Source: an optimization exercise on an open RTL-to-GDS flow (aim: small area and a short achievable clock period). Production flows keep margins and buffers that such runs may drop.
Only simulation tests tie the RTL to the original design; equivalence was not proved.
The series may have gaps, and a smaller design here may also do less where the tests do not look.
Power figures rest on the tool's default switching activity, not on a simulated workload.

run_1/wires.png
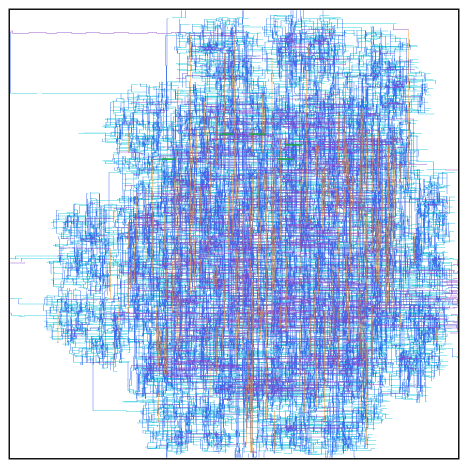
run_1/layer_met4.png
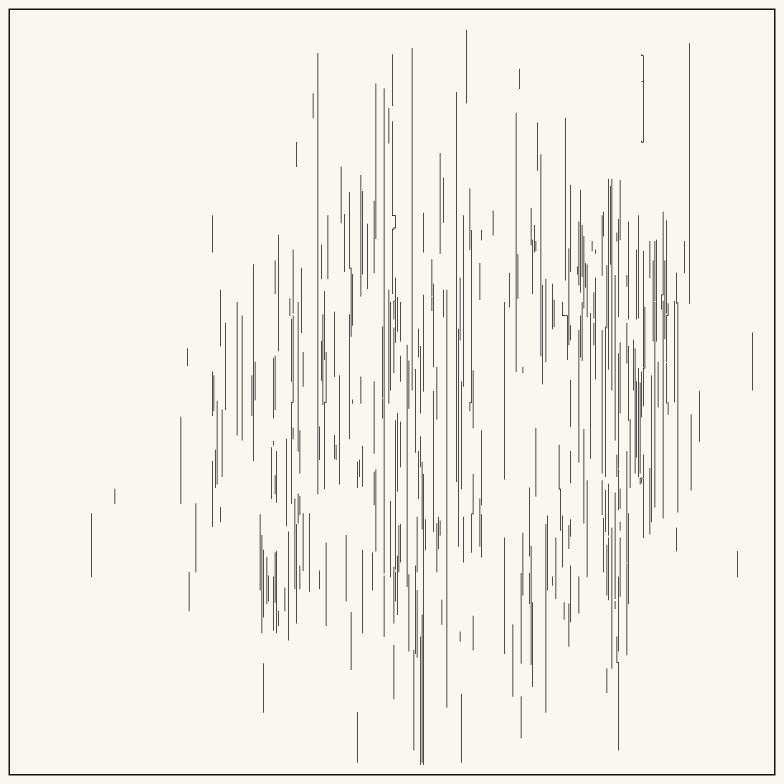
run_1/placement_by_type.png
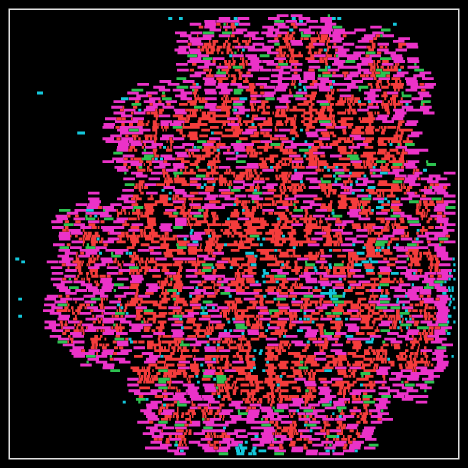
run_1/worst_path.png
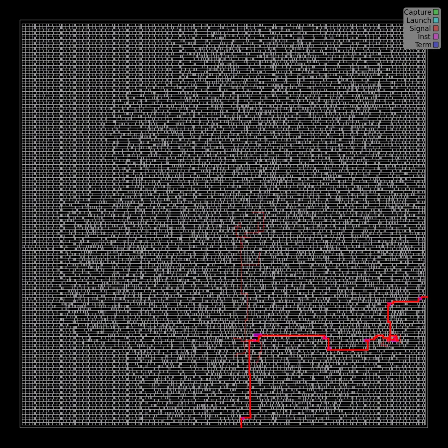
**config.mk**
```make
export PLATFORM = sky130hd
export DESIGN_NAME = clb_tile
export DESIGN_NICKNAME = clb_tile
export VERILOG_FILES = /design/flow/design.v
export SDC_FILE = /design/flow/constraint.sdc
export NUM_CORES = 4
export LEC_CHECK = 0
export CAP_MARGIN = 20
export CORE_MARGIN = 2
export CORE_UTILIZATION = 40
export SLEW_MARGIN = 20
```
**constraint.sdc**
```tcl
create_clock -name core_clock -period 10.0 [get_ports {clk}]
set_input_delay 2.0000 -clock core_clock [delete_from_list [all_inputs] [get_ports {clk}]]
set_output_delay 2.0000 -clock core_clock [all_outputs]
set_load 0.01 [all_outputs]
```
**design.v**
```verilog
module mux37 (
	input [36:0]in,
	input [5:0]config_in,
	input config_reset,
	output reg out
);
wire [63:0] in_ext = {27'h7ffffff, in};
always @ (*) begin
	if (config_reset) begin
		out = 1'b1;
	end else begin
		out = in_ext[config_in];
	end
end
endmodule
module fle (
	input [7:0]in,
	input [66:0]config_in,
	input config_reset,
	input clk,
	output [1:0]out,
	output [1:0]out_reg
);
wire out_lut4_0;
wire out_lut4_1;
wire out_lut4_2;
wire out_lut4_3;
wire in_4;
wire in_5;
mux2_inner fracture_lut_in_4 ( .config_in(config_in[64]), .config_reset(1'b0), .in({in[4], in[2]}), .out(in_4) );
mux2_inner fracture_lut_in_5 ( .config_in(config_in[64]), .config_reset(1'b0), .in({in[5], in[3]}), .out(in_5) );
lut4 lut4_0 ( .config_in(config_in[15:0]), .config_reset(config_reset), .in(in[3:0]), .out(out_lut4_0) );
lut4 lut4_1 ( .config_in(config_in[31:16]), .config_reset(config_reset), .in(in[3:0]), .out(out_lut4_1) );
lut4 lut4_2 ( .config_in(config_in[47:32]), .config_reset(config_reset), .in({in_5, in_4, in[1:0]}), .out(out_lut4_2) );
lut4 lut4_3 ( .config_in(config_in[63:48]), .config_reset(config_reset), .in({in_5, in_4, in[1:0]}), .out(out_lut4_3) );
wire out_lut5_0;
wire out_lut5_1;
wire out_lut6;
mux2_inner lut5_0_0 ( .config_in(in[6]), .config_reset(config_reset), .in({out_lut4_1, out_lut4_0}), .out(out_lut5_0) );  
mux2_inner lut5_0_1 ( .config_in(in[6]), .config_reset(config_reset), .in({out_lut4_3, out_lut4_2}), .out(out_lut5_1) ); 
mux2_inner lut6 ( .config_in(in[7]), .config_reset(config_reset), .in({out_lut5_1, out_lut5_0}), .out(out_lut6) );  
wire out_lut_0;
wire out_lut_1;
wire out_ff_0;
wire out_ff_1;
mux2_inner fracture_lut ( .config_in(config_in[64]), .config_reset(config_reset), .in({out_lut5_0, out_lut6}), .out(out_lut_0) ); 
mux2_inner lut5_1 ( .config_in(in[7]), .config_reset(config_reset), .in({out_lut4_3, out_lut4_2}), .out(out_lut_1) );  
ff ff_0 ( .D(out_lut_0), .clk(clk), .Q(out_ff_0) );
ff ff_1 ( .D(out_lut_1), .clk(clk), .Q(out_ff_1) );
assign out_reg = {out_ff_1, out_ff_0};
mux2_inner mux_bypass_0 ( .config_in(config_in[65]), .config_reset(config_reset), .in({out_ff_0, out_lut_0}), .out(out[0]) );
mux2_inner mux_bypass_1 ( .config_in(config_in[66]), .config_reset(config_reset), .in({out_ff_1, out_lut_1}), .out(out[1]) );
endmodule
module lut4 ( input [15:0]config_in, input config_reset, input [3:0]in, output reg out );
wire [3:0]in_flip;
assign in_flip = {in[0], in[1], in[2], in[3]};
always @ (*) begin
	if (config_reset) begin
		out = 1'b1;
	end else begin
		case(in)
			4'd0: out = config_in[0];
			4'd1: out = config_in[1];
			4'd2: out = config_in[2];
			4'd3: out = config_in[3];
			4'd4: out = config_in[4];
			4'd5: out = config_in[5];
			4'd6: out = config_in[6];
			4'd7: out = config_in[7];
			4'd8: out = config_in[8];
			4'd9: out = config_in[9];
			4'd10: out = config_in[10];
			4'd11: out = config_in[11];
			4'd12: out = config_in[12];
			4'd13: out = config_in[13];
			4'd14: out = config_in[14];
			4'd15: out = config_in[15];
		endcase
	end
end
endmodule
module ff ( input D, input clk, output reg Q );
always @ (posedge clk) begin
	Q <= D;
end
endmodule
module mux2_inner (
	input [1:0]in,
	input [0:0]config_in,
	input config_reset,
	output reg out
);
always @ (*) begin
	if (config_reset) begin
		out = 1'b1;
	end else begin
		case(config_in)
			1'd0: out = in[0];
			1'd1: out = in[1];
			default: out = 1'b1;
		endcase
	end
end
endmodule
module clb (
	input [12:0]I1,
	input [12:0]I2,
	input [12:0]I3,
	input [12:0]I4,
	input clk,
	output [19:0]O,
	input [1149:0]config_in,
	input config_reset
);
wire ground;
wire [7:0]in_fle_0; 
wire [0:0]clk_fle_0; 
wire [1:0]out_fle_0; 
wire [1:0]reg_fle_0; 
wire [7:0]in_fle_1; 
wire [0:0]clk_fle_1; 
wire [1:0]out_fle_1; 
wire [1:0]reg_fle_1; 
wire [7:0]in_fle_2; 
wire [0:0]clk_fle_2; 
wire [1:0]out_fle_2; 
wire [1:0]reg_fle_2; 
wire [7:0]in_fle_3; 
wire [0:0]clk_fle_3; 
wire [1:0]out_fle_3; 
wire [1:0]reg_fle_3; 
wire [7:0]in_fle_4; 
wire [0:0]clk_fle_4; 
wire [1:0]out_fle_4; 
wire [1:0]reg_fle_4; 
wire [7:0]in_fle_5; 
wire [0:0]clk_fle_5; 
wire [1:0]out_fle_5; 
wire [1:0]reg_fle_5; 
wire [7:0]in_fle_6; 
wire [0:0]clk_fle_6; 
wire [1:0]out_fle_6; 
wire [1:0]reg_fle_6; 
wire [7:0]in_fle_7; 
wire [0:0]clk_fle_7; 
wire [1:0]out_fle_7; 
wire [1:0]reg_fle_7; 
wire [7:0]in_fle_8; 
wire [0:0]clk_fle_8; 
wire [1:0]out_fle_8; 
wire [1:0]reg_fle_8; 
wire [7:0]in_fle_9; 
wire [0:0]clk_fle_9; 
wire [1:0]out_fle_9; 
wire [1:0]reg_fle_9; 
mux37 mux_0 ( .in({I4[0], I4[1], I4[2], I4[3], I4[4], I4[5], I4[6], I4[7], I4[8], I4[9], I4[10], I4[11], I4[12], I3[0], I3[1], I3[2], I3[3], I3[4], I3[5], I3[6], I3[7], I3[8], I3[9], I3[10], I3[11], I3[12], reg_fle_0[0], reg_fle_0[1], reg_fle_1[0], reg_fle_1[1], reg_fle_2[0], reg_fle_2[1], reg_fle_3[0], reg_fle_3[1], reg_fle_8[0], reg_fle_8[1], ground}), .config_in(config_in[5:0]), .config_reset(config_reset), .out(in_fle_0[0]) );
mux37 mux_6 ( .in({I3[0], I3[1], I3[2], I3[3], I3[4], I3[5], I3[6], I3[7], I3[8], I3[9], I3[10], I3[11], I3[12], I2[0], I2[1], I2[2], I2[3], I2[4], I2[5], I2[6], I2[7], I2[8], I2[9], I2[10], I2[11], I2[12], reg_fle_2[0], reg_fle_2[1], reg_fle_3[0], reg_fle_3[1], reg_fle_4[0], reg_fle_4[1], reg_fle_5[0], reg_fle_5[1], reg_fle_9[0], reg_fle_9[1], ground}), .config_in(config_in[11:6]), .config_reset(config_reset), .out(in_fle_0[1]) );
mux37 mux_12 ( .in({I2[0], I2[1], I2[2], I2[3], I2[4], I2[5], I2[6], I2[7], I2[8], I2[9], I2[10], I2[11], I2[12], I1[0], I1[1], I1[2], I1[3], I1[4], I1[5], I1[6], I1[7], I1[8], I1[9], I1[10], I1[11], I1[12], reg_fle_4[0], reg_fle_4[1], reg_fle_5[0], reg_fle_5[1], reg_fle_6[0], reg_fle_6[1], reg_fle_7[0], reg_fle_7[1], reg_fle_8[0], reg_fle_8[1], ground}), .config_in(config_in[17:12]), .config_reset(config_reset), .out(in_fle_0[2]) );
mux37 mux_18 ( .in({I4[0], I4[1], I4[2], I4[3], I4[4], I4[5], I4[6], I4[7], I4[8], I4[9], I4[10], I4[11], I4[12], I2[0], I2[1], I2[2], I2[3], I2[4], I2[5], I2[6], I2[7], I2[8], I2[9], I2[10], I2[11], I2[12], reg_fle_0[0], reg_fle_0[1], reg_fle_1[0], reg_fle_1[1], reg_fle_4[0], reg_fle_4[1], reg_fle_5[0], reg_fle_5[1], reg_fle_9[0], reg_fle_9[1], ground}), .config_in(config_in[23:18]), .config_reset(config_reset), .out(in_fle_0[3]) );
mux37 mux_24 ( .in({I3[0], I3[1], I3[2], I3[3], I3[4], I3[5], I3[6], I3[7], I3[8], I3[9], I3[10], I3[11], I3[12], I1[0], I1[1], I1[2], I1[3], I1[4], I1[5], I1[6], I1[7], I1[8], I1[9], I1[10], I1[11], I1[12], reg_fle_2[0], reg_fle_2[1], reg_fle_3[0], reg_fle_3[1], reg_fle_6[0], reg_fle_6[1], reg_fle_7[0], reg_fle_7[1], reg_fle_8[0], reg_fle_8[1], ground}), .config_in(config_in[29:24]), .config_reset(config_reset), .out(in_fle_0[4]) );
mux37 mux_30 ( .in({I4[0], I4[1], I4[2], I4[3], I4[4], I4[5], I4[6], I4[7], I4[8], I4[9], I4[10], I4[11], I4[12], I1[0], I1[1], I1[2], I1[3], I1[4], I1[5], I1[6], I1[7], I1[8], I1[9], I1[10], I1[11], I1[12], reg_fle_0[0], reg_fle_0[1], reg_fle_1[0], reg_fle_1[1], reg_fle_6[0], reg_fle_6[1], reg_fle_7[0], reg_fle_7[1], reg_fle_9[0], reg_fle_9[1], ground}), .config_in(config_in[35:30]), .config_reset(config_reset), .out(in_fle_0[5]) );
mux37 mux_36 ( .in({I4[0], I4[1], I4[2], I4[3], I4[4], I4[5], I4[6], I4[7], I4[8], I4[9], I4[10], I4[11], I4[12], I3[0], I3[1], I3[2], I3[3], I3[4], I3[5], I3[6], I3[7], I3[8], I3[9], I3[10], I3[11], I3[12], reg_fle_0[0], reg_fle_0[1], reg_fle_1[0], reg_fle_1[1], reg_fle_2[0], reg_fle_2[1], reg_fle_3[0], reg_fle_3[1], reg_fle_8[0], reg_fle_8[1], ground}), .config_in(config_in[41:36]), .config_reset(config_reset), .out(in_fle_0[6]) );
mux37 mux_42 ( .in({I3[0], I3[1], I3[2], I3[3], I3[4], I3[5], I3[6], I3[7], I3[8], I3[9], I3[10], I3[11], I3[12], I2[0], I2[1], I2[2], I2[3], I2[4], I2[5], I2[6], I2[7], I2[8], I2[9], I2[10], I2[11], I2[12], reg_fle_2[0], reg_fle_2[1], reg_fle_3[0], reg_fle_3[1], reg_fle_4[0], reg_fle_4[1], reg_fle_5[0], reg_fle_5[1], reg_fle_9[0], reg_fle_9[1], ground}), .config_in(config_in[47:42]), .config_reset(config_reset), .out(in_fle_0[7]) );
assign clk_fle_0[0] = clk;
fle fle_0 ( .clk(clk_fle_0), .in(in_fle_0), .out(out_fle_0), .out_reg(reg_fle_0), .config_in(config_in[114:48]), .config_reset(config_reset) );  
mux37 mux_115 ( .in({I4[0], I4[1], I4[2], I4[3], I4[4], I4[5], I4[6], I4[7], I4[8], I4[9], I4[10], I4[11], I4[12], I3[0], I3[1], I3[2], I3[3], I3[4], I3[5], I3[6], I3[7], I3[8], I3[9], I3[10], I3[11], I3[12], reg_fle_0[0], reg_fle_0[1], reg_fle_1[0], reg_fle_1[1], reg_fle_2[0], reg_fle_2[1], reg_fle_3[0], reg_fle_3[1], reg_fle_8[0], reg_fle_8[1], ground}), .config_in(config_in[120:115]), .config_reset(config_reset), .out(in_fle_1[0]) );
mux37 mux_121 ( .in({I3[0], I3[1], I3[2], I3[3], I3[4], I3[5], I3[6], I3[7], I3[8], I3[9], I3[10], I3[11], I3[12], I2[0], I2[1], I2[2], I2[3], I2[4], I2[5], I2[6], I2[7], I2[8], I2[9], I2[10], I2[11], I2[12], reg_fle_2[0], reg_fle_2[1], reg_fle_3[0], reg_fle_3[1], reg_fle_4[0], reg_fle_4[1], reg_fle_5[0], reg_fle_5[1], reg_fle_9[0], reg_fle_9[1], ground}), .config_in(config_in[126:121]), .config_reset(config_reset), .out(in_fle_1[1]) );
mux37 mux_127 ( .in({I2[0], I2[1], I2[2], I2[3], I2[4], I2[5], I2[6], I2[7], I2[8], I2[9], I2[10], I2[11], I2[12], I1[0], I1[1], I1[2], I1[3], I1[4], I1[5], I1[6], I1[7], I1[8], I1[9], I1[10], I1[11], I1[12], reg_fle_4[0], reg_fle_4[1], reg_fle_5[0], reg_fle_5[1], reg_fle_6[0], reg_fle_6[1], reg_fle_7[0], reg_fle_7[1], reg_fle_8[0], reg_fle_8[1], ground}), .config_in(config_in[132:127]), .config_reset(config_reset), .out(in_fle_1[2]) );
mux37 mux_133 ( .in({I4[0], I4[1], I4[2], I4[3], I4[4], I4[5], I4[6], I4[7], I4[8], I4[9], I4[10], I4[11], I4[12], I2[0], I2[1], I2[2], I2[3], I2[4], I2[5], I2[6], I2[7], I2[8], I2[9], I2[10], I2[11], I2[12], reg_fle_0[0], reg_fle_0[1], reg_fle_1[0], reg_fle_1[1], reg_fle_4[0], reg_fle_4[1], reg_fle_5[0], reg_fle_5[1], reg_fle_9[0], reg_fle_9[1], ground}), .config_in(config_in[138:133]), .config_reset(config_reset), .out(in_fle_1[3]) );
mux37 mux_139 ( .in({I3[0], I3[1], I3[2], I3[3], I3[4], I3[5], I3[6], I3[7], I3[8], I3[9], I3[10], I3[11], I3[12], I1[0], I1[1], I1[2], I1[3], I1[4], I1[5], I1[6], I1[7], I1[8], I1[9], I1[10], I1[11], I1[12], reg_fle_2[0], reg_fle_2[1], reg_fle_3[0], reg_fle_3[1], reg_fle_6[0], reg_fle_6[1], reg_fle_7[0], reg_fle_7[1], reg_fle_8[0], reg_fle_8[1], ground}), .config_in(config_in[144:139]), .config_reset(config_reset), .out(in_fle_1[4]) );
mux37 mux_145 ( .in({I4[0], I4[1], I4[2], I4[3], I4[4], I4[5], I4[6], I4[7], I4[8], I4[9], I4[10], I4[11], I4[12], I1[0], I1[1], I1[2], I1[3], I1[4], I1[5], I1[6], I1[7], I1[8], I1[9], I1[10], I1[11], I1[12], reg_fle_0[0], reg_fle_0[1], reg_fle_1[0], reg_fle_1[1], reg_fle_6[0], reg_fle_6[1], reg_fle_7[0], reg_fle_7[1], reg_fle_9[0], reg_fle_9[1], ground}), .config_in(config_in[150:145]), .config_reset(config_reset), .out(in_fle_1[5]) );
mux37 mux_151 ( .in({I4[0], I4[1], I4[2], I4[3], I4[4], I4[5], I4[6], I4[7], I4[8], I4[9], I4[10], I4[11], I4[12], I3[0], I3[1], I3[2], I3[3], I3[4], I3[5], I3[6], I3[7], I3[8], I3[9], I3[10], I3[11], I3[12], reg_fle_0[0], reg_fle_0[1], reg_fle_1[0], reg_fle_1[1], reg_fle_2[0], reg_fle_2[1], reg_fle_3[0], reg_fle_3[1], reg_fle_8[0], reg_fle_8[1], ground}), .config_in(config_in[156:151]), .config_reset(config_reset), .out(in_fle_1[6]) );
mux37 mux_157 ( .in({I3[0], I3[1], I3[2], I3[3], I3[4], I3[5], I3[6], I3[7], I3[8], I3[9], I3[10], I3[11], I3[12], I2[0], I2[1], I2[2], I2[3], I2[4], I2[5], I2[6], I2[7], I2[8], I2[9], I2[10], I2[11], I2[12], reg_fle_2[0], reg_fle_2[1], reg_fle_3[0], reg_fle_3[1], reg_fle_4[0], reg_fle_4[1], reg_fle_5[0], reg_fle_5[1], reg_fle_9[0], reg_fle_9[1], ground}), .config_in(config_in[162:157]), .config_reset(config_reset), .out(in_fle_1[7]) );
assign clk_fle_1[0] = clk;
fle fle_1 ( .clk(clk_fle_1), .in(in_fle_1), .out(out_fle_1), .out_reg(reg_fle_1), .config_in(config_in[229:163]), .config_reset(config_reset) );  
mux37 mux_230 ( .in({I4[0], I4[1], I4[2], I4[3], I4[4], I4[5], I4[6], I4[7], I4[8], I4[9], I4[10], I4[11], I4[12], I3[0], I3[1], I3[2], I3[3], I3[4], I3[5], I3[6], I3[7], I3[8], I3[9], I3[10], I3[11], I3[12], reg_fle_0[0], reg_fle_0[1], reg_fle_1[0], reg_fle_1[1], reg_fle_2[0], reg_fle_2[1], reg_fle_3[0], reg_fle_3[1], reg_fle_8[0], reg_fle_8[1], ground}), .config_in(config_in[235:230]), .config_reset(config_reset), .out(in_fle_2[0]) );
mux37 mux_236 ( .in({I3[0], I3[1], I3[2], I3[3], I3[4], I3[5], I3[6], I3[7], I3[8], I3[9], I3[10], I3[11], I3[12], I2[0], I2[1], I2[2], I2[3], I2[4], I2[5], I2[6], I2[7], I2[8], I2[9], I2[10], I2[11], I2[12], reg_fle_2[0], reg_fle_2[1], reg_fle_3[0], reg_fle_3[1], reg_fle_4[0], reg_fle_4[1], reg_fle_5[0], reg_fle_5[1], reg_fle_9[0], reg_fle_9[1], ground}), .config_in(config_in[241:236]), .config_reset(config_reset), .out(in_fle_2[1]) );
mux37 mux_242 ( .in({I2[0], I2[1], I2[2], I2[3], I2[4], I2[5], I2[6], I2[7], I2[8], I2[9], I2[10], I2[11], I2[12], I1[0], I1[1], I1[2], I1[3], I1[4], I1[5], I1[6], I1[7], I1[8], I1[9], I1[10], I1[11], I1[12], reg_fle_4[0], reg_fle_4[1], reg_fle_5[0], reg_fle_5[1], reg_fle_6[0], reg_fle_6[1], reg_fle_7[0], reg_fle_7[1], reg_fle_8[0], reg_fle_8[1], ground}), .config_in(config_in[247:242]), .config_reset(config_reset), .out(in_fle_2[2]) );
mux37 mux_248 ( .in({I4[0], I4[1], I4[2], I4[3], I4[4], I4[5], I4[6], I4[7], I4[8], I4[9], I4[10], I4[11], I4[12], I2[0], I2[1], I2[2], I2[3], I2[4], I2[5], I2[6], I2[7], I2[8], I2[9], I2[10], I2[11], I2[12], reg_fle_0[0], reg_fle_0[1], reg_fle_1[0], reg_fle_1[1], reg_fle_4[0], reg_fle_4[1], reg_fle_5[0], reg_fle_5[1], reg_fle_9[0], reg_fle_9[1], ground}), .config_in(config_in[253:248]), .config_reset(config_reset), .out(in_fle_2[3]) );
mux37 mux_254 ( .in({I3[0], I3[1], I3[2], I3[3], I3[4], I3[5], I3[6], I3[7], I3[8], I3[9], I3[10], I3[11], I3[12], I1[0], I1[1], I1[2], I1[3], I1[4], I1[5], I1[6], I1[7], I1[8], I1[9], I1[10], I1[11], I1[12], reg_fle_2[0], reg_fle_2[1], reg_fle_3[0], reg_fle_3[1], reg_fle_6[0], reg_fle_6[1], reg_fle_7[0], reg_fle_7[1], reg_fle_8[0], reg_fle_8[1], ground}), .config_in(config_in[259:254]), .config_reset(config_reset), .out(in_fle_2[4]) );
mux37 mux_260 ( .in({I4[0], I4[1], I4[2], I4[3], I4[4], I4[5], I4[6], I4[7], I4[8], I4[9], I4[10], I4[11], I4[12], I1[0], I1[1], I1[2], I1[3], I1[4], I1[5], I1[6], I1[7], I1[8], I1[9], I1[10], I1[11], I1[12], reg_fle_0[0], reg_fle_0[1], reg_fle_1[0], reg_fle_1[1], reg_fle_6[0], reg_fle_6[1], reg_fle_7[0], reg_fle_7[1], reg_fle_9[0], reg_fle_9[1], ground}), .config_in(config_in[265:260]), .config_reset(config_reset), .out(in_fle_2[5]) );
mux37 mux_266 ( .in({I4[0], I4[1], I4[2], I4[3], I4[4], I4[5], I4[6], I4[7], I4[8], I4[9], I4[10], I4[11], I4[12], I3[0], I3[1], I3[2], I3[3], I3[4], I3[5], I3[6], I3[7], I3[8], I3[9], I3[10], I3[11], I3[12], reg_fle_0[0], reg_fle_0[1], reg_fle_1[0], reg_fle_1[1], reg_fle_2[0], reg_fle_2[1], reg_fle_3[0], reg_fle_3[1], reg_fle_8[0], reg_fle_8[1], ground}), .config_in(config_in[271:266]), .config_reset(config_reset), .out(in_fle_2[6]) );
mux37 mux_272 ( .in({I3[0], I3[1], I3[2], I3[3], I3[4], I3[5], I3[6], I3[7], I3[8], I3[9], I3[10], I3[11], I3[12], I2[0], I2[1], I2[2], I2[3], I2[4], I2[5], I2[6], I2[7], I2[8], I2[9], I2[10], I2[11], I2[12], reg_fle_2[0], reg_fle_2[1], reg_fle_3[0], reg_fle_3[1], reg_fle_4[0], reg_fle_4[1], reg_fle_5[0], reg_fle_5[1], reg_fle_9[0], reg_fle_9[1], ground}), .config_in(config_in[277:272]), .config_reset(config_reset), .out(in_fle_2[7]) );
assign clk_fle_2[0] = clk;
fle fle_2 ( .clk(clk_fle_2), .in(in_fle_2), .out(out_fle_2), .out_reg(reg_fle_2), .config_in(config_in[344:278]), .config_reset(config_reset) );  
mux37 mux_345 ( .in({I4[0], I4[1], I4[2], I4[3], I4[4], I4[5], I4[6], I4[7], I4[8], I4[9], I4[10], I4[11], I4[12], I3[0], I3[1], I3[2], I3[3], I3[4], I3[5], I3[6], I3[7], I3[8], I3[9], I3[10], I3[11], I3[12], reg_fle_0[0], reg_fle_0[1], reg_fle_1[0], reg_fle_1[1], reg_fle_2[0], reg_fle_2[1], reg_fle_3[0], reg_fle_3[1], reg_fle_8[0], reg_fle_8[1], ground}), .config_in(config_in[350:345]), .config_reset(config_reset), .out(in_fle_3[0]) );
mux37 mux_351 ( .in({I3[0], I3[1], I3[2], I3[3], I3[4], I3[5], I3[6], I3[7], I3[8], I3[9], I3[10], I3[11], I3[12], I2[0], I2[1], I2[2], I2[3], I2[4], I2[5], I2[6], I2[7], I2[8], I2[9], I2[10], I2[11], I2[12], reg_fle_2[0], reg_fle_2[1], reg_fle_3[0], reg_fle_3[1], reg_fle_4[0], reg_fle_4[1], reg_fle_5[0], reg_fle_5[1], reg_fle_9[0], reg_fle_9[1], ground}), .config_in(config_in[356:351]), .config_reset(config_reset), .out(in_fle_3[1]) );
mux37 mux_357 ( .in({I2[0], I2[1], I2[2], I2[3], I2[4], I2[5], I2[6], I2[7], I2[8], I2[9], I2[10], I2[11], I2[12], I1[0], I1[1], I1[2], I1[3], I1[4], I1[5], I1[6], I1[7], I1[8], I1[9], I1[10], I1[11], I1[12], reg_fle_4[0], reg_fle_4[1], reg_fle_5[0], reg_fle_5[1], reg_fle_6[0], reg_fle_6[1], reg_fle_7[0], reg_fle_7[1], reg_fle_8[0], reg_fle_8[1], ground}), .config_in(config_in[362:357]), .config_reset(config_reset), .out(in_fle_3[2]) );
mux37 mux_363 ( .in({I4[0], I4[1], I4[2], I4[3], I4[4], I4[5], I4[6], I4[7], I4[8], I4[9], I4[10], I4[11], I4[12], I2[0], I2[1], I2[2], I2[3], I2[4], I2[5], I2[6], I2[7], I2[8], I2[9], I2[10], I2[11], I2[12], reg_fle_0[0], reg_fle_0[1], reg_fle_1[0], reg_fle_1[1], reg_fle_4[0], reg_fle_4[1], reg_fle_5[0], reg_fle_5[1], reg_fle_9[0], reg_fle_9[1], ground}), .config_in(config_in[368:363]), .config_reset(config_reset), .out(in_fle_3[3]) );
mux37 mux_369 ( .in({I3[0], I3[1], I3[2], I3[3], I3[4], I3[5], I3[6], I3[7], I3[8], I3[9], I3[10], I3[11], I3[12], I1[0], I1[1], I1[2], I1[3], I1[4], I1[5], I1[6], I1[7], I1[8], I1[9], I1[10], I1[11], I1[12], reg_fle_2[0], reg_fle_2[1], reg_fle_3[0], reg_fle_3[1], reg_fle_6[0], reg_fle_6[1], reg_fle_7[0], reg_fle_7[1], reg_fle_8[0], reg_fle_8[1], ground}), .config_in(config_in[374:369]), .config_reset(config_reset), .out(in_fle_3[4]) );
mux37 mux_375 ( .in({I4[0], I4[1], I4[2], I4[3], I4[4], I4[5], I4[6], I4[7], I4[8], I4[9], I4[10], I4[11], I4[12], I1[0], I1[1], I1[2], I1[3], I1[4], I1[5], I1[6], I1[7], I1[8], I1[9], I1[10], I1[11], I1[12], reg_fle_0[0], reg_fle_0[1], reg_fle_1[0], reg_fle_1[1], reg_fle_6[0], reg_fle_6[1], reg_fle_7[0], reg_fle_7[1], reg_fle_9[0], reg_fle_9[1], ground}), .config_in(config_in[380:375]), .config_reset(config_reset), .out(in_fle_3[5]) );
mux37 mux_381 ( .in({I4[0], I4[1], I4[2], I4[3], I4[4], I4[5], I4[6], I4[7], I4[8], I4[9], I4[10], I4[11], I4[12], I3[0], I3[1], I3[2], I3[3], I3[4], I3[5], I3[6], I3[7], I3[8], I3[9], I3[10], I3[11], I3[12], reg_fle_0[0], reg_fle_0[1], reg_fle_1[0], reg_fle_1[1], reg_fle_2[0], reg_fle_2[1], reg_fle_3[0], reg_fle_3[1], reg_fle_8[0], reg_fle_8[1], ground}), .config_in(config_in[386:381]), .config_reset(config_reset), .out(in_fle_3[6]) );
mux37 mux_387 ( .in({I3[0], I3[1], I3[2], I3[3], I3[4], I3[5], I3[6], I3[7], I3[8], I3[9], I3[10], I3[11], I3[12], I2[0], I2[1], I2[2], I2[3], I2[4], I2[5], I2[6], I2[7], I2[8], I2[9], I2[10], I2[11], I2[12], reg_fle_2[0], reg_fle_2[1], reg_fle_3[0], reg_fle_3[1], reg_fle_4[0], reg_fle_4[1], reg_fle_5[0], reg_fle_5[1], reg_fle_9[0], reg_fle_9[1], ground}), .config_in(config_in[392:387]), .config_reset(config_reset), .out(in_fle_3[7]) );
assign clk_fle_3[0] = clk;
fle fle_3 ( .clk(clk_fle_3), .in(in_fle_3), .out(out_fle_3), .out_reg(reg_fle_3), .config_in(config_in[459:393]), .config_reset(config_reset) );  
mux37 mux_460 ( .in({I4[0], I4[1], I4[2], I4[3], I4[4], I4[5], I4[6], I4[7], I4[8], I4[9], I4[10], I4[11], I4[12], I3[0], I3[1], I3[2], I3[3], I3[4], I3[5], I3[6], I3[7], I3[8], I3[9], I3[10], I3[11], I3[12], reg_fle_0[0], reg_fle_0[1], reg_fle_1[0], reg_fle_1[1], reg_fle_2[0], reg_fle_2[1], reg_fle_3[0], reg_fle_3[1], reg_fle_8[0], reg_fle_8[1], ground}), .config_in(config_in[465:460]), .config_reset(config_reset), .out(in_fle_4[0]) );
mux37 mux_466 ( .in({I3[0], I3[1], I3[2], I3[3], I3[4], I3[5], I3[6], I3[7], I3[8], I3[9], I3[10], I3[11], I3[12], I2[0], I2[1], I2[2], I2[3], I2[4], I2[5], I2[6], I2[7], I2[8], I2[9], I2[10], I2[11], I2[12], reg_fle_2[0], reg_fle_2[1], reg_fle_3[0], reg_fle_3[1], reg_fle_4[0], reg_fle_4[1], reg_fle_5[0], reg_fle_5[1], reg_fle_9[0], reg_fle_9[1], ground}), .config_in(config_in[471:466]), .config_reset(config_reset), .out(in_fle_4[1]) );
mux37 mux_472 ( .in({I2[0], I2[1], I2[2], I2[3], I2[4], I2[5], I2[6], I2[7], I2[8], I2[9], I2[10], I2[11], I2[12], I1[0], I1[1], I1[2], I1[3], I1[4], I1[5], I1[6], I1[7], I1[8], I1[9], I1[10], I1[11], I1[12], reg_fle_4[0], reg_fle_4[1], reg_fle_5[0], reg_fle_5[1], reg_fle_6[0], reg_fle_6[1], reg_fle_7[0], reg_fle_7[1], reg_fle_8[0], reg_fle_8[1], ground}), .config_in(config_in[477:472]), .config_reset(config_reset), .out(in_fle_4[2]) );
mux37 mux_478 ( .in({I4[0], I4[1], I4[2], I4[3], I4[4], I4[5], I4[6], I4[7], I4[8], I4[9], I4[10], I4[11], I4[12], I2[0], I2[1], I2[2], I2[3], I2[4], I2[5], I2[6], I2[7], I2[8], I2[9], I2[10], I2[11], I2[12], reg_fle_0[0], reg_fle_0[1], reg_fle_1[0], reg_fle_1[1], reg_fle_4[0], reg_fle_4[1], reg_fle_5[0], reg_fle_5[1], reg_fle_9[0], reg_fle_9[1], ground}), .config_in(config_in[483:478]), .config_reset(config_reset), .out(in_fle_4[3]) );
mux37 mux_484 ( .in({I3[0], I3[1], I3[2], I3[3], I3[4], I3[5], I3[6], I3[7], I3[8], I3[9], I3[10], I3[11], I3[12], I1[0], I1[1], I1[2], I1[3], I1[4], I1[5], I1[6], I1[7], I1[8], I1[9], I1[10], I1[11], I1[12], reg_fle_2[0], reg_fle_2[1], reg_fle_3[0], reg_fle_3[1], reg_fle_6[0], reg_fle_6[1], reg_fle_7[0], reg_fle_7[1], reg_fle_8[0], reg_fle_8[1], ground}), .config_in(config_in[489:484]), .config_reset(config_reset), .out(in_fle_4[4]) );
mux37 mux_490 ( .in({I4[0], I4[1], I4[2], I4[3], I4[4], I4[5], I4[6], I4[7], I4[8], I4[9], I4[10], I4[11], I4[12], I1[0], I1[1], I1[2], I1[3], I1[4], I1[5], I1[6], I1[7], I1[8], I1[9], I1[10], I1[11], I1[12], reg_fle_0[0], reg_fle_0[1], reg_fle_1[0], reg_fle_1[1], reg_fle_6[0], reg_fle_6[1], reg_fle_7[0], reg_fle_7[1], reg_fle_9[0], reg_fle_9[1], ground}), .config_in(config_in[495:490]), .config_reset(config_reset), .out(in_fle_4[5]) );
mux37 mux_496 ( .in({I4[0], I4[1], I4[2], I4[3], I4[4], I4[5], I4[6], I4[7], I4[8], I4[9], I4[10], I4[11], I4[12], I3[0], I3[1], I3[2], I3[3], I3[4], I3[5], I3[6], I3[7], I3[8], I3[9], I3[10], I3[11], I3[12], reg_fle_0[0], reg_fle_0[1], reg_fle_1[0], reg_fle_1[1], reg_fle_2[0], reg_fle_2[1], reg_fle_3[0], reg_fle_3[1], reg_fle_8[0], reg_fle_8[1], ground}), .config_in(config_in[501:496]), .config_reset(config_reset), .out(in_fle_4[6]) );
mux37 mux_502 ( .in({I3[0], I3[1], I3[2], I3[3], I3[4], I3[5], I3[6], I3[7], I3[8], I3[9], I3[10], I3[11], I3[12], I2[0], I2[1], I2[2], I2[3], I2[4], I2[5], I2[6], I2[7], I2[8], I2[9], I2[10], I2[11], I2[12], reg_fle_2[0], reg_fle_2[1], reg_fle_3[0], reg_fle_3[1], reg_fle_4[0], reg_fle_4[1], reg_fle_5[0], reg_fle_5[1], reg_fle_9[0], reg_fle_9[1], ground}), .config_in(config_in[507:502]), .config_reset(config_reset), .out(in_fle_4[7]) );
assign clk_fle_4[0] = clk;
fle fle_4 ( .clk(clk_fle_4), .in(in_fle_4), .out(out_fle_4), .out_reg(reg_fle_4), .config_in(config_in[574:508]), .config_reset(config_reset) );  
mux37 mux_575 ( .in({I4[0], I4[1], I4[2], I4[3], I4[4], I4[5], I4[6], I4[7], I4[8], I4[9], I4[10], I4[11], I4[12], I3[0], I3[1], I3[2], I3[3], I3[4], I3[5], I3[6], I3[7], I3[8], I3[9], I3[10], I3[11], I3[12], reg_fle_0[0], reg_fle_0[1], reg_fle_1[0], reg_fle_1[1], reg_fle_2[0], reg_fle_2[1], reg_fle_3[0], reg_fle_3[1], reg_fle_8[0], reg_fle_8[1], ground}), .config_in(config_in[580:575]), .config_reset(config_reset), .out(in_fle_5[0]) );
mux37 mux_581 ( .in({I3[0], I3[1], I3[2], I3[3], I3[4], I3[5], I3[6], I3[7], I3[8], I3[9], I3[10], I3[11], I3[12], I2[0], I2[1], I2[2], I2[3], I2[4], I2[5], I2[6], I2[7], I2[8], I2[9], I2[10], I2[11], I2[12], reg_fle_2[0], reg_fle_2[1], reg_fle_3[0], reg_fle_3[1], reg_fle_4[0], reg_fle_4[1], reg_fle_5[0], reg_fle_5[1], reg_fle_9[0], reg_fle_9[1], ground}), .config_in(config_in[586:581]), .config_reset(config_reset), .out(in_fle_5[1]) );
mux37 mux_587 ( .in({I2[0], I2[1], I2[2], I2[3], I2[4], I2[5], I2[6], I2[7], I2[8], I2[9], I2[10], I2[11], I2[12], I1[0], I1[1], I1[2], I1[3], I1[4], I1[5], I1[6], I1[7], I1[8], I1[9], I1[10], I1[11], I1[12], reg_fle_4[0], reg_fle_4[1], reg_fle_5[0], reg_fle_5[1], reg_fle_6[0], reg_fle_6[1], reg_fle_7[0], reg_fle_7[1], reg_fle_8[0], reg_fle_8[1], ground}), .config_in(config_in[592:587]), .config_reset(config_reset), .out(in_fle_5[2]) );
mux37 mux_593 ( .in({I4[0], I4[1], I4[2], I4[3], I4[4], I4[5], I4[6], I4[7], I4[8], I4[9], I4[10], I4[11], I4[12], I2[0], I2[1], I2[2], I2[3], I2[4], I2[5], I2[6], I2[7], I2[8], I2[9], I2[10], I2[11], I2[12], reg_fle_0[0], reg_fle_0[1], reg_fle_1[0], reg_fle_1[1], reg_fle_4[0], reg_fle_4[1], reg_fle_5[0], reg_fle_5[1], reg_fle_9[0], reg_fle_9[1], ground}), .config_in(config_in[598:593]), .config_reset(config_reset), .out(in_fle_5[3]) );
mux37 mux_599 ( .in({I3[0], I3[1], I3[2], I3[3], I3[4], I3[5], I3[6], I3[7], I3[8], I3[9], I3[10], I3[11], I3[12], I1[0], I1[1], I1[2], I1[3], I1[4], I1[5], I1[6], I1[7], I1[8], I1[9], I1[10], I1[11], I1[12], reg_fle_2[0], reg_fle_2[1], reg_fle_3[0], reg_fle_3[1], reg_fle_6[0], reg_fle_6[1], reg_fle_7[0], reg_fle_7[1], reg_fle_8[0], reg_fle_8[1], ground}), .config_in(config_in[604:599]), .config_reset(config_reset), .out(in_fle_5[4]) );
mux37 mux_605 ( .in({I4[0], I4[1], I4[2], I4[3], I4[4], I4[5], I4[6], I4[7], I4[8], I4[9], I4[10], I4[11], I4[12], I1[0], I1[1], I1[2], I1[3], I1[4], I1[5], I1[6], I1[7], I1[8], I1[9], I1[10], I1[11], I1[12], reg_fle_0[0], reg_fle_0[1], reg_fle_1[0], reg_fle_1[1], reg_fle_6[0], reg_fle_6[1], reg_fle_7[0], reg_fle_7[1], reg_fle_9[0], reg_fle_9[1], ground}), .config_in(config_in[610:605]), .config_reset(config_reset), .out(in_fle_5[5]) );
mux37 mux_611 ( .in({I4[0], I4[1], I4[2], I4[3], I4[4], I4[5], I4[6], I4[7], I4[8], I4[9], I4[10], I4[11], I4[12], I3[0], I3[1], I3[2], I3[3], I3[4], I3[5], I3[6], I3[7], I3[8], I3[9], I3[10], I3[11], I3[12], reg_fle_0[0], reg_fle_0[1], reg_fle_1[0], reg_fle_1[1], reg_fle_2[0], reg_fle_2[1], reg_fle_3[0], reg_fle_3[1], reg_fle_8[0], reg_fle_8[1], ground}), .config_in(config_in[616:611]), .config_reset(config_reset), .out(in_fle_5[6]) );
mux37 mux_617 ( .in({I3[0], I3[1], I3[2], I3[3], I3[4], I3[5], I3[6], I3[7], I3[8], I3[9], I3[10], I3[11], I3[12], I2[0], I2[1], I2[2], I2[3], I2[4], I2[5], I2[6], I2[7], I2[8], I2[9], I2[10], I2[11], I2[12], reg_fle_2[0], reg_fle_2[1], reg_fle_3[0], reg_fle_3[1], reg_fle_4[0], reg_fle_4[1], reg_fle_5[0], reg_fle_5[1], reg_fle_9[0], reg_fle_9[1], ground}), .config_in(config_in[622:617]), .config_reset(config_reset), .out(in_fle_5[7]) );
assign clk_fle_5[0] = clk;
fle fle_5 ( .clk(clk_fle_5), .in(in_fle_5), .out(out_fle_5), .out_reg(reg_fle_5), .config_in(config_in[689:623]), .config_reset(config_reset) );  
mux37 mux_690 ( .in({I4[0], I4[1], I4[2], I4[3], I4[4], I4[5], I4[6], I4[7], I4[8], I4[9], I4[10], I4[11], I4[12], I3[0], I3[1], I3[2], I3[3], I3[4], I3[5], I3[6], I3[7], I3[8], I3[9], I3[10], I3[11], I3[12], reg_fle_0[0], reg_fle_0[1], reg_fle_1[0], reg_fle_1[1], reg_fle_2[0], reg_fle_2[1], reg_fle_3[0], reg_fle_3[1], reg_fle_8[0], reg_fle_8[1], ground}), .config_in(config_in[695:690]), .config_reset(config_reset), .out(in_fle_6[0]) );
mux37 mux_696 ( .in({I3[0], I3[1], I3[2], I3[3], I3[4], I3[5], I3[6], I3[7], I3[8], I3[9], I3[10], I3[11], I3[12], I2[0], I2[1], I2[2], I2[3], I2[4], I2[5], I2[6], I2[7], I2[8], I2[9], I2[10], I2[11], I2[12], reg_fle_2[0], reg_fle_2[1], reg_fle_3[0], reg_fle_3[1], reg_fle_4[0], reg_fle_4[1], reg_fle_5[0], reg_fle_5[1], reg_fle_9[0], reg_fle_9[1], ground}), .config_in(config_in[701:696]), .config_reset(config_reset), .out(in_fle_6[1]) );
mux37 mux_702 ( .in({I2[0], I2[1], I2[2], I2[3], I2[4], I2[5], I2[6], I2[7], I2[8], I2[9], I2[10], I2[11], I2[12], I1[0], I1[1], I1[2], I1[3], I1[4], I1[5], I1[6], I1[7], I1[8], I1[9], I1[10], I1[11], I1[12], reg_fle_4[0], reg_fle_4[1], reg_fle_5[0], reg_fle_5[1], reg_fle_6[0], reg_fle_6[1], reg_fle_7[0], reg_fle_7[1], reg_fle_8[0], reg_fle_8[1], ground}), .config_in(config_in[707:702]), .config_reset(config_reset), .out(in_fle_6[2]) );
mux37 mux_708 ( .in({I4[0], I4[1], I4[2], I4[3], I4[4], I4[5], I4[6], I4[7], I4[8], I4[9], I4[10], I4[11], I4[12], I2[0], I2[1], I2[2], I2[3], I2[4], I2[5], I2[6], I2[7], I2[8], I2[9], I2[10], I2[11], I2[12], reg_fle_0[0], reg_fle_0[1], reg_fle_1[0], reg_fle_1[1], reg_fle_4[0], reg_fle_4[1], reg_fle_5[0], reg_fle_5[1], reg_fle_9[0], reg_fle_9[1], ground}), .config_in(config_in[713:708]), .config_reset(config_reset), .out(in_fle_6[3]) );
mux37 mux_714 ( .in({I3[0], I3[1], I3[2], I3[3], I3[4], I3[5], I3[6], I3[7], I3[8], I3[9], I3[10], I3[11], I3[12], I1[0], I1[1], I1[2], I1[3], I1[4], I1[5], I1[6], I1[7], I1[8], I1[9], I1[10], I1[11], I1[12], reg_fle_2[0], reg_fle_2[1], reg_fle_3[0], reg_fle_3[1], reg_fle_6[0], reg_fle_6[1], reg_fle_7[0], reg_fle_7[1], reg_fle_8[0], reg_fle_8[1], ground}), .config_in(config_in[719:714]), .config_reset(config_reset), .out(in_fle_6[4]) );
mux37 mux_720 ( .in({I4[0], I4[1], I4[2], I4[3], I4[4], I4[5], I4[6], I4[7], I4[8], I4[9], I4[10], I4[11], I4[12], I1[0], I1[1], I1[2], I1[3], I1[4], I1[5], I1[6], I1[7], I1[8], I1[9], I1[10], I1[11], I1[12], reg_fle_0[0], reg_fle_0[1], reg_fle_1[0], reg_fle_1[1], reg_fle_6[0], reg_fle_6[1], reg_fle_7[0], reg_fle_7[1], reg_fle_9[0], reg_fle_9[1], ground}), .config_in(config_in[725:720]), .config_reset(config_reset), .out(in_fle_6[5]) );
mux37 mux_726 ( .in({I4[0], I4[1], I4[2], I4[3], I4[4], I4[5], I4[6], I4[7], I4[8], I4[9], I4[10], I4[11], I4[12], I3[0], I3[1], I3[2], I3[3], I3[4], I3[5], I3[6], I3[7], I3[8], I3[9], I3[10], I3[11], I3[12], reg_fle_0[0], reg_fle_0[1], reg_fle_1[0], reg_fle_1[1], reg_fle_2[0], reg_fle_2[1], reg_fle_3[0], reg_fle_3[1], reg_fle_8[0], reg_fle_8[1], ground}), .config_in(config_in[731:726]), .config_reset(config_reset), .out(in_fle_6[6]) );
mux37 mux_732 ( .in({I3[0], I3[1], I3[2], I3[3], I3[4], I3[5], I3[6], I3[7], I3[8], I3[9], I3[10], I3[11], I3[12], I2[0], I2[1], I2[2], I2[3], I2[4], I2[5], I2[6], I2[7], I2[8], I2[9], I2[10], I2[11], I2[12], reg_fle_2[0], reg_fle_2[1], reg_fle_3[0], reg_fle_3[1], reg_fle_4[0], reg_fle_4[1], reg_fle_5[0], reg_fle_5[1], reg_fle_9[0], reg_fle_9[1], ground}), .config_in(config_in[737:732]), .config_reset(config_reset), .out(in_fle_6[7]) );
assign clk_fle_6[0] = clk;
fle fle_6 ( .clk(clk_fle_6), .in(in_fle_6), .out(out_fle_6), .out_reg(reg_fle_6), .config_in(config_in[804:738]), .config_reset(config_reset) );  
mux37 mux_805 ( .in({I4[0], I4[1], I4[2], I4[3], I4[4], I4[5], I4[6], I4[7], I4[8], I4[9], I4[10], I4[11], I4[12], I3[0], I3[1], I3[2], I3[3], I3[4], I3[5], I3[6], I3[7], I3[8], I3[9], I3[10], I3[11], I3[12], reg_fle_0[0], reg_fle_0[1], reg_fle_1[0], reg_fle_1[1], reg_fle_2[0], reg_fle_2[1], reg_fle_3[0], reg_fle_3[1], reg_fle_8[0], reg_fle_8[1], ground}), .config_in(config_in[810:805]), .config_reset(config_reset), .out(in_fle_7[0]) );
mux37 mux_811 ( .in({I3[0], I3[1], I3[2], I3[3], I3[4], I3[5], I3[6], I3[7], I3[8], I3[9], I3[10], I3[11], I3[12], I2[0], I2[1], I2[2], I2[3], I2[4], I2[5], I2[6], I2[7], I2[8], I2[9], I2[10], I2[11], I2[12], reg_fle_2[0], reg_fle_2[1], reg_fle_3[0], reg_fle_3[1], reg_fle_4[0], reg_fle_4[1], reg_fle_5[0], reg_fle_5[1], reg_fle_9[0], reg_fle_9[1], ground}), .config_in(config_in[816:811]), .config_reset(config_reset), .out(in_fle_7[1]) );
mux37 mux_817 ( .in({I2[0], I2[1], I2[2], I2[3], I2[4], I2[5], I2[6], I2[7], I2[8], I2[9], I2[10], I2[11], I2[12], I1[0], I1[1], I1[2], I1[3], I1[4], I1[5], I1[6], I1[7], I1[8], I1[9], I1[10], I1[11], I1[12], reg_fle_4[0], reg_fle_4[1], reg_fle_5[0], reg_fle_5[1], reg_fle_6[0], reg_fle_6[1], reg_fle_7[0], reg_fle_7[1], reg_fle_8[0], reg_fle_8[1], ground}), .config_in(config_in[822:817]), .config_reset(config_reset), .out(in_fle_7[2]) );
mux37 mux_823 ( .in({I4[0], I4[1], I4[2], I4[3], I4[4], I4[5], I4[6], I4[7], I4[8], I4[9], I4[10], I4[11], I4[12], I2[0], I2[1], I2[2], I2[3], I2[4], I2[5], I2[6], I2[7], I2[8], I2[9], I2[10], I2[11], I2[12], reg_fle_0[0], reg_fle_0[1], reg_fle_1[0], reg_fle_1[1], reg_fle_4[0], reg_fle_4[1], reg_fle_5[0], reg_fle_5[1], reg_fle_9[0], reg_fle_9[1], ground}), .config_in(config_in[828:823]), .config_reset(config_reset), .out(in_fle_7[3]) );
mux37 mux_829 ( .in({I3[0], I3[1], I3[2], I3[3], I3[4], I3[5], I3[6], I3[7], I3[8], I3[9], I3[10], I3[11], I3[12], I1[0], I1[1], I1[2], I1[3], I1[4], I1[5], I1[6], I1[7], I1[8], I1[9], I1[10], I1[11], I1[12], reg_fle_2[0], reg_fle_2[1], reg_fle_3[0], reg_fle_3[1], reg_fle_6[0], reg_fle_6[1], reg_fle_7[0], reg_fle_7[1], reg_fle_8[0], reg_fle_8[1], ground}), .config_in(config_in[834:829]), .config_reset(config_reset), .out(in_fle_7[4]) );
mux37 mux_835 ( .in({I4[0], I4[1], I4[2], I4[3], I4[4], I4[5], I4[6], I4[7], I4[8], I4[9], I4[10], I4[11], I4[12], I1[0], I1[1], I1[2], I1[3], I1[4], I1[5], I1[6], I1[7], I1[8], I1[9], I1[10], I1[11], I1[12], reg_fle_0[0], reg_fle_0[1], reg_fle_1[0], reg_fle_1[1], reg_fle_6[0], reg_fle_6[1], reg_fle_7[0], reg_fle_7[1], reg_fle_9[0], reg_fle_9[1], ground}), .config_in(config_in[840:835]), .config_reset(config_reset), .out(in_fle_7[5]) );
mux37 mux_841 ( .in({I4[0], I4[1], I4[2], I4[3], I4[4], I4[5], I4[6], I4[7], I4[8], I4[9], I4[10], I4[11], I4[12], I3[0], I3[1], I3[2], I3[3], I3[4], I3[5], I3[6], I3[7], I3[8], I3[9], I3[10], I3[11], I3[12], reg_fle_0[0], reg_fle_0[1], reg_fle_1[0], reg_fle_1[1], reg_fle_2[0], reg_fle_2[1], reg_fle_3[0], reg_fle_3[1], reg_fle_8[0], reg_fle_8[1], ground}), .config_in(config_in[846:841]), .config_reset(config_reset), .out(in_fle_7[6]) );
mux37 mux_847 ( .in({I3[0], I3[1], I3[2], I3[3], I3[4], I3[5], I3[6], I3[7], I3[8], I3[9], I3[10], I3[11], I3[12], I2[0], I2[1], I2[2], I2[3], I2[4], I2[5], I2[6], I2[7], I2[8], I2[9], I2[10], I2[11], I2[12], reg_fle_2[0], reg_fle_2[1], reg_fle_3[0], reg_fle_3[1], reg_fle_4[0], reg_fle_4[1], reg_fle_5[0], reg_fle_5[1], reg_fle_9[0], reg_fle_9[1], ground}), .config_in(config_in[852:847]), .config_reset(config_reset), .out(in_fle_7[7]) );
assign clk_fle_7[0] = clk;
fle fle_7 ( .clk(clk_fle_7), .in(in_fle_7), .out(out_fle_7), .out_reg(reg_fle_7), .config_in(config_in[919:853]), .config_reset(config_reset) );  
mux37 mux_920 ( .in({I4[0], I4[1], I4[2], I4[3], I4[4], I4[5], I4[6], I4[7], I4[8], I4[9], I4[10], I4[11], I4[12], I3[0], I3[1], I3[2], I3[3], I3[4], I3[5], I3[6], I3[7], I3[8], I3[9], I3[10], I3[11], I3[12], reg_fle_0[0], reg_fle_0[1], reg_fle_1[0], reg_fle_1[1], reg_fle_2[0], reg_fle_2[1], reg_fle_3[0], reg_fle_3[1], reg_fle_8[0], reg_fle_8[1], ground}), .config_in(config_in[925:920]), .config_reset(config_reset), .out(in_fle_8[0]) );
mux37 mux_926 ( .in({I3[0], I3[1], I3[2], I3[3], I3[4], I3[5], I3[6], I3[7], I3[8], I3[9], I3[10], I3[11], I3[12], I2[0], I2[1], I2[2], I2[3], I2[4], I2[5], I2[6], I2[7], I2[8], I2[9], I2[10], I2[11], I2[12], reg_fle_2[0], reg_fle_2[1], reg_fle_3[0], reg_fle_3[1], reg_fle_4[0], reg_fle_4[1], reg_fle_5[0], reg_fle_5[1], reg_fle_9[0], reg_fle_9[1], ground}), .config_in(config_in[931:926]), .config_reset(config_reset), .out(in_fle_8[1]) );
mux37 mux_932 ( .in({I2[0], I2[1], I2[2], I2[3], I2[4], I2[5], I2[6], I2[7], I2[8], I2[9], I2[10], I2[11], I2[12], I1[0], I1[1], I1[2], I1[3], I1[4], I1[5], I1[6], I1[7], I1[8], I1[9], I1[10], I1[11], I1[12], reg_fle_4[0], reg_fle_4[1], reg_fle_5[0], reg_fle_5[1], reg_fle_6[0], reg_fle_6[1], reg_fle_7[0], reg_fle_7[1], reg_fle_8[0], reg_fle_8[1], ground}), .config_in(config_in[937:932]), .config_reset(config_reset), .out(in_fle_8[2]) );
mux37 mux_938 ( .in({I4[0], I4[1], I4[2], I4[3], I4[4], I4[5], I4[6], I4[7], I4[8], I4[9], I4[10], I4[11], I4[12], I2[0], I2[1], I2[2], I2[3], I2[4], I2[5], I2[6], I2[7], I2[8], I2[9], I2[10], I2[11], I2[12], reg_fle_0[0], reg_fle_0[1], reg_fle_1[0], reg_fle_1[1], reg_fle_4[0], reg_fle_4[1], reg_fle_5[0], reg_fle_5[1], reg_fle_9[0], reg_fle_9[1], ground}), .config_in(config_in[943:938]), .config_reset(config_reset), .out(in_fle_8[3]) );
mux37 mux_944 ( .in({I3[0], I3[1], I3[2], I3[3], I3[4], I3[5], I3[6], I3[7], I3[8], I3[9], I3[10], I3[11], I3[12], I1[0], I1[1], I1[2], I1[3], I1[4], I1[5], I1[6], I1[7], I1[8], I1[9], I1[10], I1[11], I1[12], reg_fle_2[0], reg_fle_2[1], reg_fle_3[0], reg_fle_3[1], reg_fle_6[0], reg_fle_6[1], reg_fle_7[0], reg_fle_7[1], reg_fle_8[0], reg_fle_8[1], ground}), .config_in(config_in[949:944]), .config_reset(config_reset), .out(in_fle_8[4]) );
mux37 mux_950 ( .in({I4[0], I4[1], I4[2], I4[3], I4[4], I4[5], I4[6], I4[7], I4[8], I4[9], I4[10], I4[11], I4[12], I1[0], I1[1], I1[2], I1[3], I1[4], I1[5], I1[6], I1[7], I1[8], I1[9], I1[10], I1[11], I1[12], reg_fle_0[0], reg_fle_0[1], reg_fle_1[0], reg_fle_1[1], reg_fle_6[0], reg_fle_6[1], reg_fle_7[0], reg_fle_7[1], reg_fle_9[0], reg_fle_9[1], ground}), .config_in(config_in[955:950]), .config_reset(config_reset), .out(in_fle_8[5]) );
mux37 mux_956 ( .in({I4[0], I4[1], I4[2], I4[3], I4[4], I4[5], I4[6], I4[7], I4[8], I4[9], I4[10], I4[11], I4[12], I3[0], I3[1], I3[2], I3[3], I3[4], I3[5], I3[6], I3[7], I3[8], I3[9], I3[10], I3[11], I3[12], reg_fle_0[0], reg_fle_0[1], reg_fle_1[0], reg_fle_1[1], reg_fle_2[0], reg_fle_2[1], reg_fle_3[0], reg_fle_3[1], reg_fle_8[0], reg_fle_8[1], ground}), .config_in(config_in[961:956]), .config_reset(config_reset), .out(in_fle_8[6]) );
mux37 mux_962 ( .in({I3[0], I3[1], I3[2], I3[3], I3[4], I3[5], I3[6], I3[7], I3[8], I3[9], I3[10], I3[11], I3[12], I2[0], I2[1], I2[2], I2[3], I2[4], I2[5], I2[6], I2[7], I2[8], I2[9], I2[10], I2[11], I2[12], reg_fle_2[0], reg_fle_2[1], reg_fle_3[0], reg_fle_3[1], reg_fle_4[0], reg_fle_4[1], reg_fle_5[0], reg_fle_5[1], reg_fle_9[0], reg_fle_9[1], ground}), .config_in(config_in[967:962]), .config_reset(config_reset), .out(in_fle_8[7]) );
assign clk_fle_8[0] = clk;
fle fle_8 ( .clk(clk_fle_8), .in(in_fle_8), .out(out_fle_8), .out_reg(reg_fle_8), .config_in(config_in[1034:968]), .config_reset(config_reset) );  
mux37 mux_1035 ( .in({I4[0], I4[1], I4[2], I4[3], I4[4], I4[5], I4[6], I4[7], I4[8], I4[9], I4[10], I4[11], I4[12], I3[0], I3[1], I3[2], I3[3], I3[4], I3[5], I3[6], I3[7], I3[8], I3[9], I3[10], I3[11], I3[12], reg_fle_0[0], reg_fle_0[1], reg_fle_1[0], reg_fle_1[1], reg_fle_2[0], reg_fle_2[1], reg_fle_3[0], reg_fle_3[1], reg_fle_8[0], reg_fle_8[1], ground}), .config_in(config_in[1040:1035]), .config_reset(config_reset), .out(in_fle_9[0]) );
mux37 mux_1041 ( .in({I3[0], I3[1], I3[2], I3[3], I3[4], I3[5], I3[6], I3[7], I3[8], I3[9], I3[10], I3[11], I3[12], I2[0], I2[1], I2[2], I2[3], I2[4], I2[5], I2[6], I2[7], I2[8], I2[9], I2[10], I2[11], I2[12], reg_fle_2[0], reg_fle_2[1], reg_fle_3[0], reg_fle_3[1], reg_fle_4[0], reg_fle_4[1], reg_fle_5[0], reg_fle_5[1], reg_fle_9[0], reg_fle_9[1], ground}), .config_in(config_in[1046:1041]), .config_reset(config_reset), .out(in_fle_9[1]) );
mux37 mux_1047 ( .in({I2[0], I2[1], I2[2], I2[3], I2[4], I2[5], I2[6], I2[7], I2[8], I2[9], I2[10], I2[11], I2[12], I1[0], I1[1], I1[2], I1[3], I1[4], I1[5], I1[6], I1[7], I1[8], I1[9], I1[10], I1[11], I1[12], reg_fle_4[0], reg_fle_4[1], reg_fle_5[0], reg_fle_5[1], reg_fle_6[0], reg_fle_6[1], reg_fle_7[0], reg_fle_7[1], reg_fle_8[0], reg_fle_8[1], ground}), .config_in(config_in[1052:1047]), .config_reset(config_reset), .out(in_fle_9[2]) );
mux37 mux_1053 ( .in({I4[0], I4[1], I4[2], I4[3], I4[4], I4[5], I4[6], I4[7], I4[8], I4[9], I4[10], I4[11], I4[12], I2[0], I2[1], I2[2], I2[3], I2[4], I2[5], I2[6], I2[7], I2[8], I2[9], I2[10], I2[11], I2[12], reg_fle_0[0], reg_fle_0[1], reg_fle_1[0], reg_fle_1[1], reg_fle_4[0], reg_fle_4[1], reg_fle_5[0], reg_fle_5[1], reg_fle_9[0], reg_fle_9[1], ground}), .config_in(config_in[1058:1053]), .config_reset(config_reset), .out(in_fle_9[3]) );
mux37 mux_1059 ( .in({I3[0], I3[1], I3[2], I3[3], I3[4], I3[5], I3[6], I3[7], I3[8], I3[9], I3[10], I3[11], I3[12], I1[0], I1[1], I1[2], I1[3], I1[4], I1[5], I1[6], I1[7], I1[8], I1[9], I1[10], I1[11], I1[12], reg_fle_2[0], reg_fle_2[1], reg_fle_3[0], reg_fle_3[1], reg_fle_6[0], reg_fle_6[1], reg_fle_7[0], reg_fle_7[1], reg_fle_8[0], reg_fle_8[1], ground}), .config_in(config_in[1064:1059]), .config_reset(config_reset), .out(in_fle_9[4]) );
mux37 mux_1065 ( .in({I4[0], I4[1], I4[2], I4[3], I4[4], I4[5], I4[6], I4[7], I4[8], I4[9], I4[10], I4[11], I4[12], I1[0], I1[1], I1[2], I1[3], I1[4], I1[5], I1[6], I1[7], I1[8], I1[9], I1[10], I1[11], I1[12], reg_fle_0[0], reg_fle_0[1], reg_fle_1[0], reg_fle_1[1], reg_fle_6[0], reg_fle_6[1], reg_fle_7[0], reg_fle_7[1], reg_fle_9[0], reg_fle_9[1], ground}), .config_in(config_in[1070:1065]), .config_reset(config_reset), .out(in_fle_9[5]) );
mux37 mux_1071 ( .in({I4[0], I4[1], I4[2], I4[3], I4[4], I4[5], I4[6], I4[7], I4[8], I4[9], I4[10], I4[11], I4[12], I3[0], I3[1], I3[2], I3[3], I3[4], I3[5], I3[6], I3[7], I3[8], I3[9], I3[10], I3[11], I3[12], reg_fle_0[0], reg_fle_0[1], reg_fle_1[0], reg_fle_1[1], reg_fle_2[0], reg_fle_2[1], reg_fle_3[0], reg_fle_3[1], reg_fle_8[0], reg_fle_8[1], ground}), .config_in(config_in[1076:1071]), .config_reset(config_reset), .out(in_fle_9[6]) );
mux37 mux_1077 ( .in({I3[0], I3[1], I3[2], I3[3], I3[4], I3[5], I3[6], I3[7], I3[8], I3[9], I3[10], I3[11], I3[12], I2[0], I2[1], I2[2], I2[3], I2[4], I2[5], I2[6], I2[7], I2[8], I2[9], I2[10], I2[11], I2[12], reg_fle_2[0], reg_fle_2[1], reg_fle_3[0], reg_fle_3[1], reg_fle_4[0], reg_fle_4[1], reg_fle_5[0], reg_fle_5[1], reg_fle_9[0], reg_fle_9[1], ground}), .config_in(config_in[1082:1077]), .config_reset(config_reset), .out(in_fle_9[7]) );
assign clk_fle_9[0] = clk;
fle fle_9 ( .clk(clk_fle_9), .in(in_fle_9), .out(out_fle_9), .out_reg(reg_fle_9), .config_in(config_in[1149:1083]), .config_reset(config_reset) );  
assign O[0] = out_fle_0[0];
assign O[1] = out_fle_1[0];
assign O[2] = out_fle_2[0];
assign O[3] = out_fle_3[0];
assign O[4] = out_fle_4[0];
assign O[5] = out_fle_5[0];
assign O[6] = out_fle_6[0];
assign O[7] = out_fle_7[0];
assign O[8] = out_fle_8[0];
assign O[9] = out_fle_9[0];
assign O[10] = out_fle_0[1];
assign O[11] = out_fle_1[1];
assign O[12] = out_fle_2[1];
assign O[13] = out_fle_3[1];
assign O[14] = out_fle_4[1];
assign O[15] = out_fle_5[1];
assign O[16] = out_fle_6[1];
assign O[17] = out_fle_7[1];
assign O[18] = out_fle_8[1];
assign O[19] = out_fle_9[1];
assign ground = 1'b0;
endmodule
module clb_tile (
	input clk,
	input config_in,
	input config_en,
	input config_reset,
	input [12:0]I1,
	input [12:0]I2,
	input [12:0]I3,
	input [12:0]I4,
	output [19:0]O
);
reg [1149:0]config_out;
wire [1149:0]config_wire;
assign config_wire = {config_out[1148:0], config_in};
always @ (posedge clk) begin
	if (config_en) begin
		config_out <= config_wire;
	end
end
clb clb_0 ( .I1(I1), .I2(I2), .I3(I3), .I4(I4), .clk(clk), .O(O), .config_in(config_out), .config_reset(config_reset) );
endmodule
```
**run.sh**
```bash
#!/bin/bash
# synth_recipe.tcl (not shown) runs the flow's synth.tcl, then flattens the netlist and writes it again
# the make line also repeats each setting of config.mk as NAME=value (left out here)
make -C /OpenROAD-flow-scripts/flow DESIGN_CONFIG=/design/flow/config.mk WORK_HOME=/design/flow/orfs CLKGATE_MAP_FILE= SYNTH_SCRIPT=/design/flow/synth_recipe.tcl finish
```
==> flow_summary.html, run 1 <==
<table>
<tr><th>Metric</th><th>Value</th></tr>
<tr><th colspan="2">Run status</th></tr>
<tr><td>Status</td><td>finished clean</td></tr>
<tr><th colspan="2">Route</th></tr>
<tr><td>Detailed-route wire length on metal 1</td><td>94400 um</td></tr>
<tr><td>Via Count</td><td>52033</td></tr>
<tr><td>Iteration-0 DRC count of the detailed router</td><td>7958</td></tr>
<tr><td>Detailed-routed wire length on met2</td><td>104000 um</td></tr>
<tr><td>Top Layer Used</td><td>met5</td></tr>
<tr><td>Routed vias/inst</td><td>6.90</td></tr>
<tr><td>Router iterations before antenna repair</td><td>6</td></tr>
<tr><td>Total wire length</td><td>244000 um</td></tr>
<tr><td>Met3 layer wire length in the routed design</td><td>32300 um</td></tr>
<tr><th colspan="2">Timing</th></tr>
<tr><td>Worst Hold Slack</td><td>0.432 ns</td></tr>
<tr><td>Maximum clock skew at final layout</td><td>0.0282 ns</td></tr>
<tr><td>Period utilisation layout</td><td>93.9%</td></tr>
<tr><td>Setup repair after global routing missed its margin</td><td>no</td></tr>
<tr><td>Highest clock frequency the design can meet</td><td>107 MHz</td></tr>
<tr><td>Final setup fails</td><td>0</td></tr>
<tr><td>Hold violation total from the final report</td><td>0</td></tr>
<tr><td>Least-Margin Pin Slew</td><td>1.34 ns</td></tr>
<tr><th colspan="2">Logic synthesis</th></tr>
<tr><td>Leading cell type by number of instances after synthesis</td><td>sky130_fd_sc_hd__edfxtp_1</td></tr>
<tr><td>Fraction of the mapped netlist area in simple logic gates</td><td>8.83%</td></tr>
<tr><td>Fraction of post-synthesis cell area in the top cell type by area</td><td>48.6%</td></tr>
<tr><td>Netlist area before placement</td><td>0.0711 mm^2</td></tr>
<tr><td>Dominant combinational cell family by area after synthesis</td><td>multiplexers</td></tr>
<tr><td>Cell type with the highest aggregate area in the netlist</td><td>sky130_fd_sc_hd__edfxtp_1</td></tr>
<tr><td>Sequential element share of the synthesized area</td><td>49.1%</td></tr>
<tr><td>Number of synthesized flops with an enable pin</td><td>1150</td></tr>
<tr><td>Most common flop cell mapped by yosys</td><td>sky130_fd_sc_hd__edfxtp_1</td></tr>
<tr><td>Fraction of the mapped netlist area in adder cells</td><td>0%</td></tr>
<tr><td>Synth warnings</td><td>5</td></tr>
<tr><td>Commonest cells post-synth</td><td>sky130_fd_sc_hd__edfxtp_1 (1150), sky130_fd_sc_hd__mux4_2 (577), sky130_fd_sc_hd__clkbuf_1 (450)</td></tr>
<tr><td>Multiplexer area fraction after synthesis</td><td>26.6%</td></tr>
<tr><td>Count of cell types in the netlist</td><td>114</td></tr>
<tr><th colspan="2">Power and ir drop</th></tr>
<tr><td>Clock Power</td><td>5.13 mW</td></tr>
<tr><td>Switching power</td><td>4.06 mW</td></tr>
<tr><td>Gate power share</td><td>17.9%</td></tr>
<tr><td>Pwr per Cell Area</td><td>176 mW/mm^2</td></tr>
<tr><td>Sequential power share</td><td>44.9%</td></tr>
<tr><td>Power consumption</td><td>13.8 mW</td></tr>
<tr><td>Switching Share</td><td>29.4%</td></tr>
<tr><td>Design internal power</td><td>9.75 mW</td></tr>
<tr><td>Clock share of power</td><td>37.2%</td></tr>
<tr><th colspan="2">Global routing</th></tr>
<tr><td>Maximum number of pins on one net before global-route repair</td><td>179</td></tr>
<tr><td>GRT Residual Overflow</td><td>0</td></tr>
<tr><td>Via count of the first global-routing pass</td><td>49146</td></tr>
<tr><td>Met3 Use GR</td><td>7.96%</td></tr>
<tr><td>Initial antenna violation count</td><td>10</td></tr>
<tr><td>GR met2 Demand/Resource</td><td>38.0%</td></tr>
<tr><td>Grt met1 use</td><td>36.7%</td></tr>
<tr><th colspan="2">Worst setup path</th></tr>
<tr><td>Series of cell instances along the critical path</td><td>clkdlybuf4s50_1 -&gt; buf_4 -&gt; mux4_2 -&gt; mux2_2 -&gt; nor4b_1 -&gt; o311ai_2 -&gt; nand2_1 -&gt; mux2i_1 -&gt; o211ai_1 -&gt; o311ai_0 -&gt; nand2_1 -&gt; a31o_2 -&gt; clkdlybuf4s50_1</td></tr>
<tr><td>Launching instance or port of the critical path</td><td>I1[7]</td></tr>
<tr><td>CP Launch Type</td><td>input port</td></tr>
<tr><td>CP endpoint</td><td>O[19]</td></tr>
<tr><td>Terminus of the critical flop-to-flop path</td><td>clb_0.fle_7.ff_1.Q</td></tr>
<tr><td>Reg-to-reg startpoint</td><td>clb_0.fle_9.ff_0.Q</td></tr>
<tr><td>Critical path required time</td><td>8.00 ns</td></tr>
<tr><td>Endpoint type of the worst setup path</td><td>primary output</td></tr>
<tr><td>Critical path buffer and inverter count</td><td>3</td></tr>
<tr><th colspan="2">Place</th></tr>
<tr><td>Post-Place Cell Area</td><td>0.0739 mm^2</td></tr>
<tr><td>Buffers added on ports</td><td>75</td></tr>
<tr><td>Place WS</td><td>0.766 ns</td></tr>
<tr><td>Routability-driven placement congestion ratio</td><td>0.936</td></tr>
<tr><td>Number of placed instances, taps included</td><td>7294</td></tr>
<tr><th colspan="2">Layout</th></tr>
<tr><td>Most common cell after layout, fill and taps aside</td><td>sky130_fd_sc_hd__edfxtp_1</td></tr>
<tr><td>Cell kind with the greatest summed area</td><td>sequential cells</td></tr>
<tr><td>Signal buffers</td><td>295</td></tr>
<tr><td>Non-CTS inverters</td><td>110</td></tr>
<tr><td>Flip-flop count of the largest register after layout</td><td>1150</td></tr>
<tr><td>Register with the most flip-flops</td><td>config_out</td></tr>
<tr><td>Post-route cell area</td><td>0.0784 mm^2</td></tr>
<tr><td>Seq/total area</td><td>44.6%</td></tr>
<tr><td>Non-clock buffer share of cell area</td><td>3.14%</td></tr>
<tr><td>Synthesis-to-finish area growth</td><td>10.3%</td></tr>
<tr><td>Multi-input gate share of total cell area</td><td>42.3%</td></tr>
<tr><td>Ant. Diodes</td><td>5</td></tr>
<tr><td>Number of nets in the layout</td><td>5147</td></tr>
<tr><th colspan="2">Clock network</th></tr>
<tr><td># clock sinks</td><td>1170</td></tr>
<tr><td>TritonCTS clock tree</td><td>yes</td></tr>
<tr><td>Maximum number of buffers from clock root to sink</td><td>3</td></tr>
<tr><td>Clock transition time at the flip-flop clock pins of the worst setup and hold paths</td><td>0.06 ns</td></tr>
<tr><td>Number of gates resized after cts</td><td>0</td></tr>
<tr><td>Worst-skew pair later-pin latency</td><td>0.82 ns</td></tr>
<tr><th colspan="2">Die</th></tr>
<tr><td>Horizontal die dimension</td><td>426 um</td></tr>
<tr><td>Floorplan Core Area</td><td>0.176 mm^2</td></tr>
<tr><th colspan="2">Min path</th></tr>
<tr><td>End point of the most critical hold path</td><td>config_out[511]</td></tr>
<tr><td>Worst hold start</td><td>config_out[510]</td></tr>
</table>
Notes on wires.png above:
| colour | layer | wire length |
|---|---|---|
| cyan | metal 1 | 94.4 mm |
| green | metal 5 | 64.4 um |
| orange | metal 4 | 13100 um |
| blue | metal 2 | 104 mm |
| purple | metal 3 | 32.3 mm |

Notes on layer_met4.png above:
main direction: vertical
share of all routed wire: 5.4%
wire length on this layer: 13100 um
longest straight run: 270 um
nets with wire on the layer: 173

Notes on placement_by_type.png above:
| colour | class | cells |
|---|---|---|
| red | combinational and other logic | 3489 |
| cyan | remaining buffers and delay cells | 295 |
| green | clock drivers and dummy loads | 245 |
| magenta | sequential cells | 1170 |

Notes on worst_path.png above:
final cell utilization of the core: 44.5%
post-layout minimum cycle time: 9.39 ns
post-route worst setup slack: 0.613 ns
total negative slack: 0 ns
final std cells w/o fill: 7544

## Run 2: large edit since run 1, in outline
design.v: 298 -> 349 lines; modules unchanged: 0
  xmux: new, 21 lines
  dec8: new, 17 lines
  dec5: new, 14 lines
  grp8: new, 11 lines
  grp7: new, 11 lines
  grp5: new, 12 lines
  inv: new, 3 lines
  nand2: new, 3 lines
  nand3: new, 3 lines
  nor2: new, 3 lines
  nor3: new, 3 lines
  or2: new, 3 lines
  or3: new, 3 lines
  oai21: new, 3 lines
  aoi21: new, 3 lines
  aoi22: new, 3 lines
  aoi222: new, 3 lines
  mux2: new, 3 lines
  mux4: new, 3 lines
  fle: edited, 38 -> 50 lines
  dec4: new, 12 lines
  lut4: edited, 28 -> 13 lines
  sel4: new, 10 lines
  andn2: new, 3 lines
  clb: edited, 173 -> 112 lines
  clb_tile: edited, 21 -> 24 lines
  removed: mux37, ff, mux2_inner
==> module grp8 as of run 2 <==
module grp8 (
	input [7:0]d,
	input [7:0]e,
	output y
);
wire [2:0]t;
aoi222 u_t0 ( .a0(d[0]), .b0(e[0]), .a1(d[1]), .b1(e[1]), .a2(d[2]), .b2(e[2]), .y(t[0]) );
aoi222 u_t1 ( .a0(d[3]), .b0(e[3]), .a1(d[4]), .b1(e[4]), .a2(d[5]), .b2(e[5]), .y(t[1]) );
aoi22 u_t2 ( .a0(d[6]), .b0(e[6]), .a1(d[7]), .b1(e[7]), .y(t[2]) );
nand3 u_y ( .a(t[0]), .b(t[1]), .c(t[2]), .y(y) );
endmodule
==> module fle as of run 2 <==
module fle (
	input [7:0]x,
	input [66:0]c,
	input rst,
	input [1:0]q,
	output [1:0]d,
	output [1:0]out
);
wire in4, in5;
mux2 u_in4 ( .d({x[4], x[2]}), .s(c[64]), .y(in4) );
mux2 u_in5 ( .d({x[5], x[3]}), .s(c[64]), .y(in5) );
wire [3:0]a01, a23, b01, b23;
dec4 u_a01 ( .s(x[1:0]), .y(a01) );
dec4 u_a23 ( .s(x[1:0]), .y(a23) );
dec4 u_b01 ( .s(x[3:2]), .y(b01) );
dec4 u_b23 ( .s({in5, in4}), .y(b23) );
wire [3:0]l;
lut4 u_l0 ( .c(c[15:0]), .a(a01), .b(b01), .y(l[0]) );
lut4 u_l1 ( .c(c[31:16]), .a(a01), .b(b01), .y(l[1]) );
lut4 u_l2 ( .c(c[47:32]), .a(a23), .b(b23), .y(l[2]) );
lut4 u_l3 ( .c(c[63:48]), .a(a23), .b(b23), .y(l[3]) );
wire y7;
andn2 u_y7 ( .a(x[7]), .b(c[64]), .y(y7) );
wire lut0, lut1;
mux4 u_lut0 ( .d(l), .s({y7, x[6]}), .y(lut0) );
mux2 u_lut1 ( .d(l[3:2]), .s(x[7]), .y(lut1) );
or2 u_d0 ( .a(lut0), .b(rst), .y(d[0]) );
or2 u_d1 ( .a(lut1), .b(rst), .y(d[1]) );
wire ny7, nx6, nx7;
inv u_ny7 ( .a(y7), .y(ny7) );
inv u_nx6 ( .a(x[6]), .y(nx6) );
inv u_nx7 ( .a(x[7]), .y(nx7) );
wire [3:0]e0;
nor3 u_e00 ( .a(y7), .b(x[6]), .c(c[65]), .y(e0[0]) );
nor3 u_e01 ( .a(y7), .b(nx6), .c(c[65]), .y(e0[1]) );
nor3 u_e02 ( .a(ny7), .b(x[6]), .c(c[65]), .y(e0[2]) );
nor3 u_e03 ( .a(ny7), .b(nx6), .c(c[65]), .y(e0[3]) );
wire [2:0]t0;
aoi22 u_t00 ( .a0(l[0]), .b0(e0[0]), .a1(l[1]), .b1(e0[1]), .y(t0[0]) );
aoi22 u_t01 ( .a0(l[2]), .b0(e0[2]), .a1(l[3]), .b1(e0[3]), .y(t0[1]) );
aoi21 u_t02 ( .a0(q[0]), .a1(c[65]), .b(rst), .y(t0[2]) );
nand3 u_o0 ( .a(t0[0]), .b(t0[1]), .c(t0[2]), .y(out[0]) );
wire [1:0]e1;
nor2 u_e10 ( .a(x[7]), .b(c[66]), .y(e1[0]) );
nor2 u_e11 ( .a(nx7), .b(c[66]), .y(e1[1]) );
wire [1:0]t1;
aoi22 u_t10 ( .a0(l[2]), .b0(e1[0]), .a1(l[3]), .b1(e1[1]), .y(t1[0]) );
aoi21 u_t11 ( .a0(q[1]), .a1(c[66]), .b(rst), .y(t1[1]) );
nand2 u_o1 ( .a(t1[0]), .b(t1[1]), .y(out[1]) );
endmodule
==> module dec4 as of run 2 <==
module dec4 (
	input [1:0]s,
	output [3:0]y
);
wire [1:0]n;
inv u_n0 ( .a(s[0]), .y(n[0]) );
inv u_n1 ( .a(s[1]), .y(n[1]) );
nor2 u_y0 ( .a(s[1]), .b(s[0]), .y(y[0]) );
nor2 u_y1 ( .a(s[1]), .b(n[0]), .y(y[1]) );
nor2 u_y2 ( .a(n[1]), .b(s[0]), .y(y[2]) );
nor2 u_y3 ( .a(n[1]), .b(n[0]), .y(y[3]) );
endmodule
==> module or3 as of run 2 <==
module or3 ( input a, input b, input c, output y );
assign y = a | b | c;
endmodule
==> module or2 as of run 2 <==
module or2 ( input a, input b, output y );
assign y = a | b;
endmodule
==> module mux4 as of run 2 <==
module mux4 ( input [3:0]d, input [1:0]s, output y );
assign y = d[s];
endmodule
==> module nand3 as of run 2 <==
module nand3 ( input a, input b, input c, output y );
assign y = ~(a & b & c);
endmodule
==> module grp7 as of run 2 <==
module grp7 (
	input [6:0]d,
	input [6:0]e,
	output y
);
wire [2:0]t;
aoi222 u_t0 ( .a0(d[0]), .b0(e[0]), .a1(d[1]), .b1(e[1]), .a2(d[2]), .b2(e[2]), .y(t[0]) );
aoi222 u_t1 ( .a0(d[3]), .b0(e[3]), .a1(d[4]), .b1(e[4]), .a2(d[5]), .b2(e[5]), .y(t[1]) );
nand2 u_t2 ( .a(d[6]), .b(e[6]), .y(t[2]) );
nand3 u_y ( .a(t[0]), .b(t[1]), .c(t[2]), .y(y) );
endmodule
==> module sel4 as of run 2 <==
module sel4 (
	input [3:0]d,
	input [3:0]e,
	output y
);
wire [1:0]t;
aoi22 u_t0 ( .a0(d[0]), .b0(e[0]), .a1(d[1]), .b1(e[1]), .y(t[0]) );
aoi22 u_t1 ( .a0(d[2]), .b0(e[2]), .a1(d[3]), .b1(e[3]), .y(t[1]) );
nand2 u_y ( .a(t[0]), .b(t[1]), .y(y) );
endmodule
==> module inv as of run 2 <==
module inv ( input a, output y );
assign y = ~a;
endmodule
==> module aoi21 as of run 2 <==
module aoi21 ( input a0, input a1, input b, output y );
assign y = ~((a0 & a1) | b);
endmodule
==> module dec8 as of run 2 <==
module dec8 (
	input [2:0]s,
	output [7:0]y
);
wire [2:0]n;
inv u_n0 ( .a(s[0]), .y(n[0]) );
inv u_n1 ( .a(s[1]), .y(n[1]) );
inv u_n2 ( .a(s[2]), .y(n[2]) );
nor3 u_y0 ( .a(s[2]), .b(s[1]), .c(s[0]), .y(y[0]) );
nor3 u_y1 ( .a(s[2]), .b(s[1]), .c(n[0]), .y(y[1]) );
nor3 u_y2 ( .a(s[2]), .b(n[1]), .c(s[0]), .y(y[2]) );
nor3 u_y3 ( .a(s[2]), .b(n[1]), .c(n[0]), .y(y[3]) );
nor3 u_y4 ( .a(n[2]), .b(s[1]), .c(s[0]), .y(y[4]) );
nor3 u_y5 ( .a(n[2]), .b(s[1]), .c(n[0]), .y(y[5]) );
nor3 u_y6 ( .a(n[2]), .b(n[1]), .c(s[0]), .y(y[6]) );
nor3 u_y7 ( .a(n[2]), .b(n[1]), .c(n[0]), .y(y[7]) );
endmodule
==> module nor3 as of run 2 <==
module nor3 ( input a, input b, input c, output y );
assign y = ~(a | b | c);
endmodule
==> module grp5 as of run 2 <==
module grp5 (
	input [4:0]d,
	input [4:0]e,
	input [2:0]s,
	output y
);
wire [2:0]t;
aoi222 u_t0 ( .a0(d[0]), .b0(e[0]), .a1(d[1]), .b1(e[1]), .a2(d[2]), .b2(e[2]), .y(t[0]) );
aoi22 u_t1 ( .a0(d[3]), .b0(e[3]), .a1(d[4]), .b1(e[4]), .y(t[1]) );
oai21 u_t2 ( .a0(s[1]), .a1(s[0]), .b(s[2]), .y(t[2]) );
nand3 u_y ( .a(t[0]), .b(t[1]), .c(t[2]), .y(y) );
endmodule
==> module nor2 as of run 2 <==
module nor2 ( input a, input b, output y );
assign y = ~(a | b);
endmodule
==> module andn2 as of run 2 <==
module andn2 ( input a, input b, output y );
assign y = a & ~b;
endmodule
==> module nand2 as of run 2 <==
module nand2 ( input a, input b, output y );
assign y = ~(a & b);
endmodule
==> module lut4 as of run 2 <==
module lut4 (
	input [15:0]c,
	input [3:0]a,
	input [3:0]b,
	output y
);
wire [3:0]t;
sel4 u_t0 ( .d(c[3:0]), .e(a), .y(t[0]) );
sel4 u_t1 ( .d(c[7:4]), .e(a), .y(t[1]) );
sel4 u_t2 ( .d(c[11:8]), .e(a), .y(t[2]) );
sel4 u_t3 ( .d(c[15:12]), .e(a), .y(t[3]) );
sel4 u_y ( .d(t), .e(b), .y(y) );
endmodule
==> module mux2 as of run 2 <==
module mux2 ( input [1:0]d, input s, output y );
assign y = s ? d[1] : d[0];
endmodule
==> module clb_tile as of run 2 <==
module clb_tile (
	input clk,
	input config_in,
	input config_en,
	input config_reset,
	input [12:0]I1,
	input [12:0]I2,
	input [12:0]I3,
	input [12:0]I4,
	output [19:0]O
);
reg [1149:0]cfg;
reg [19:0]q;
wire [19:0]d;
always @ (posedge clk) begin
	if (config_en) begin
		cfg <= {cfg[1148:0], config_in};
	end
end
always @ (posedge clk) begin
	q <= d;
end
clb clb_0 ( .I1(I1), .I2(I2), .I3(I3), .I4(I4), .O(O), .d(d), .q(q), .cfg(cfg), .config_reset(config_reset) );
endmodule
==> module dec5 as of run 2 <==
module dec5 (
	input [2:0]s,
	output [4:0]y
);
wire [2:0]n;
inv u_n0 ( .a(s[0]), .y(n[0]) );
inv u_n1 ( .a(s[1]), .y(n[1]) );
inv u_n2 ( .a(s[2]), .y(n[2]) );
nor3 u_y0 ( .a(s[2]), .b(s[1]), .c(s[0]), .y(y[0]) );
nor3 u_y1 ( .a(s[2]), .b(s[1]), .c(n[0]), .y(y[1]) );
nor3 u_y2 ( .a(s[2]), .b(n[1]), .c(s[0]), .y(y[2]) );
nor3 u_y3 ( .a(s[2]), .b(n[1]), .c(n[0]), .y(y[3]) );
nor3 u_y4 ( .a(n[2]), .b(s[1]), .c(s[0]), .y(y[4]) );
endmodule
==> module aoi222 as of run 2 <==
module aoi222 ( input a0, input b0, input a1, input b1, input a2, input b2, output y );
assign y = ~((a0 & b0) | (a1 & b1) | (a2 & b2));
endmodule
==> module oai21 as of run 2 <==
module oai21 ( input a0, input a1, input b, output y );
assign y = ~((a0 | a1) & b);
endmodule
==> module xmux as of run 2 <==
module xmux (
	input [35:0]in,
	input [5:0]sel,
	output out
);
wire [7:0]dec;
dec8 u_dec ( .s(sel[2:0]), .y(dec) );
wire [4:0]g;
grp7 u_g0 ( .d(in[6:0]), .e(dec[7:1]), .y(g[0]) );
grp8 u_g1 ( .d(in[14:7]), .e(dec), .y(g[1]) );
grp8 u_g2 ( .d(in[22:15]), .e(dec), .y(g[2]) );
grp8 u_g3 ( .d(in[30:23]), .e(dec), .y(g[3]) );
grp5 u_g4 ( .d(in[35:31]), .e(dec[4:0]), .s(sel[2:0]), .y(g[4]) );
wire [4:0]e;
dec5 u_dec2 ( .s(sel[5:3]), .y(e) );
wire [2:0]t;
aoi222 u_t0 ( .a0(g[0]), .b0(e[0]), .a1(g[1]), .b1(e[1]), .a2(g[2]), .b2(e[2]), .y(t[0]) );
aoi22 u_t1 ( .a0(g[3]), .b0(e[3]), .a1(g[4]), .b1(e[4]), .y(t[1]) );
oai21 u_t2 ( .a0(sel[4]), .a1(sel[3]), .b(sel[5]), .y(t[2]) );
nand3 u_o ( .a(t[0]), .b(t[1]), .c(t[2]), .y(out) );
endmodule
==> module aoi22 as of run 2 <==
module aoi22 ( input a0, input b0, input a1, input b1, output y );
assign y = ~((a0 & b0) | (a1 & b1));
endmodule
==> flow/run.sh (new file) <==
#!/bin/bash
# Own layout flow: the standard flow, with
#  - one step added between synthesis and floorplan that swaps every
#    combinational cell to the smallest cell of its family (the repair steps
#    later size up what timing needs), and
#  - the port buffers made buf_4 cells instead of the default pick.
# Each tool's output goes to a log file of its own in this folder.
set -euo pipefail
bash standard.sh synth > synth.log 2>&1
DS_DB=orfs/results/${FLOW_PLATFORM}/clb_tile/base/1_synth.odb openroad -no_init -exit flow/downsize.tcl > downsize.log 2>&1
bash standard.sh "BUFFER_PORTS_ARGS=-buffer_cell sky130_fd_sc_hd__buf_4" finish > finish.log 2>&1
==> flow/downsize.tcl (new file) <==
# Swap every combinational cell of the synthesized netlist to the smallest
# cell of its family (same function and pins); among equally small ones the
# strongest. Registers, and cells the platform marks don't-use, are kept.
# The later repair steps size up whatever timing, slew or load needs.
set db_file $::env(DS_DB)
read_db $db_file
set db [ord::get_db]
set block [ord::get_db_block]
set best [dict create]
foreach lib [$db getLibs] {
  foreach m [$lib getMasters] {
    set n [$m getName]
    if { ![regexp {^sky130_fd_sc_hd__(.+)_(\d+)$} $n -> fam drive] } { continue }
    if { [regexp {^(df|edf|sdf|sedf|dl|sdl|lpflow|probe|tap|fill|decap|diode|conb|clkdly|dly)} $fam] } { continue }
    set w [$m getWidth]
    if { ![dict exists $best $fam] } {
      dict set best $fam [list $w $drive $m]
    } else {
      lassign [dict get $best $fam] bw bd bm
      if { $w < $bw || ($w == $bw && $drive > $bd) } {
        dict set best $fam [list $w $drive $m]
      }
    }
  }
}
set swapped 0
foreach inst [$block getInsts] {
  set n [[$inst getMaster] getName]
  if { ![regexp {^sky130_fd_sc_hd__(.+)_(\d+)$} $n -> fam drive] } { continue }
  if { ![dict exists $best $fam] } { continue }
  set m [lindex [dict get $best $fam] 2]
  if { [$m getName] ne $n } {
    if { [$inst swapMaster $m] } { incr swapped }
  }
}
puts "downsize: swapped $swapped instances"
write_db $db_file
==> standard.sh (new file) <==
#!/bin/bash
# synth_recipe.tcl (not shown) runs the flow's synth.tcl, then flattens the netlist and writes it again
# the make line also repeats each setting of config.mk as NAME=value (left out here)
make -C /OpenROAD-flow-scripts/flow DESIGN_CONFIG=/design/flow/config.mk WORK_HOME=/design/flow/orfs CLKGATE_MAP_FILE= SYNTH_SCRIPT=/design/flow/synth_recipe.tcl "${@:-finish}"
--- a/config.mk
+++ b/config.mk
@@ -7,5 +7,13 @@
 export LEC_CHECK = 0
 export CAP_MARGIN = 20
+export CELL_PAD_IN_SITES_DETAIL_PLACEMENT = 2
+export CELL_PAD_IN_SITES_GLOBAL_PLACEMENT = 2
 export CORE_MARGIN = 2
-export CORE_UTILIZATION = 40
+export CORE_UTILIZATION = 30
+export CTS_CLUSTER_DIAMETER = 80
+export CTS_CLUSTER_SIZE = 20
+export PLACE_DENSITY = 0.4
+export SETUP_SLACK_MARGIN = 3.0
 export SLEW_MARGIN = 20
+export SYNTH_HIERARCHICAL = 1
+export SYNTH_MINIMUM_KEEP_SIZE = 0
removed: run.sh
run_2/layer_met4.png
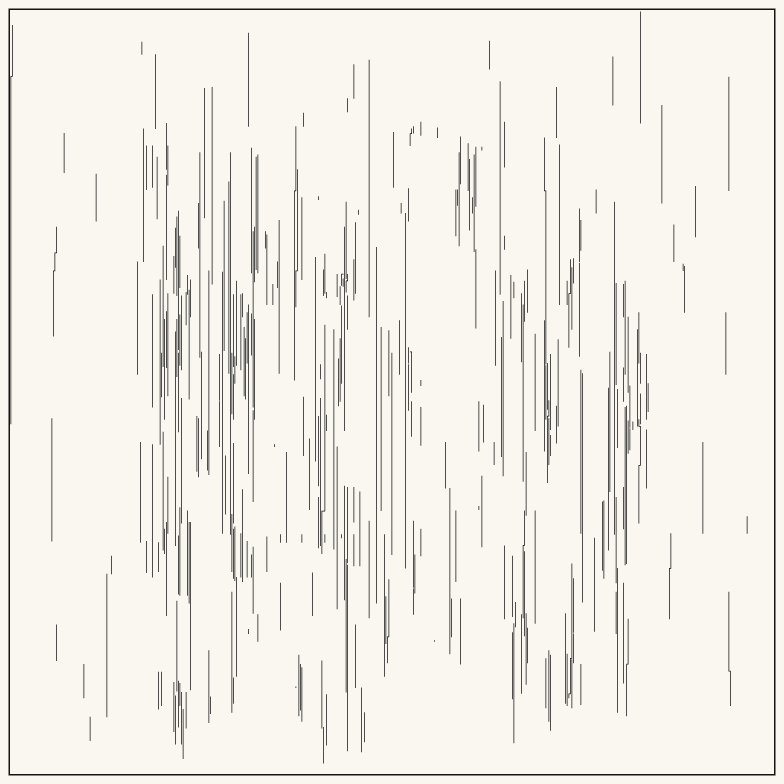
longest straight run: 231 um
main direction: vertical
wire length on this layer: 15400 um
share of all routed wire: 4.7%

run_2/worst_path.png
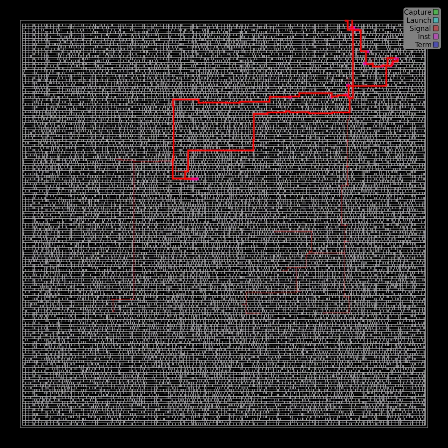
post-route worst setup slack: 2.98 ns
post-layout minimum cycle time: 7.02 ns
final cell utilization of the core: 36.7%
final std cells w/o fill: 9013

run_2/wires.png
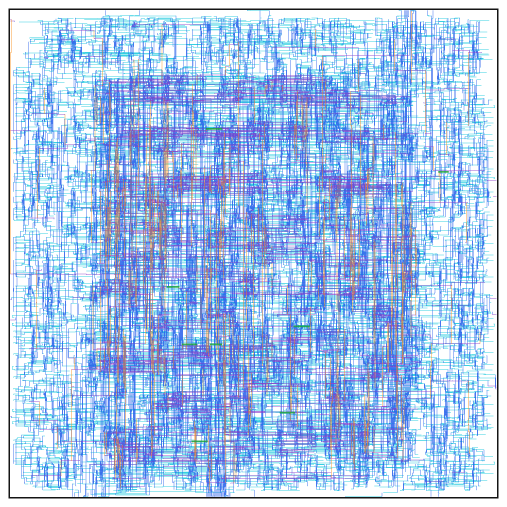
| colour | layer | wire length |
|---|---|---|
| cyan | metal 1 | 135 mm |
| green | metal 5 | 95.7 um |
| orange | metal 4 | 15400 um |
| purple | metal 3 | 31.8 mm |
| blue | metal 2 | 143 mm |

==> run 2 against run 1 <==
Against the previous run: global-route usage rose by 2.1 points; synthesized cell count is 7.4% higher; first-iteration DRC count rose by 41%; non-clock buffer count grew 40; register-to-register slack better by 0.79 ns; sequential power fell by 1%; clock-buffer cell count shrank 50; cell area down 3.1%; sequential share of layout area rose by 1.4 points; critical endpoint is now O[2]; highest routed layer unchanged.
==> flow_summary.html, run 2 <==
<table>
<tr><th>Metric</th><th>Value</th></tr>
<tr><th colspan="2">Run status</th></tr>
<tr><td>Status</td><td>finished clean</td></tr>
<tr><th colspan="2">Layout</th></tr>
<tr><td>Non-clock buffer share of cell area</td><td>5.54% (+2.4 points)</td></tr>
<tr><td>Multi-input gate share of total cell area</td><td>35.6% (-6.7 points)</td></tr>
<tr><td>Register with the most flip-flops</td><td>cfg</td></tr>
<tr><td>Ant. Diodes</td><td>6 (+1)</td></tr>
<tr><td>Non-CTS inverters</td><td>590 (+440%)</td></tr>
<tr><td>Number of nets in the layout</td><td>6182 (+20%)</td></tr>
<tr><td>Post-route cell area</td><td>0.0760 mm^2 (-3.1%)</td></tr>
<tr><td>Cell kind with the greatest summed area</td><td>sequential cells</td></tr>
<tr><td>Most common cell after layout, fill and taps aside</td><td>sky130_fd_sc_hd__edfxtp_1</td></tr>
<tr><td>Flip-flop count of the largest register after layout</td><td>1150 (unchanged)</td></tr>
<tr><th colspan="2">Timing</th></tr>
<tr><td>Period utilisation layout</td><td>70.2% (-24 points)</td></tr>
<tr><td>Highest clock frequency the design can meet</td><td>142 MHz (+34%)</td></tr>
<tr><td>Total negative slack</td><td>0 ns (unchanged)</td></tr>
<tr><td>Final setup fails</td><td>0 (unchanged)</td></tr>
<tr><td>Least-Margin Pin Slew</td><td>1.18 ns (-0.166 ns)</td></tr>
<tr><td>Worst Hold Slack</td><td>0.448 ns (+0.0160 ns)</td></tr>
<tr><td>Hold violation total from the final report</td><td>0 (unchanged)</td></tr>
<tr><th colspan="2">Route</th></tr>
<tr><td>Detailed-route wire length on metal 1</td><td>135000 um (+43%)</td></tr>
<tr><td>Via Count</td><td>60704 (+17%)</td></tr>
<tr><td>Router iterations before antenna repair</td><td>13 (+7)</td></tr>
<tr><td>Iteration-0 DRC count of the detailed router</td><td>11219 (+41%)</td></tr>
<tr><td>Routed vias/inst</td><td>6.74 (-2.4%)</td></tr>
<tr><td>Detailed-routed wire length on met2</td><td>143000 um (+37%)</td></tr>
<tr><th colspan="2">Global routing</th></tr>
<tr><td>Via count of the first global-routing pass</td><td>60450 (+23%)</td></tr>
<tr><td>Grt met1 use</td><td>39.4% (+2.6 points)</td></tr>
<tr><td>GRT Residual Overflow</td><td>0 (unchanged)</td></tr>
<tr><td>GR met2 Demand/Resource</td><td>44.0% (+5.9 points)</td></tr>
<tr><td>Maximum number of pins on one net before global-route repair</td><td>169 (-5.6%)</td></tr>
<tr><th colspan="2">Place</th></tr>
<tr><td>Buffers added on ports</td><td>75 (unchanged)</td></tr>
<tr><td>Number of placed instances, taps included</td><td>8660 (+19%)</td></tr>
<tr><td>Post-Place Cell Area</td><td>0.0677 mm^2 (-8.3%)</td></tr>
<tr><td>Routability-driven placement congestion ratio</td><td>0.842 (-10%)</td></tr>
<tr><th colspan="2">Logic synthesis</th></tr>
<tr><td>Synth warnings</td><td>7 (+2)</td></tr>
<tr><td>Netlist area before placement</td><td>0.0627 mm^2 (-12%)</td></tr>
<tr><th colspan="2">Min path</th></tr>
<tr><td>Worst hold start</td><td>cfg[901]</td></tr>
<tr><td>End point of the most critical hold path</td><td>cfg[902]</td></tr>
<tr><th colspan="2">Worst setup path</th></tr>
<tr><td>CP Launch Type</td><td>input port</td></tr>
<tr><td>Slowest cell on the critical path</td><td>sky130_fd_sc_hd__a222oi_1</td></tr>
<tr><td>Number of cell instances on the worst register-to-register path</td><td>14</td></tr>
<tr><td>Critical path required time</td><td>8.00 ns (about the same)</td></tr>
<tr><td>CP endpoint</td><td>O[2]</td></tr>
<tr><td>Series of cell instances along the critical path</td><td>buf_8 -&gt; clkbuf_16 -&gt; a222oi_1 -&gt; nand3_1 -&gt; a222oi_1 -&gt; nand3_1 -&gt; mux2_2 -&gt; inv_2 -&gt; nor2_1 -&gt; a22oi_2 -&gt; nand2_2 -&gt; a22oi_2 -&gt; nand3_2 -&gt; buf_6</td></tr>
<tr><td>Reg-to-reg startpoint</td><td>q[3]</td></tr>
<tr><th colspan="2">Power and ir drop</th></tr>
<tr><td>Pwr per Cell Area</td><td>187 mW/mm^2 (+6.4%)</td></tr>
<tr><td>Design internal power</td><td>9.06 mW (-7.1%)</td></tr>
<tr><td>Clock Power</td><td>4.78 mW (-6.8%)</td></tr>
<tr><td>Sequential power share</td><td>43.2% (-1.7 points)</td></tr>
<tr><td>Switching Share</td><td>36.4% (+7.0 points)</td></tr>
<tr><td>Gate power share</td><td>23.3% (+5.4 points)</td></tr>
<tr><td>Clock share of power</td><td>33.5% (-3.7 points)</td></tr>
<tr><td>Switching power</td><td>5.18 mW (+28%)</td></tr>
<tr><th colspan="2">Clock network</th></tr>
<tr><td># clock sinks</td><td>1170 (unchanged)</td></tr>
<tr><td>Clock transition time at the flip-flop clock pins of the worst setup and hold paths</td><td>0.09 ns (+0.03 ns)</td></tr>
<tr><td>Maximum number of buffers from clock root to sink</td><td>3 (unchanged)</td></tr>
<tr><th colspan="2">Die</th></tr>
<tr><td>Horizontal die dimension</td><td>461 um (+8.3%)</td></tr>
</table>
run_2/placement_by_type.png
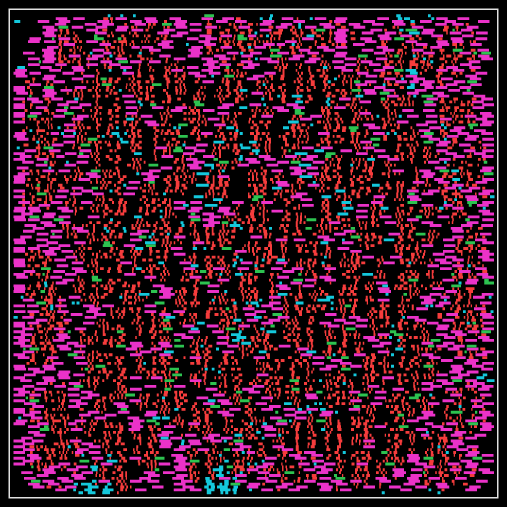

==> inputs of run 3 (changes only) <==
--- a/config.mk
+++ b/config.mk
@@ -8,9 +8,9 @@
 export CAP_MARGIN = 20
-export CELL_PAD_IN_SITES_DETAIL_PLACEMENT = 2
-export CELL_PAD_IN_SITES_GLOBAL_PLACEMENT = 2
+export CELL_PAD_IN_SITES_DETAIL_PLACEMENT = 1
+export CELL_PAD_IN_SITES_GLOBAL_PLACEMENT = 1
 export CORE_MARGIN = 2
-export CORE_UTILIZATION = 30
+export CORE_UTILIZATION = 35
 export CTS_CLUSTER_DIAMETER = 80
 export CTS_CLUSTER_SIZE = 20
-export PLACE_DENSITY = 0.4
+export PLACE_DENSITY = 0.5
 export SETUP_SLACK_MARGIN = 3.0
run_3/placement_by_type.png
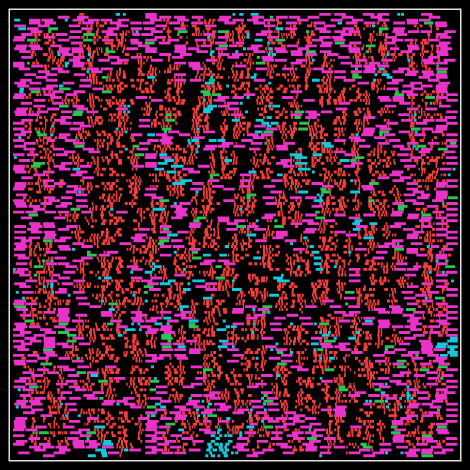
| colour | class | cells |
|---|---|---|
| red | combinational and other logic | 4510 |
| magenta | sequential cells | 1170 |
| cyan | remaining buffers and delay cells | 324 |
| green | clock drivers and dummy loads | 185 |

run_3/layer_met4.png
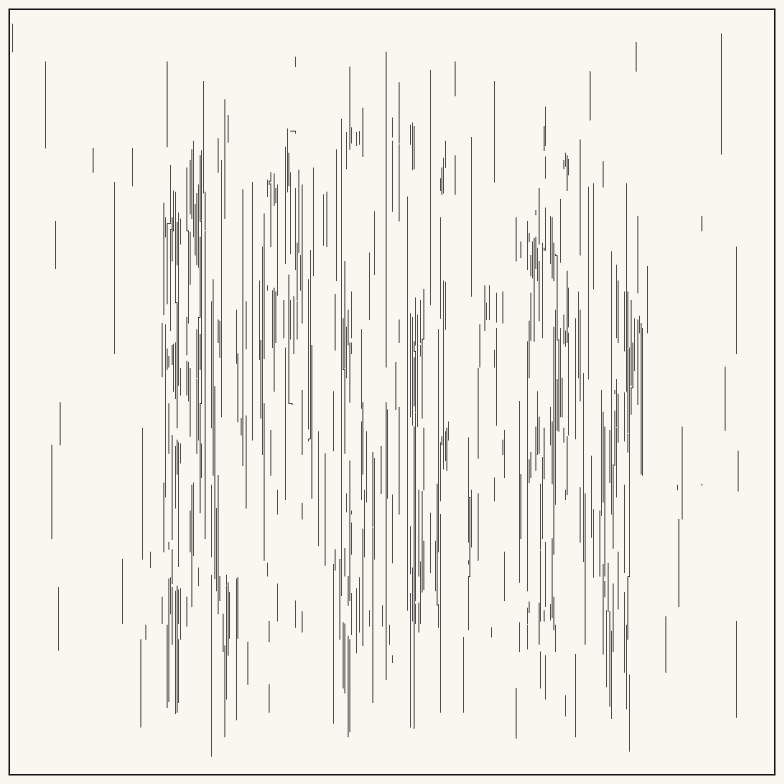
share of all routed wire: 5.9%
nets with wire on the layer: 183

run_3/wires.png
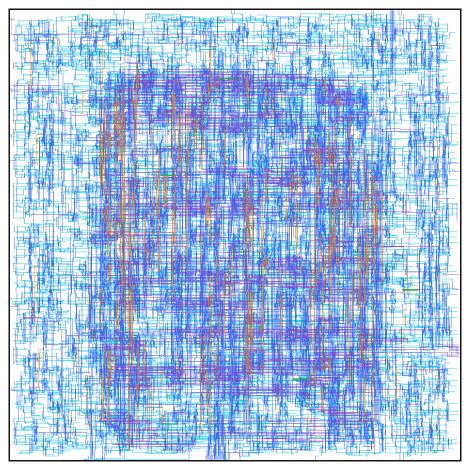
| colour | layer | wire length |
|---|---|---|
| orange | metal 4 | 17700 um |
| blue | metal 2 | 126 mm |
| cyan | metal 1 | 119 mm |
| green | metal 5 | 53.4 um |
| purple | metal 3 | 36.5 mm |

==> run 3 against run 2 <==
Against the previous run: non-clock buffer count decreased by 11; critical path type unchanged; utilization increased by 5.3 points; routed wire length decreased by 7.7%; cell area decreased by 1.5%; synthesized area unchanged; power decreased by 3.2%; clock power decreased by 6.7%; highest routed layer unchanged; critical endpoint is now O[7]; sequential share of layout area increased by 0.70 points; via count decreased by 0.49%; still clean on timing, DRC and antenna.
==> flow_summary.html, run 3 <==
<table>
<tr><th>Metric</th><th>Value</th></tr>
<tr><th colspan="2">Route</th></tr>
<tr><td>Detailed-route wire length on metal 1</td><td>119000 um (-11%)</td></tr>
<tr><td>Total wire length</td><td>300000 um</td></tr>
<tr><td>Routed wirelength normalized by instance count</td><td>35.1 um</td></tr>
<tr><td>Router iterations before antenna repair</td><td>14 (+1)</td></tr>
<tr><td>Via Count</td><td>60408 (-0.49%)</td></tr>
<tr><td>Remaining design rule violation count</td><td>0</td></tr>
<tr><td>Detailed-routed wire length on met2</td><td>126000 um (-11%)</td></tr>
<tr><td>Iteration-0 DRC count of the detailed router</td><td>11901 (+6.1%)</td></tr>
<tr><td>Routed vias/inst</td><td>7.07 (+4.9%)</td></tr>
<tr><th colspan="2">Global routing</th></tr>
<tr><td>Met3 Use GR</td><td>7.68%</td></tr>
<tr><td>GRT Residual Overflow</td><td>0 (unchanged)</td></tr>
<tr><td>Most crowded layer after global routing</td><td>met2</td></tr>
<tr><td>Global-route wire length before repair</td><td>414000 um</td></tr>
<tr><td>Grt met1 use</td><td>42.2% (+2.8 points)</td></tr>
<tr><td>GR met2 Demand/Resource</td><td>45.5% (+1.6 points)</td></tr>
<tr><td>Via count of the first global-routing pass</td><td>57537 (-4.8%)</td></tr>
<tr><td>Maximum number of pins on one net before global-route repair</td><td>167 (-1.2%)</td></tr>
<tr><td>Initial antenna violation count</td><td>16</td></tr>
<tr><th colspan="2">Layout</th></tr>
<tr><td>Ant. Diodes</td><td>5 (-1)</td></tr>
<tr><td>Non-clock buffer share of cell area</td><td>5.69% (+0.14 points)</td></tr>
<tr><td>Non-CTS inverters</td><td>590 (unchanged)</td></tr>
<tr><td>Most common cell after layout, fill and taps aside</td><td>sky130_fd_sc_hd__edfxtp_1</td></tr>
<tr><td>Number of nets in the layout</td><td>6161 (-0.34%)</td></tr>
<tr><td>Layout cell share with drive strength beyond 1</td><td>23.0%</td></tr>
<tr><td>Multi-input gate share of total cell area</td><td>35.8% (+0.17 points)</td></tr>
<tr><td>Cell kind with the greatest summed area</td><td>sequential cells</td></tr>
<tr><td>Final std cells w/o fill</td><td>8549 (-5.1%)</td></tr>
<tr><td>Post-route cell area</td><td>0.0749 mm^2 (-1.5%)</td></tr>
<tr><td>Area taken by multi-input logic gates</td><td>0.0268 mm^2</td></tr>
<tr><td>Number of filler instances in the final layout</td><td>19045</td></tr>
<tr><td>Most frequent cells in the layout</td><td>sky130_fd_sc_hd__edfxtp_1 (1150), sky130_fd_sc_hd__nor3_1 (1080), sky130_fd_sc_hd__a222oi_1 (800)</td></tr>
<tr><td>Signal buffers</td><td>324</td></tr>
<tr><td>Final cell utilization of the core</td><td>42.0% (+5.3 points)</td></tr>
<tr><td>Seq/total area</td><td>46.7%</td></tr>
<tr><td>Final sequential cell count</td><td>1170</td></tr>
<tr><td>Synthesis-to-finish area growth</td><td>19.5%</td></tr>
<tr><td>Register with the most flip-flops</td><td>cfg</td></tr>
<tr><td>Clk tree area frac</td><td>4.90%</td></tr>
<tr><td>Sequential cell area</td><td>0.0350 mm^2</td></tr>
<tr><td>Flip-flop count of the largest register after layout</td><td>1150 (unchanged)</td></tr>
<tr><th colspan="2">Worst setup path</th></tr>
<tr><td>Crit path arrival time</td><td>4.97 ns</td></tr>
<tr><td>Longest individual stage delay on the worst path</td><td>0.41 ns</td></tr>
<tr><td>Critical path buffer and inverter count</td><td>5</td></tr>
<tr><td>WP depth</td><td>15</td></tr>
<tr><td>CP endpoint</td><td>O[7]</td></tr>
<tr><td>Series of cell instances along the critical path</td><td>buf_16 -&gt; clkbuf_16 -&gt; buf_4 -&gt; a222oi_1 -&gt; nand3_1 -&gt; a222oi_1 -&gt; nand3_2 -&gt; mux2_2 -&gt; inv_2 -&gt; nor2_1 -&gt; a22oi_1 -&gt; nand2_1 -&gt; a22oi_1 -&gt; nand3_1 -&gt; buf_4</td></tr>
<tr><td>Reg-to-reg startpoint</td><td>q[1]</td></tr>
<tr><td>Slowest cell on the critical path</td><td>sky130_fd_sc_hd__a222oi_1</td></tr>
<tr><td>Endpoint type of the worst setup path</td><td>primary output</td></tr>
<tr><td>Highest net fanout along the worst path</td><td>10</td></tr>
<tr><td>Family with the most delay on the worst path</td><td>compound AO/OA/AOI/OAI gates</td></tr>
<tr><td>Number of cell instances on the worst register-to-register path</td><td>16 (+2)</td></tr>
<tr><td>CP Class</td><td>in -&gt; out</td></tr>
<tr><td>Critical path required time</td><td>8.00 ns (about the same)</td></tr>
<tr><td>CP Launch Type</td><td>input port</td></tr>
<tr><th colspan="2">Place</th></tr>
<tr><td>Buffers added on ports</td><td>75 (unchanged)</td></tr>
<tr><td>Routability-driven placement congestion ratio</td><td>0.863 (+2.6%)</td></tr>
<tr><td>Place WS</td><td>2.38 ns</td></tr>
<tr><td>Post-Place Cell Area</td><td>0.0670 mm^2 (-1.1%)</td></tr>
<tr><td>Number of placed instances, taps included</td><td>8204 (-5.3%)</td></tr>
<tr><th colspan="2">Clock network</th></tr>
<tr><td># clock sinks</td><td>1170 (unchanged)</td></tr>
<tr><td>Number of gates resized after cts</td><td>227</td></tr>
<tr><td>TritonCTS clock tree</td><td>yes</td></tr>
<tr><td>Root buffer cell</td><td>sky130_fd_sc_hd__clkbuf_16</td></tr>
<tr><td>H-tree levels</td><td>3</td></tr>
<tr><td>Clock transition time at the flip-flop clock pins of the worst setup and hold paths</td><td>0.08 ns (about the same)</td></tr>
<tr><td>Post CTS Setup Buffer Count</td><td>40</td></tr>
<tr><td>Maximum number of buffers from clock root to sink</td><td>3 (unchanged)</td></tr>
<tr><th colspan="2">Timing</th></tr>
<tr><td>Post-route worst setup slack</td><td>3.03 ns (+0.0516 ns)</td></tr>
<tr><td>Post-layout minimum cycle time</td><td>6.97 ns (-0.0516 ns)</td></tr>
<tr><td>Max transition margin</td><td>12.8%</td></tr>
<tr><td>Maximum clock skew at final layout</td><td>0.0318 ns</td></tr>
<tr><td>Total count of max-transition violations in the final report</td><td>0</td></tr>
<tr><td>Final setup fails</td><td>0 (unchanged)</td></tr>
<tr><td>Hold violation total from the final report</td><td>0 (unchanged)</td></tr>
<tr><td>Least-Margin Pin Slew</td><td>1.31 ns (+0.131 ns)</td></tr>
<tr><td>Setup repair after global routing missed its margin</td><td>no</td></tr>
<tr><td>Total negative slack</td><td>0 ns (unchanged)</td></tr>
<tr><td>Period utilisation layout</td><td>69.7% (-0.52 points)</td></tr>
<tr><td>Highest clock frequency the design can meet</td><td>144 MHz (+0.74%)</td></tr>
<tr><td>Worst Hold Slack</td><td>0.444 ns (-0.00444 ns)</td></tr>
<tr><th colspan="2">Logic synthesis</th></tr>
<tr><td>Netlist area before placement</td><td>0.0627 mm^2 (unchanged)</td></tr>
<tr><td>Synth Instances</td><td>5680</td></tr>
<tr><td>Post-synthesis area per instance</td><td>11.0 um^2</td></tr>
<tr><td>Synth warnings</td><td>7 (unchanged)</td></tr>
<tr><th colspan="2">Die</th></tr>
<tr><td>Floorplan Core Area</td><td>0.178 mm^2</td></tr>
<tr><td>Chip height</td><td>427 um</td></tr>
<tr><td>Number of core rows</td><td>155</td></tr>
<tr><td>Number of top-level pins</td><td>76</td></tr>
<tr><td>Horizontal die dimension</td><td>427 um (-7.4%)</td></tr>
<tr><td>Effective utilization at floorplan</td><td>35.2%</td></tr>
<tr><td>Area of the die</td><td>0.182 mm^2</td></tr>
<tr><td>Number of tap instances</td><td>2355</td></tr>
<tr><th colspan="2">Min path</th></tr>
<tr><td>Worst hold start</td><td>cfg[394]</td></tr>
<tr><td>End point of the most critical hold path</td><td>cfg[395]</td></tr>
<tr><td>Hold crit path type</td><td>reg -&gt; reg</td></tr>
<tr><th colspan="2">Power and ir drop</th></tr>
<tr><td>Switching power</td><td>4.85 mW (-6.3%)</td></tr>
<tr><td>Switching Share</td><td>35.2% (-1.2 points)</td></tr>
<tr><td>Clock share of power</td><td>32.4% (-1.1 points)</td></tr>
<tr><td>Sequential power share</td><td>45.3% (+2.1 points)</td></tr>
<tr><td>Design internal power</td><td>8.93 mW (-1.4%)</td></tr>
<tr><td>Clock Power</td><td>4.46 mW (-6.7%)</td></tr>
<tr><td>Peak supply drop</td><td>0.144 mV</td></tr>
<tr><td>Power consumption</td><td>13.8 mW</td></tr>
<tr><td>Gate power share</td><td>22.4% (-0.9 points)</td></tr>
<tr><td>Pwr per Cell Area</td><td>184 mW/mm^2 (-1.7%)</td></tr>
<tr><th colspan="2">Run status</th></tr>
<tr><td>Status</td><td>finished clean</td></tr>
<tr><th colspan="2">Run</th></tr>
<tr><td>Maximum capacitance violations</td><td>0</td></tr>
</table>
run_3/worst_path.png
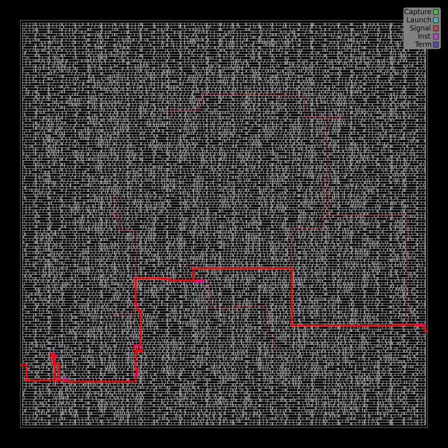

## Run 4: large edit since run 3, in outline
design.v: 349 -> 205 lines; modules unchanged: 0
  xmux: edited, 21 -> 8 lines
  fle: edited, 50 -> 27 lines
  clb: edited, 112 -> 151 lines
  clb_tile: edited, 24 -> 19 lines
  removed: dec8, dec5, grp8, grp7, grp5, inv, nand2, nand3, nor2, nor3, or2, or3, oai21, aoi21, aoi22, aoi222, mux2, mux4, dec4, lut4, sel4, andn2
==> module xmux as of run 4 <==
module xmux (
	input [35:0]in,
	input [5:0]sel,
	output out
);
wire [63:0] ext = {27'h7ffffff, in, 1'b0};
assign out = ext[sel];
endmodule
==> module fle as of run 4 <==
module fle (
	input clk,
	input [7:0]x,
	input [66:0]c,
	input rst,
	output [1:0]out,
	output reg [1:0]q
);
wire in4 = c[64] ? x[4] : x[2];
wire in5 = c[64] ? x[5] : x[3];
wire [3:0] ia = x[3:0];
wire [3:0] ib = {in5, in4, x[1:0]};
wire l0 = c[ia];
wire l1 = c[16 + ia];
wire l2 = c[32 + ib];
wire l3 = c[48 + ib];
wire l5a = x[6] ? l1 : l0;
wire l5b = x[6] ? l3 : l2;
wire y7 = x[7] & ~c[64];
wire lut0 = rst | (y7 ? l5b : l5a);
wire lut1 = rst | (x[7] ? l3 : l2);
always @ (posedge clk) begin
	q <= {lut1, lut0};
end
assign out[0] = rst | (c[65] ? q[0] : lut0);
assign out[1] = rst | (c[66] ? q[1] : lut1);
endmodule
==> module clb_tile as of run 4 <==
module clb_tile (
	input clk,
	input config_in,
	input config_en,
	input config_reset,
	input [12:0]I1,
	input [12:0]I2,
	input [12:0]I3,
	input [12:0]I4,
	output [19:0]O
);
reg [1149:0]cfg;
always @ (posedge clk) begin
	if (config_en) begin
		cfg <= {cfg[1148:0], config_in};
	end
end
clb clb_0 ( .I1(I1), .I2(I2), .I3(I3), .I4(I4), .clk(clk), .O(O), .cfg(cfg), .config_reset(config_reset) );
endmodule
==> config.mk (replaced) <==
export PLATFORM = sky130hd
export DESIGN_NAME = clb_tile
export DESIGN_NICKNAME = clb_tile
export VERILOG_FILES = /design/flow/design.v
export SDC_FILE = /design/flow/constraint.sdc
export NUM_CORES = 4
export LEC_CHECK = 0
export CAP_MARGIN = 20
export CORE_MARGIN = 2
export CORE_UTILIZATION = 40
export CTS_CLUSTER_DIAMETER = 80
export CTS_CLUSTER_SIZE = 20
export SETUP_SLACK_MARGIN = 3.0
export SLEW_MARGIN = 20
run_4/worst_path.png
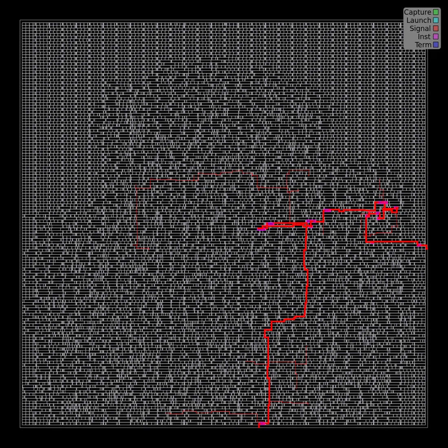
final std cells w/o fill: 6736
post-layout minimum cycle time: 7.74 ns
post-route worst setup slack: 2.26 ns
final cell utilization of the core: 45.9%

run_4/placement_by_type.png
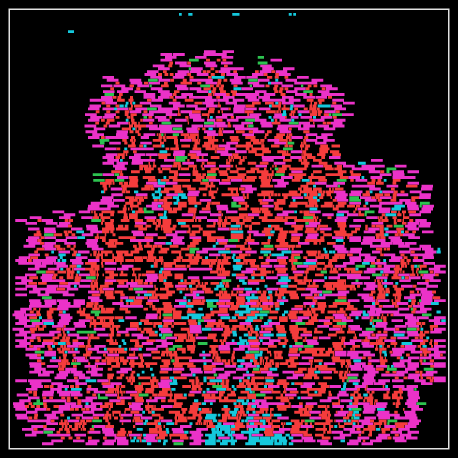
| colour | class | cells |
|---|---|---|
| red | combinational and other logic | 2769 |
| cyan | remaining buffers and delay cells | 429 |
| magenta | sequential cells | 1170 |
| green | clock drivers and dummy loads | 139 |

==> run 4 against run 3 <==
Against the previous run: flip-flop and latch count unchanged; non-clock buffer count up 105; routed wire length down 26%; worst setup slack worse by 0.77 ns; first-iteration DRC count down 39%; synthesized cell count down 21%; critical path type unchanged; largest cell class unchanged.
==> flow_summary.html, run 4 <==
<table>
<tr><th>Metric</th><th>Value</th></tr>
<tr><th colspan="2">Run status</th></tr>
<tr><td>Status</td><td>finished clean</td></tr>
<tr><th colspan="2">Layout</th></tr>
<tr><td>Multi-input gate share of total cell area</td><td>41.0% (+5.2 points)</td></tr>
<tr><td>Layout cell share with drive strength beyond 1</td><td>36.6% (+14 points)</td></tr>
<tr><td>Synthesis-to-finish area growth</td><td>14.3%</td></tr>
<tr><td>Non-CTS inverters</td><td>63 (-89%)</td></tr>
<tr><td>Ant. Diodes</td><td>11 (+6)</td></tr>
<tr><td>Sequential cell area</td><td>0.0350 mm^2 (about the same)</td></tr>
<tr><td>Seq/total area</td><td>45.0% (-1.7 points)</td></tr>
<tr><td>Most frequent cells in the layout</td><td>sky130_fd_sc_hd__edfxtp_1 (1150), sky130_fd_sc_hd__mux4_2 (719), sky130_fd_sc_hd__mux2i_1 (514)</td></tr>
<tr><td>Register with the most flip-flops</td><td>cfg</td></tr>
<tr><td>Non-clock buffer share of cell area</td><td>6.77% (+1.1 points)</td></tr>
<tr><td>Most common cell after layout, fill and taps aside</td><td>sky130_fd_sc_hd__edfxtp_1</td></tr>
<tr><td>Number of filler instances in the final layout</td><td>14440 (-24%)</td></tr>
<tr><td>Number of nets in the layout</td><td>4506 (-27%)</td></tr>
<tr><td>Area taken by multi-input logic gates</td><td>0.0318 mm^2 (+19%)</td></tr>
<tr><td>Final sequential cell count</td><td>1170 (unchanged)</td></tr>
<tr><td>Signal buffers</td><td>429 (+32%)</td></tr>
<tr><td>Flip-flop count of the largest register after layout</td><td>1150 (unchanged)</td></tr>
<tr><td>Post-route cell area</td><td>0.0777 mm^2 (+3.7%)</td></tr>
<tr><td>Clk tree area frac</td><td>3.36% (-1.5 points)</td></tr>
<tr><td>Cell kind with the greatest summed area</td><td>sequential cells</td></tr>
<tr><th colspan="2">Global routing</th></tr>
<tr><td>Via count of the first global-routing pass</td><td>43171 (-25%)</td></tr>
<tr><td>GRT Residual Overflow</td><td>0 (unchanged)</td></tr>
<tr><td>Global-route wire length before repair</td><td>314000 um (-24%)</td></tr>
<tr><td>Met3 Use GR</td><td>6.28% (-1.4 points)</td></tr>
<tr><td>Most crowded layer after global routing</td><td>met2</td></tr>
<tr><td>GR met2 Demand/Resource</td><td>36.1% (-9.4 points)</td></tr>
<tr><td>Grt met1 use</td><td>33.8% (-8.4 points)</td></tr>
<tr><td>Maximum number of pins on one net before global-route repair</td><td>188 (+13%)</td></tr>
<tr><td>Initial antenna violation count</td><td>7 (-9)</td></tr>
<tr><th colspan="2">Timing</th></tr>
<tr><td>Final setup fails</td><td>0 (unchanged)</td></tr>
<tr><td>Max transition margin</td><td>23.1% (+10 points)</td></tr>
<tr><td>Total count of max-transition violations in the final report</td><td>0 (unchanged)</td></tr>
<tr><td>Least-Margin Pin Slew</td><td>1.15 ns (-0.156 ns)</td></tr>
<tr><td>Setup repair after global routing missed its margin</td><td>yes</td></tr>
<tr><td>Period utilisation layout</td><td>77.4% (+7.7 points)</td></tr>
<tr><td>Hold violation total from the final report</td><td>0 (unchanged)</td></tr>
<tr><td>Highest clock frequency the design can meet</td><td>129 MHz (-9.9%)</td></tr>
<tr><td>Total negative slack</td><td>0 ns (unchanged)</td></tr>
<tr><td>Maximum clock skew at final layout</td><td>0.0499 ns (+0.0181 ns)</td></tr>
<tr><th colspan="2">Power and ir drop</th></tr>
<tr><td>Sequential power share</td><td>47.9% (+2.6 points)</td></tr>
<tr><td>Combinational cell power</td><td>3.18 mW</td></tr>
<tr><td>Switching Share</td><td>30.7% (-4.5 points)</td></tr>
<tr><td>Gate power share</td><td>24.8% (+2.4 points)</td></tr>
<tr><td>Clock Power</td><td>3.52 mW (-21%)</td></tr>
<tr><td>Design internal power</td><td>8.90 mW (-0.34%)</td></tr>
<tr><td>Pwr per Cell Area</td><td>165 mW/mm^2 (-10%)</td></tr>
<tr><td>Peak supply drop</td><td>0.126 mV (-12%)</td></tr>
<tr><td>Clock share of power</td><td>27.4% (-5.0 points)</td></tr>
<tr><td>Power consumption</td><td>12.8 mW (-6.8%)</td></tr>
<tr><td>Switching power</td><td>3.95 mW (-19%)</td></tr>
<tr><th colspan="2">Die</th></tr>
<tr><td>Number of tap instances</td><td>2218 (-5.8%)</td></tr>
<tr><td>Number of top-level pins</td><td>76 (unchanged)</td></tr>
<tr><td>Effective utilization at floorplan</td><td>40.2% (+5.0 points)</td></tr>
<tr><td>Number of core rows</td><td>151 (-2.6%)</td></tr>
<tr><td>Floorplan Core Area</td><td>0.169 mm^2 (-5.1%)</td></tr>
<tr><td>Area of the die</td><td>0.173 mm^2 (-5.0%)</td></tr>
<tr><td>Chip height</td><td>416 um (-2.5%)</td></tr>
<tr><td>Horizontal die dimension</td><td>416 um (-2.5%)</td></tr>
<tr><th colspan="2">Logic synthesis</th></tr>
<tr><td>Post-synthesis area per instance</td><td>15.2 um^2 (+38%)</td></tr>
<tr><td>Synth Instances</td><td>4480 (-21%)</td></tr>
<tr><td>Synth warnings</td><td>2 (-5)</td></tr>
<tr><td>Most common flop cell mapped by yosys</td><td>sky130_fd_sc_hd__edfxtp_1</td></tr>
<tr><td>Netlist area before placement</td><td>0.0680 mm^2 (+8.5%)</td></tr>
<tr><td>Net count after synthesis</td><td>4536</td></tr>
<tr><th colspan="2">Route</th></tr>
<tr><td>Router iterations before antenna repair</td><td>6 (-8)</td></tr>
<tr><td>Via Count</td><td>45969 (-24%)</td></tr>
<tr><td>Detailed-routed wire length on met2</td><td>96900 um (-23%)</td></tr>
<tr><td>Remaining design rule violation count</td><td>0 (unchanged)</td></tr>
<tr><td>Detailed-route wire length on metal 1</td><td>83900 um (-30%)</td></tr>
<tr><td>Routed wirelength normalized by instance count</td><td>32.8 um (-6.6%)</td></tr>
<tr><td>Routed vias/inst</td><td>6.82 (-3.4%)</td></tr>
<tr><td>Total wire length</td><td>221000 um (-26%)</td></tr>
<tr><td>Antenna-violating nets left</td><td>0</td></tr>
<tr><td>Iteration-0 DRC count of the detailed router</td><td>7212 (-39%)</td></tr>
<tr><th colspan="2">Place</th></tr>
<tr><td>Place WS</td><td>1.35 ns (-1.03 ns)</td></tr>
<tr><td>Number of placed instances, taps included</td><td>6369 (-22%)</td></tr>
<tr><td>Routability-driven placement congestion ratio</td><td>0.862 (-0.15%)</td></tr>
<tr><td>Post-Place Cell Area</td><td>0.0706 mm^2 (+5.4%)</td></tr>
<tr><td>Buffers added on ports</td><td>75 (unchanged)</td></tr>
<tr><th colspan="2">Clock network</th></tr>
<tr><td>Clock transition time at the flip-flop clock pins of the worst setup and hold paths</td><td>0.08 ns (about the same)</td></tr>
<tr><td>Post CTS Setup Buffer Count</td><td>134 (+240%)</td></tr>
<tr><td>Maximum number of buffers from clock root to sink</td><td>3 (unchanged)</td></tr>
<tr><td># clock sinks</td><td>1170 (unchanged)</td></tr>
<tr><td>TritonCTS clock tree</td><td>yes</td></tr>
<tr><td>Number of gates resized after cts</td><td>351 (+55%)</td></tr>
<tr><td>H-tree levels</td><td>3 (unchanged)</td></tr>
<tr><th colspan="2">Worst setup path</th></tr>
<tr><td>Endpoint type of the worst setup path</td><td>primary output</td></tr>
<tr><td>WP depth</td><td>15 (unchanged)</td></tr>
<tr><td>CP Launch Type</td><td>input port</td></tr>
<tr><td>Longest individual stage delay on the worst path</td><td>0.54 ns (+0.13 ns)</td></tr>
<tr><td>Series of cell instances along the critical path</td><td>buf_8 -&gt; mux4_2 -&gt; mux4_2 -&gt; or3b_4 -&gt; o311ai_4 -&gt; buf_12 -&gt; buf_16 -&gt; mux2i_1 -&gt; nand2_1 -&gt; o211ai_1 -&gt; a32o_2 -&gt; nor2_1 -&gt; or4_4 -&gt; o21a_1 -&gt; buf_6</td></tr>
<tr><td>Number of cell instances on the worst register-to-register path</td><td>22 (+6)</td></tr>
<tr><td>Reg-to-reg startpoint</td><td>cfg[697]</td></tr>
<tr><td>Slowest cell on the critical path</td><td>sky130_fd_sc_hd__or4_4</td></tr>
<tr><td>CP endpoint</td><td>O[4]</td></tr>
<tr><td>Critical path buffer and inverter count</td><td>4 (-1)</td></tr>
<tr><td>Highest net fanout along the worst path</td><td>32 (+22)</td></tr>
<tr><td>Crit path arrival time</td><td>5.74 ns (+0.77 ns)</td></tr>
<tr><td>Critical path required time</td><td>8.00 ns (about the same)</td></tr>
<tr><td>Family with the most delay on the worst path</td><td>multiplexers</td></tr>
<tr><td>CP Class</td><td>in -&gt; out</td></tr>
<tr><th colspan="2">Min path</th></tr>
<tr><td>Worst Hold Depth</td><td>0</td></tr>
<tr><td>End point of the most critical hold path</td><td>cfg[412]</td></tr>
<tr><td>Hold crit path type</td><td>reg -&gt; reg</td></tr>
<tr><td>Worst hold start</td><td>cfg[411]</td></tr>
<tr><th colspan="2">Run</th></tr>
<tr><td>Maximum capacitance violations</td><td>0 (unchanged)</td></tr>
</table>
run_4/layer_met4.png
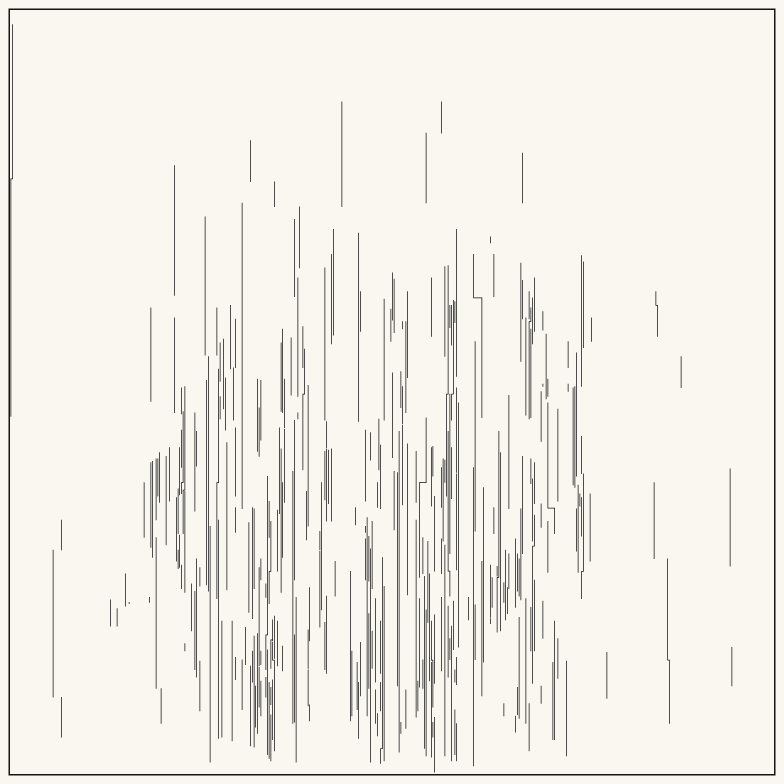
longest straight run: 175 um
nets with wire on the layer: 158
share of all routed wire: 6.0%

[static timing again, ports no longer ideal]
Ports are ideal in the flow. The routed layouts listed here were re-timed in OpenROAD. Step 1: set_driving_cell puts a clkbuf_16 on clk and a buf_2 on each other input, an assumption about the parent block. Step 2, shift: input delay + t, output delay - t, t = (earliest + latest rising clock arrival at the registers) / 2. This alone moves slack from input paths to output paths. Three values: ideal ports, drivers, drivers and shift; two values: the first two.
run	t (ns)	setup WS [ns]	hold slack, ns	worst setup path at the end
run 1	0.901	0.613 / 0.588 / 0.588	0.432 / 0.432 / 0.432	input to output
run 2	0.884	2.982 / 2.878 / 2.878	0.448 / 0.448 / 0.448	input to output
run 3	0.865	3.033 / 2.845 / 2.845	0.444 / 0.444 / 0.444	input to output
run 4	0.806	2.264 / 2.211 / 2.211	0.425 / 0.425 / 0.425	input to output
After both steps setup and hold are still met in every run listed. For run 3, which loses most, drivers alone change the setup slack by -0.188 ns; drivers and shift together by -0.188 ns.
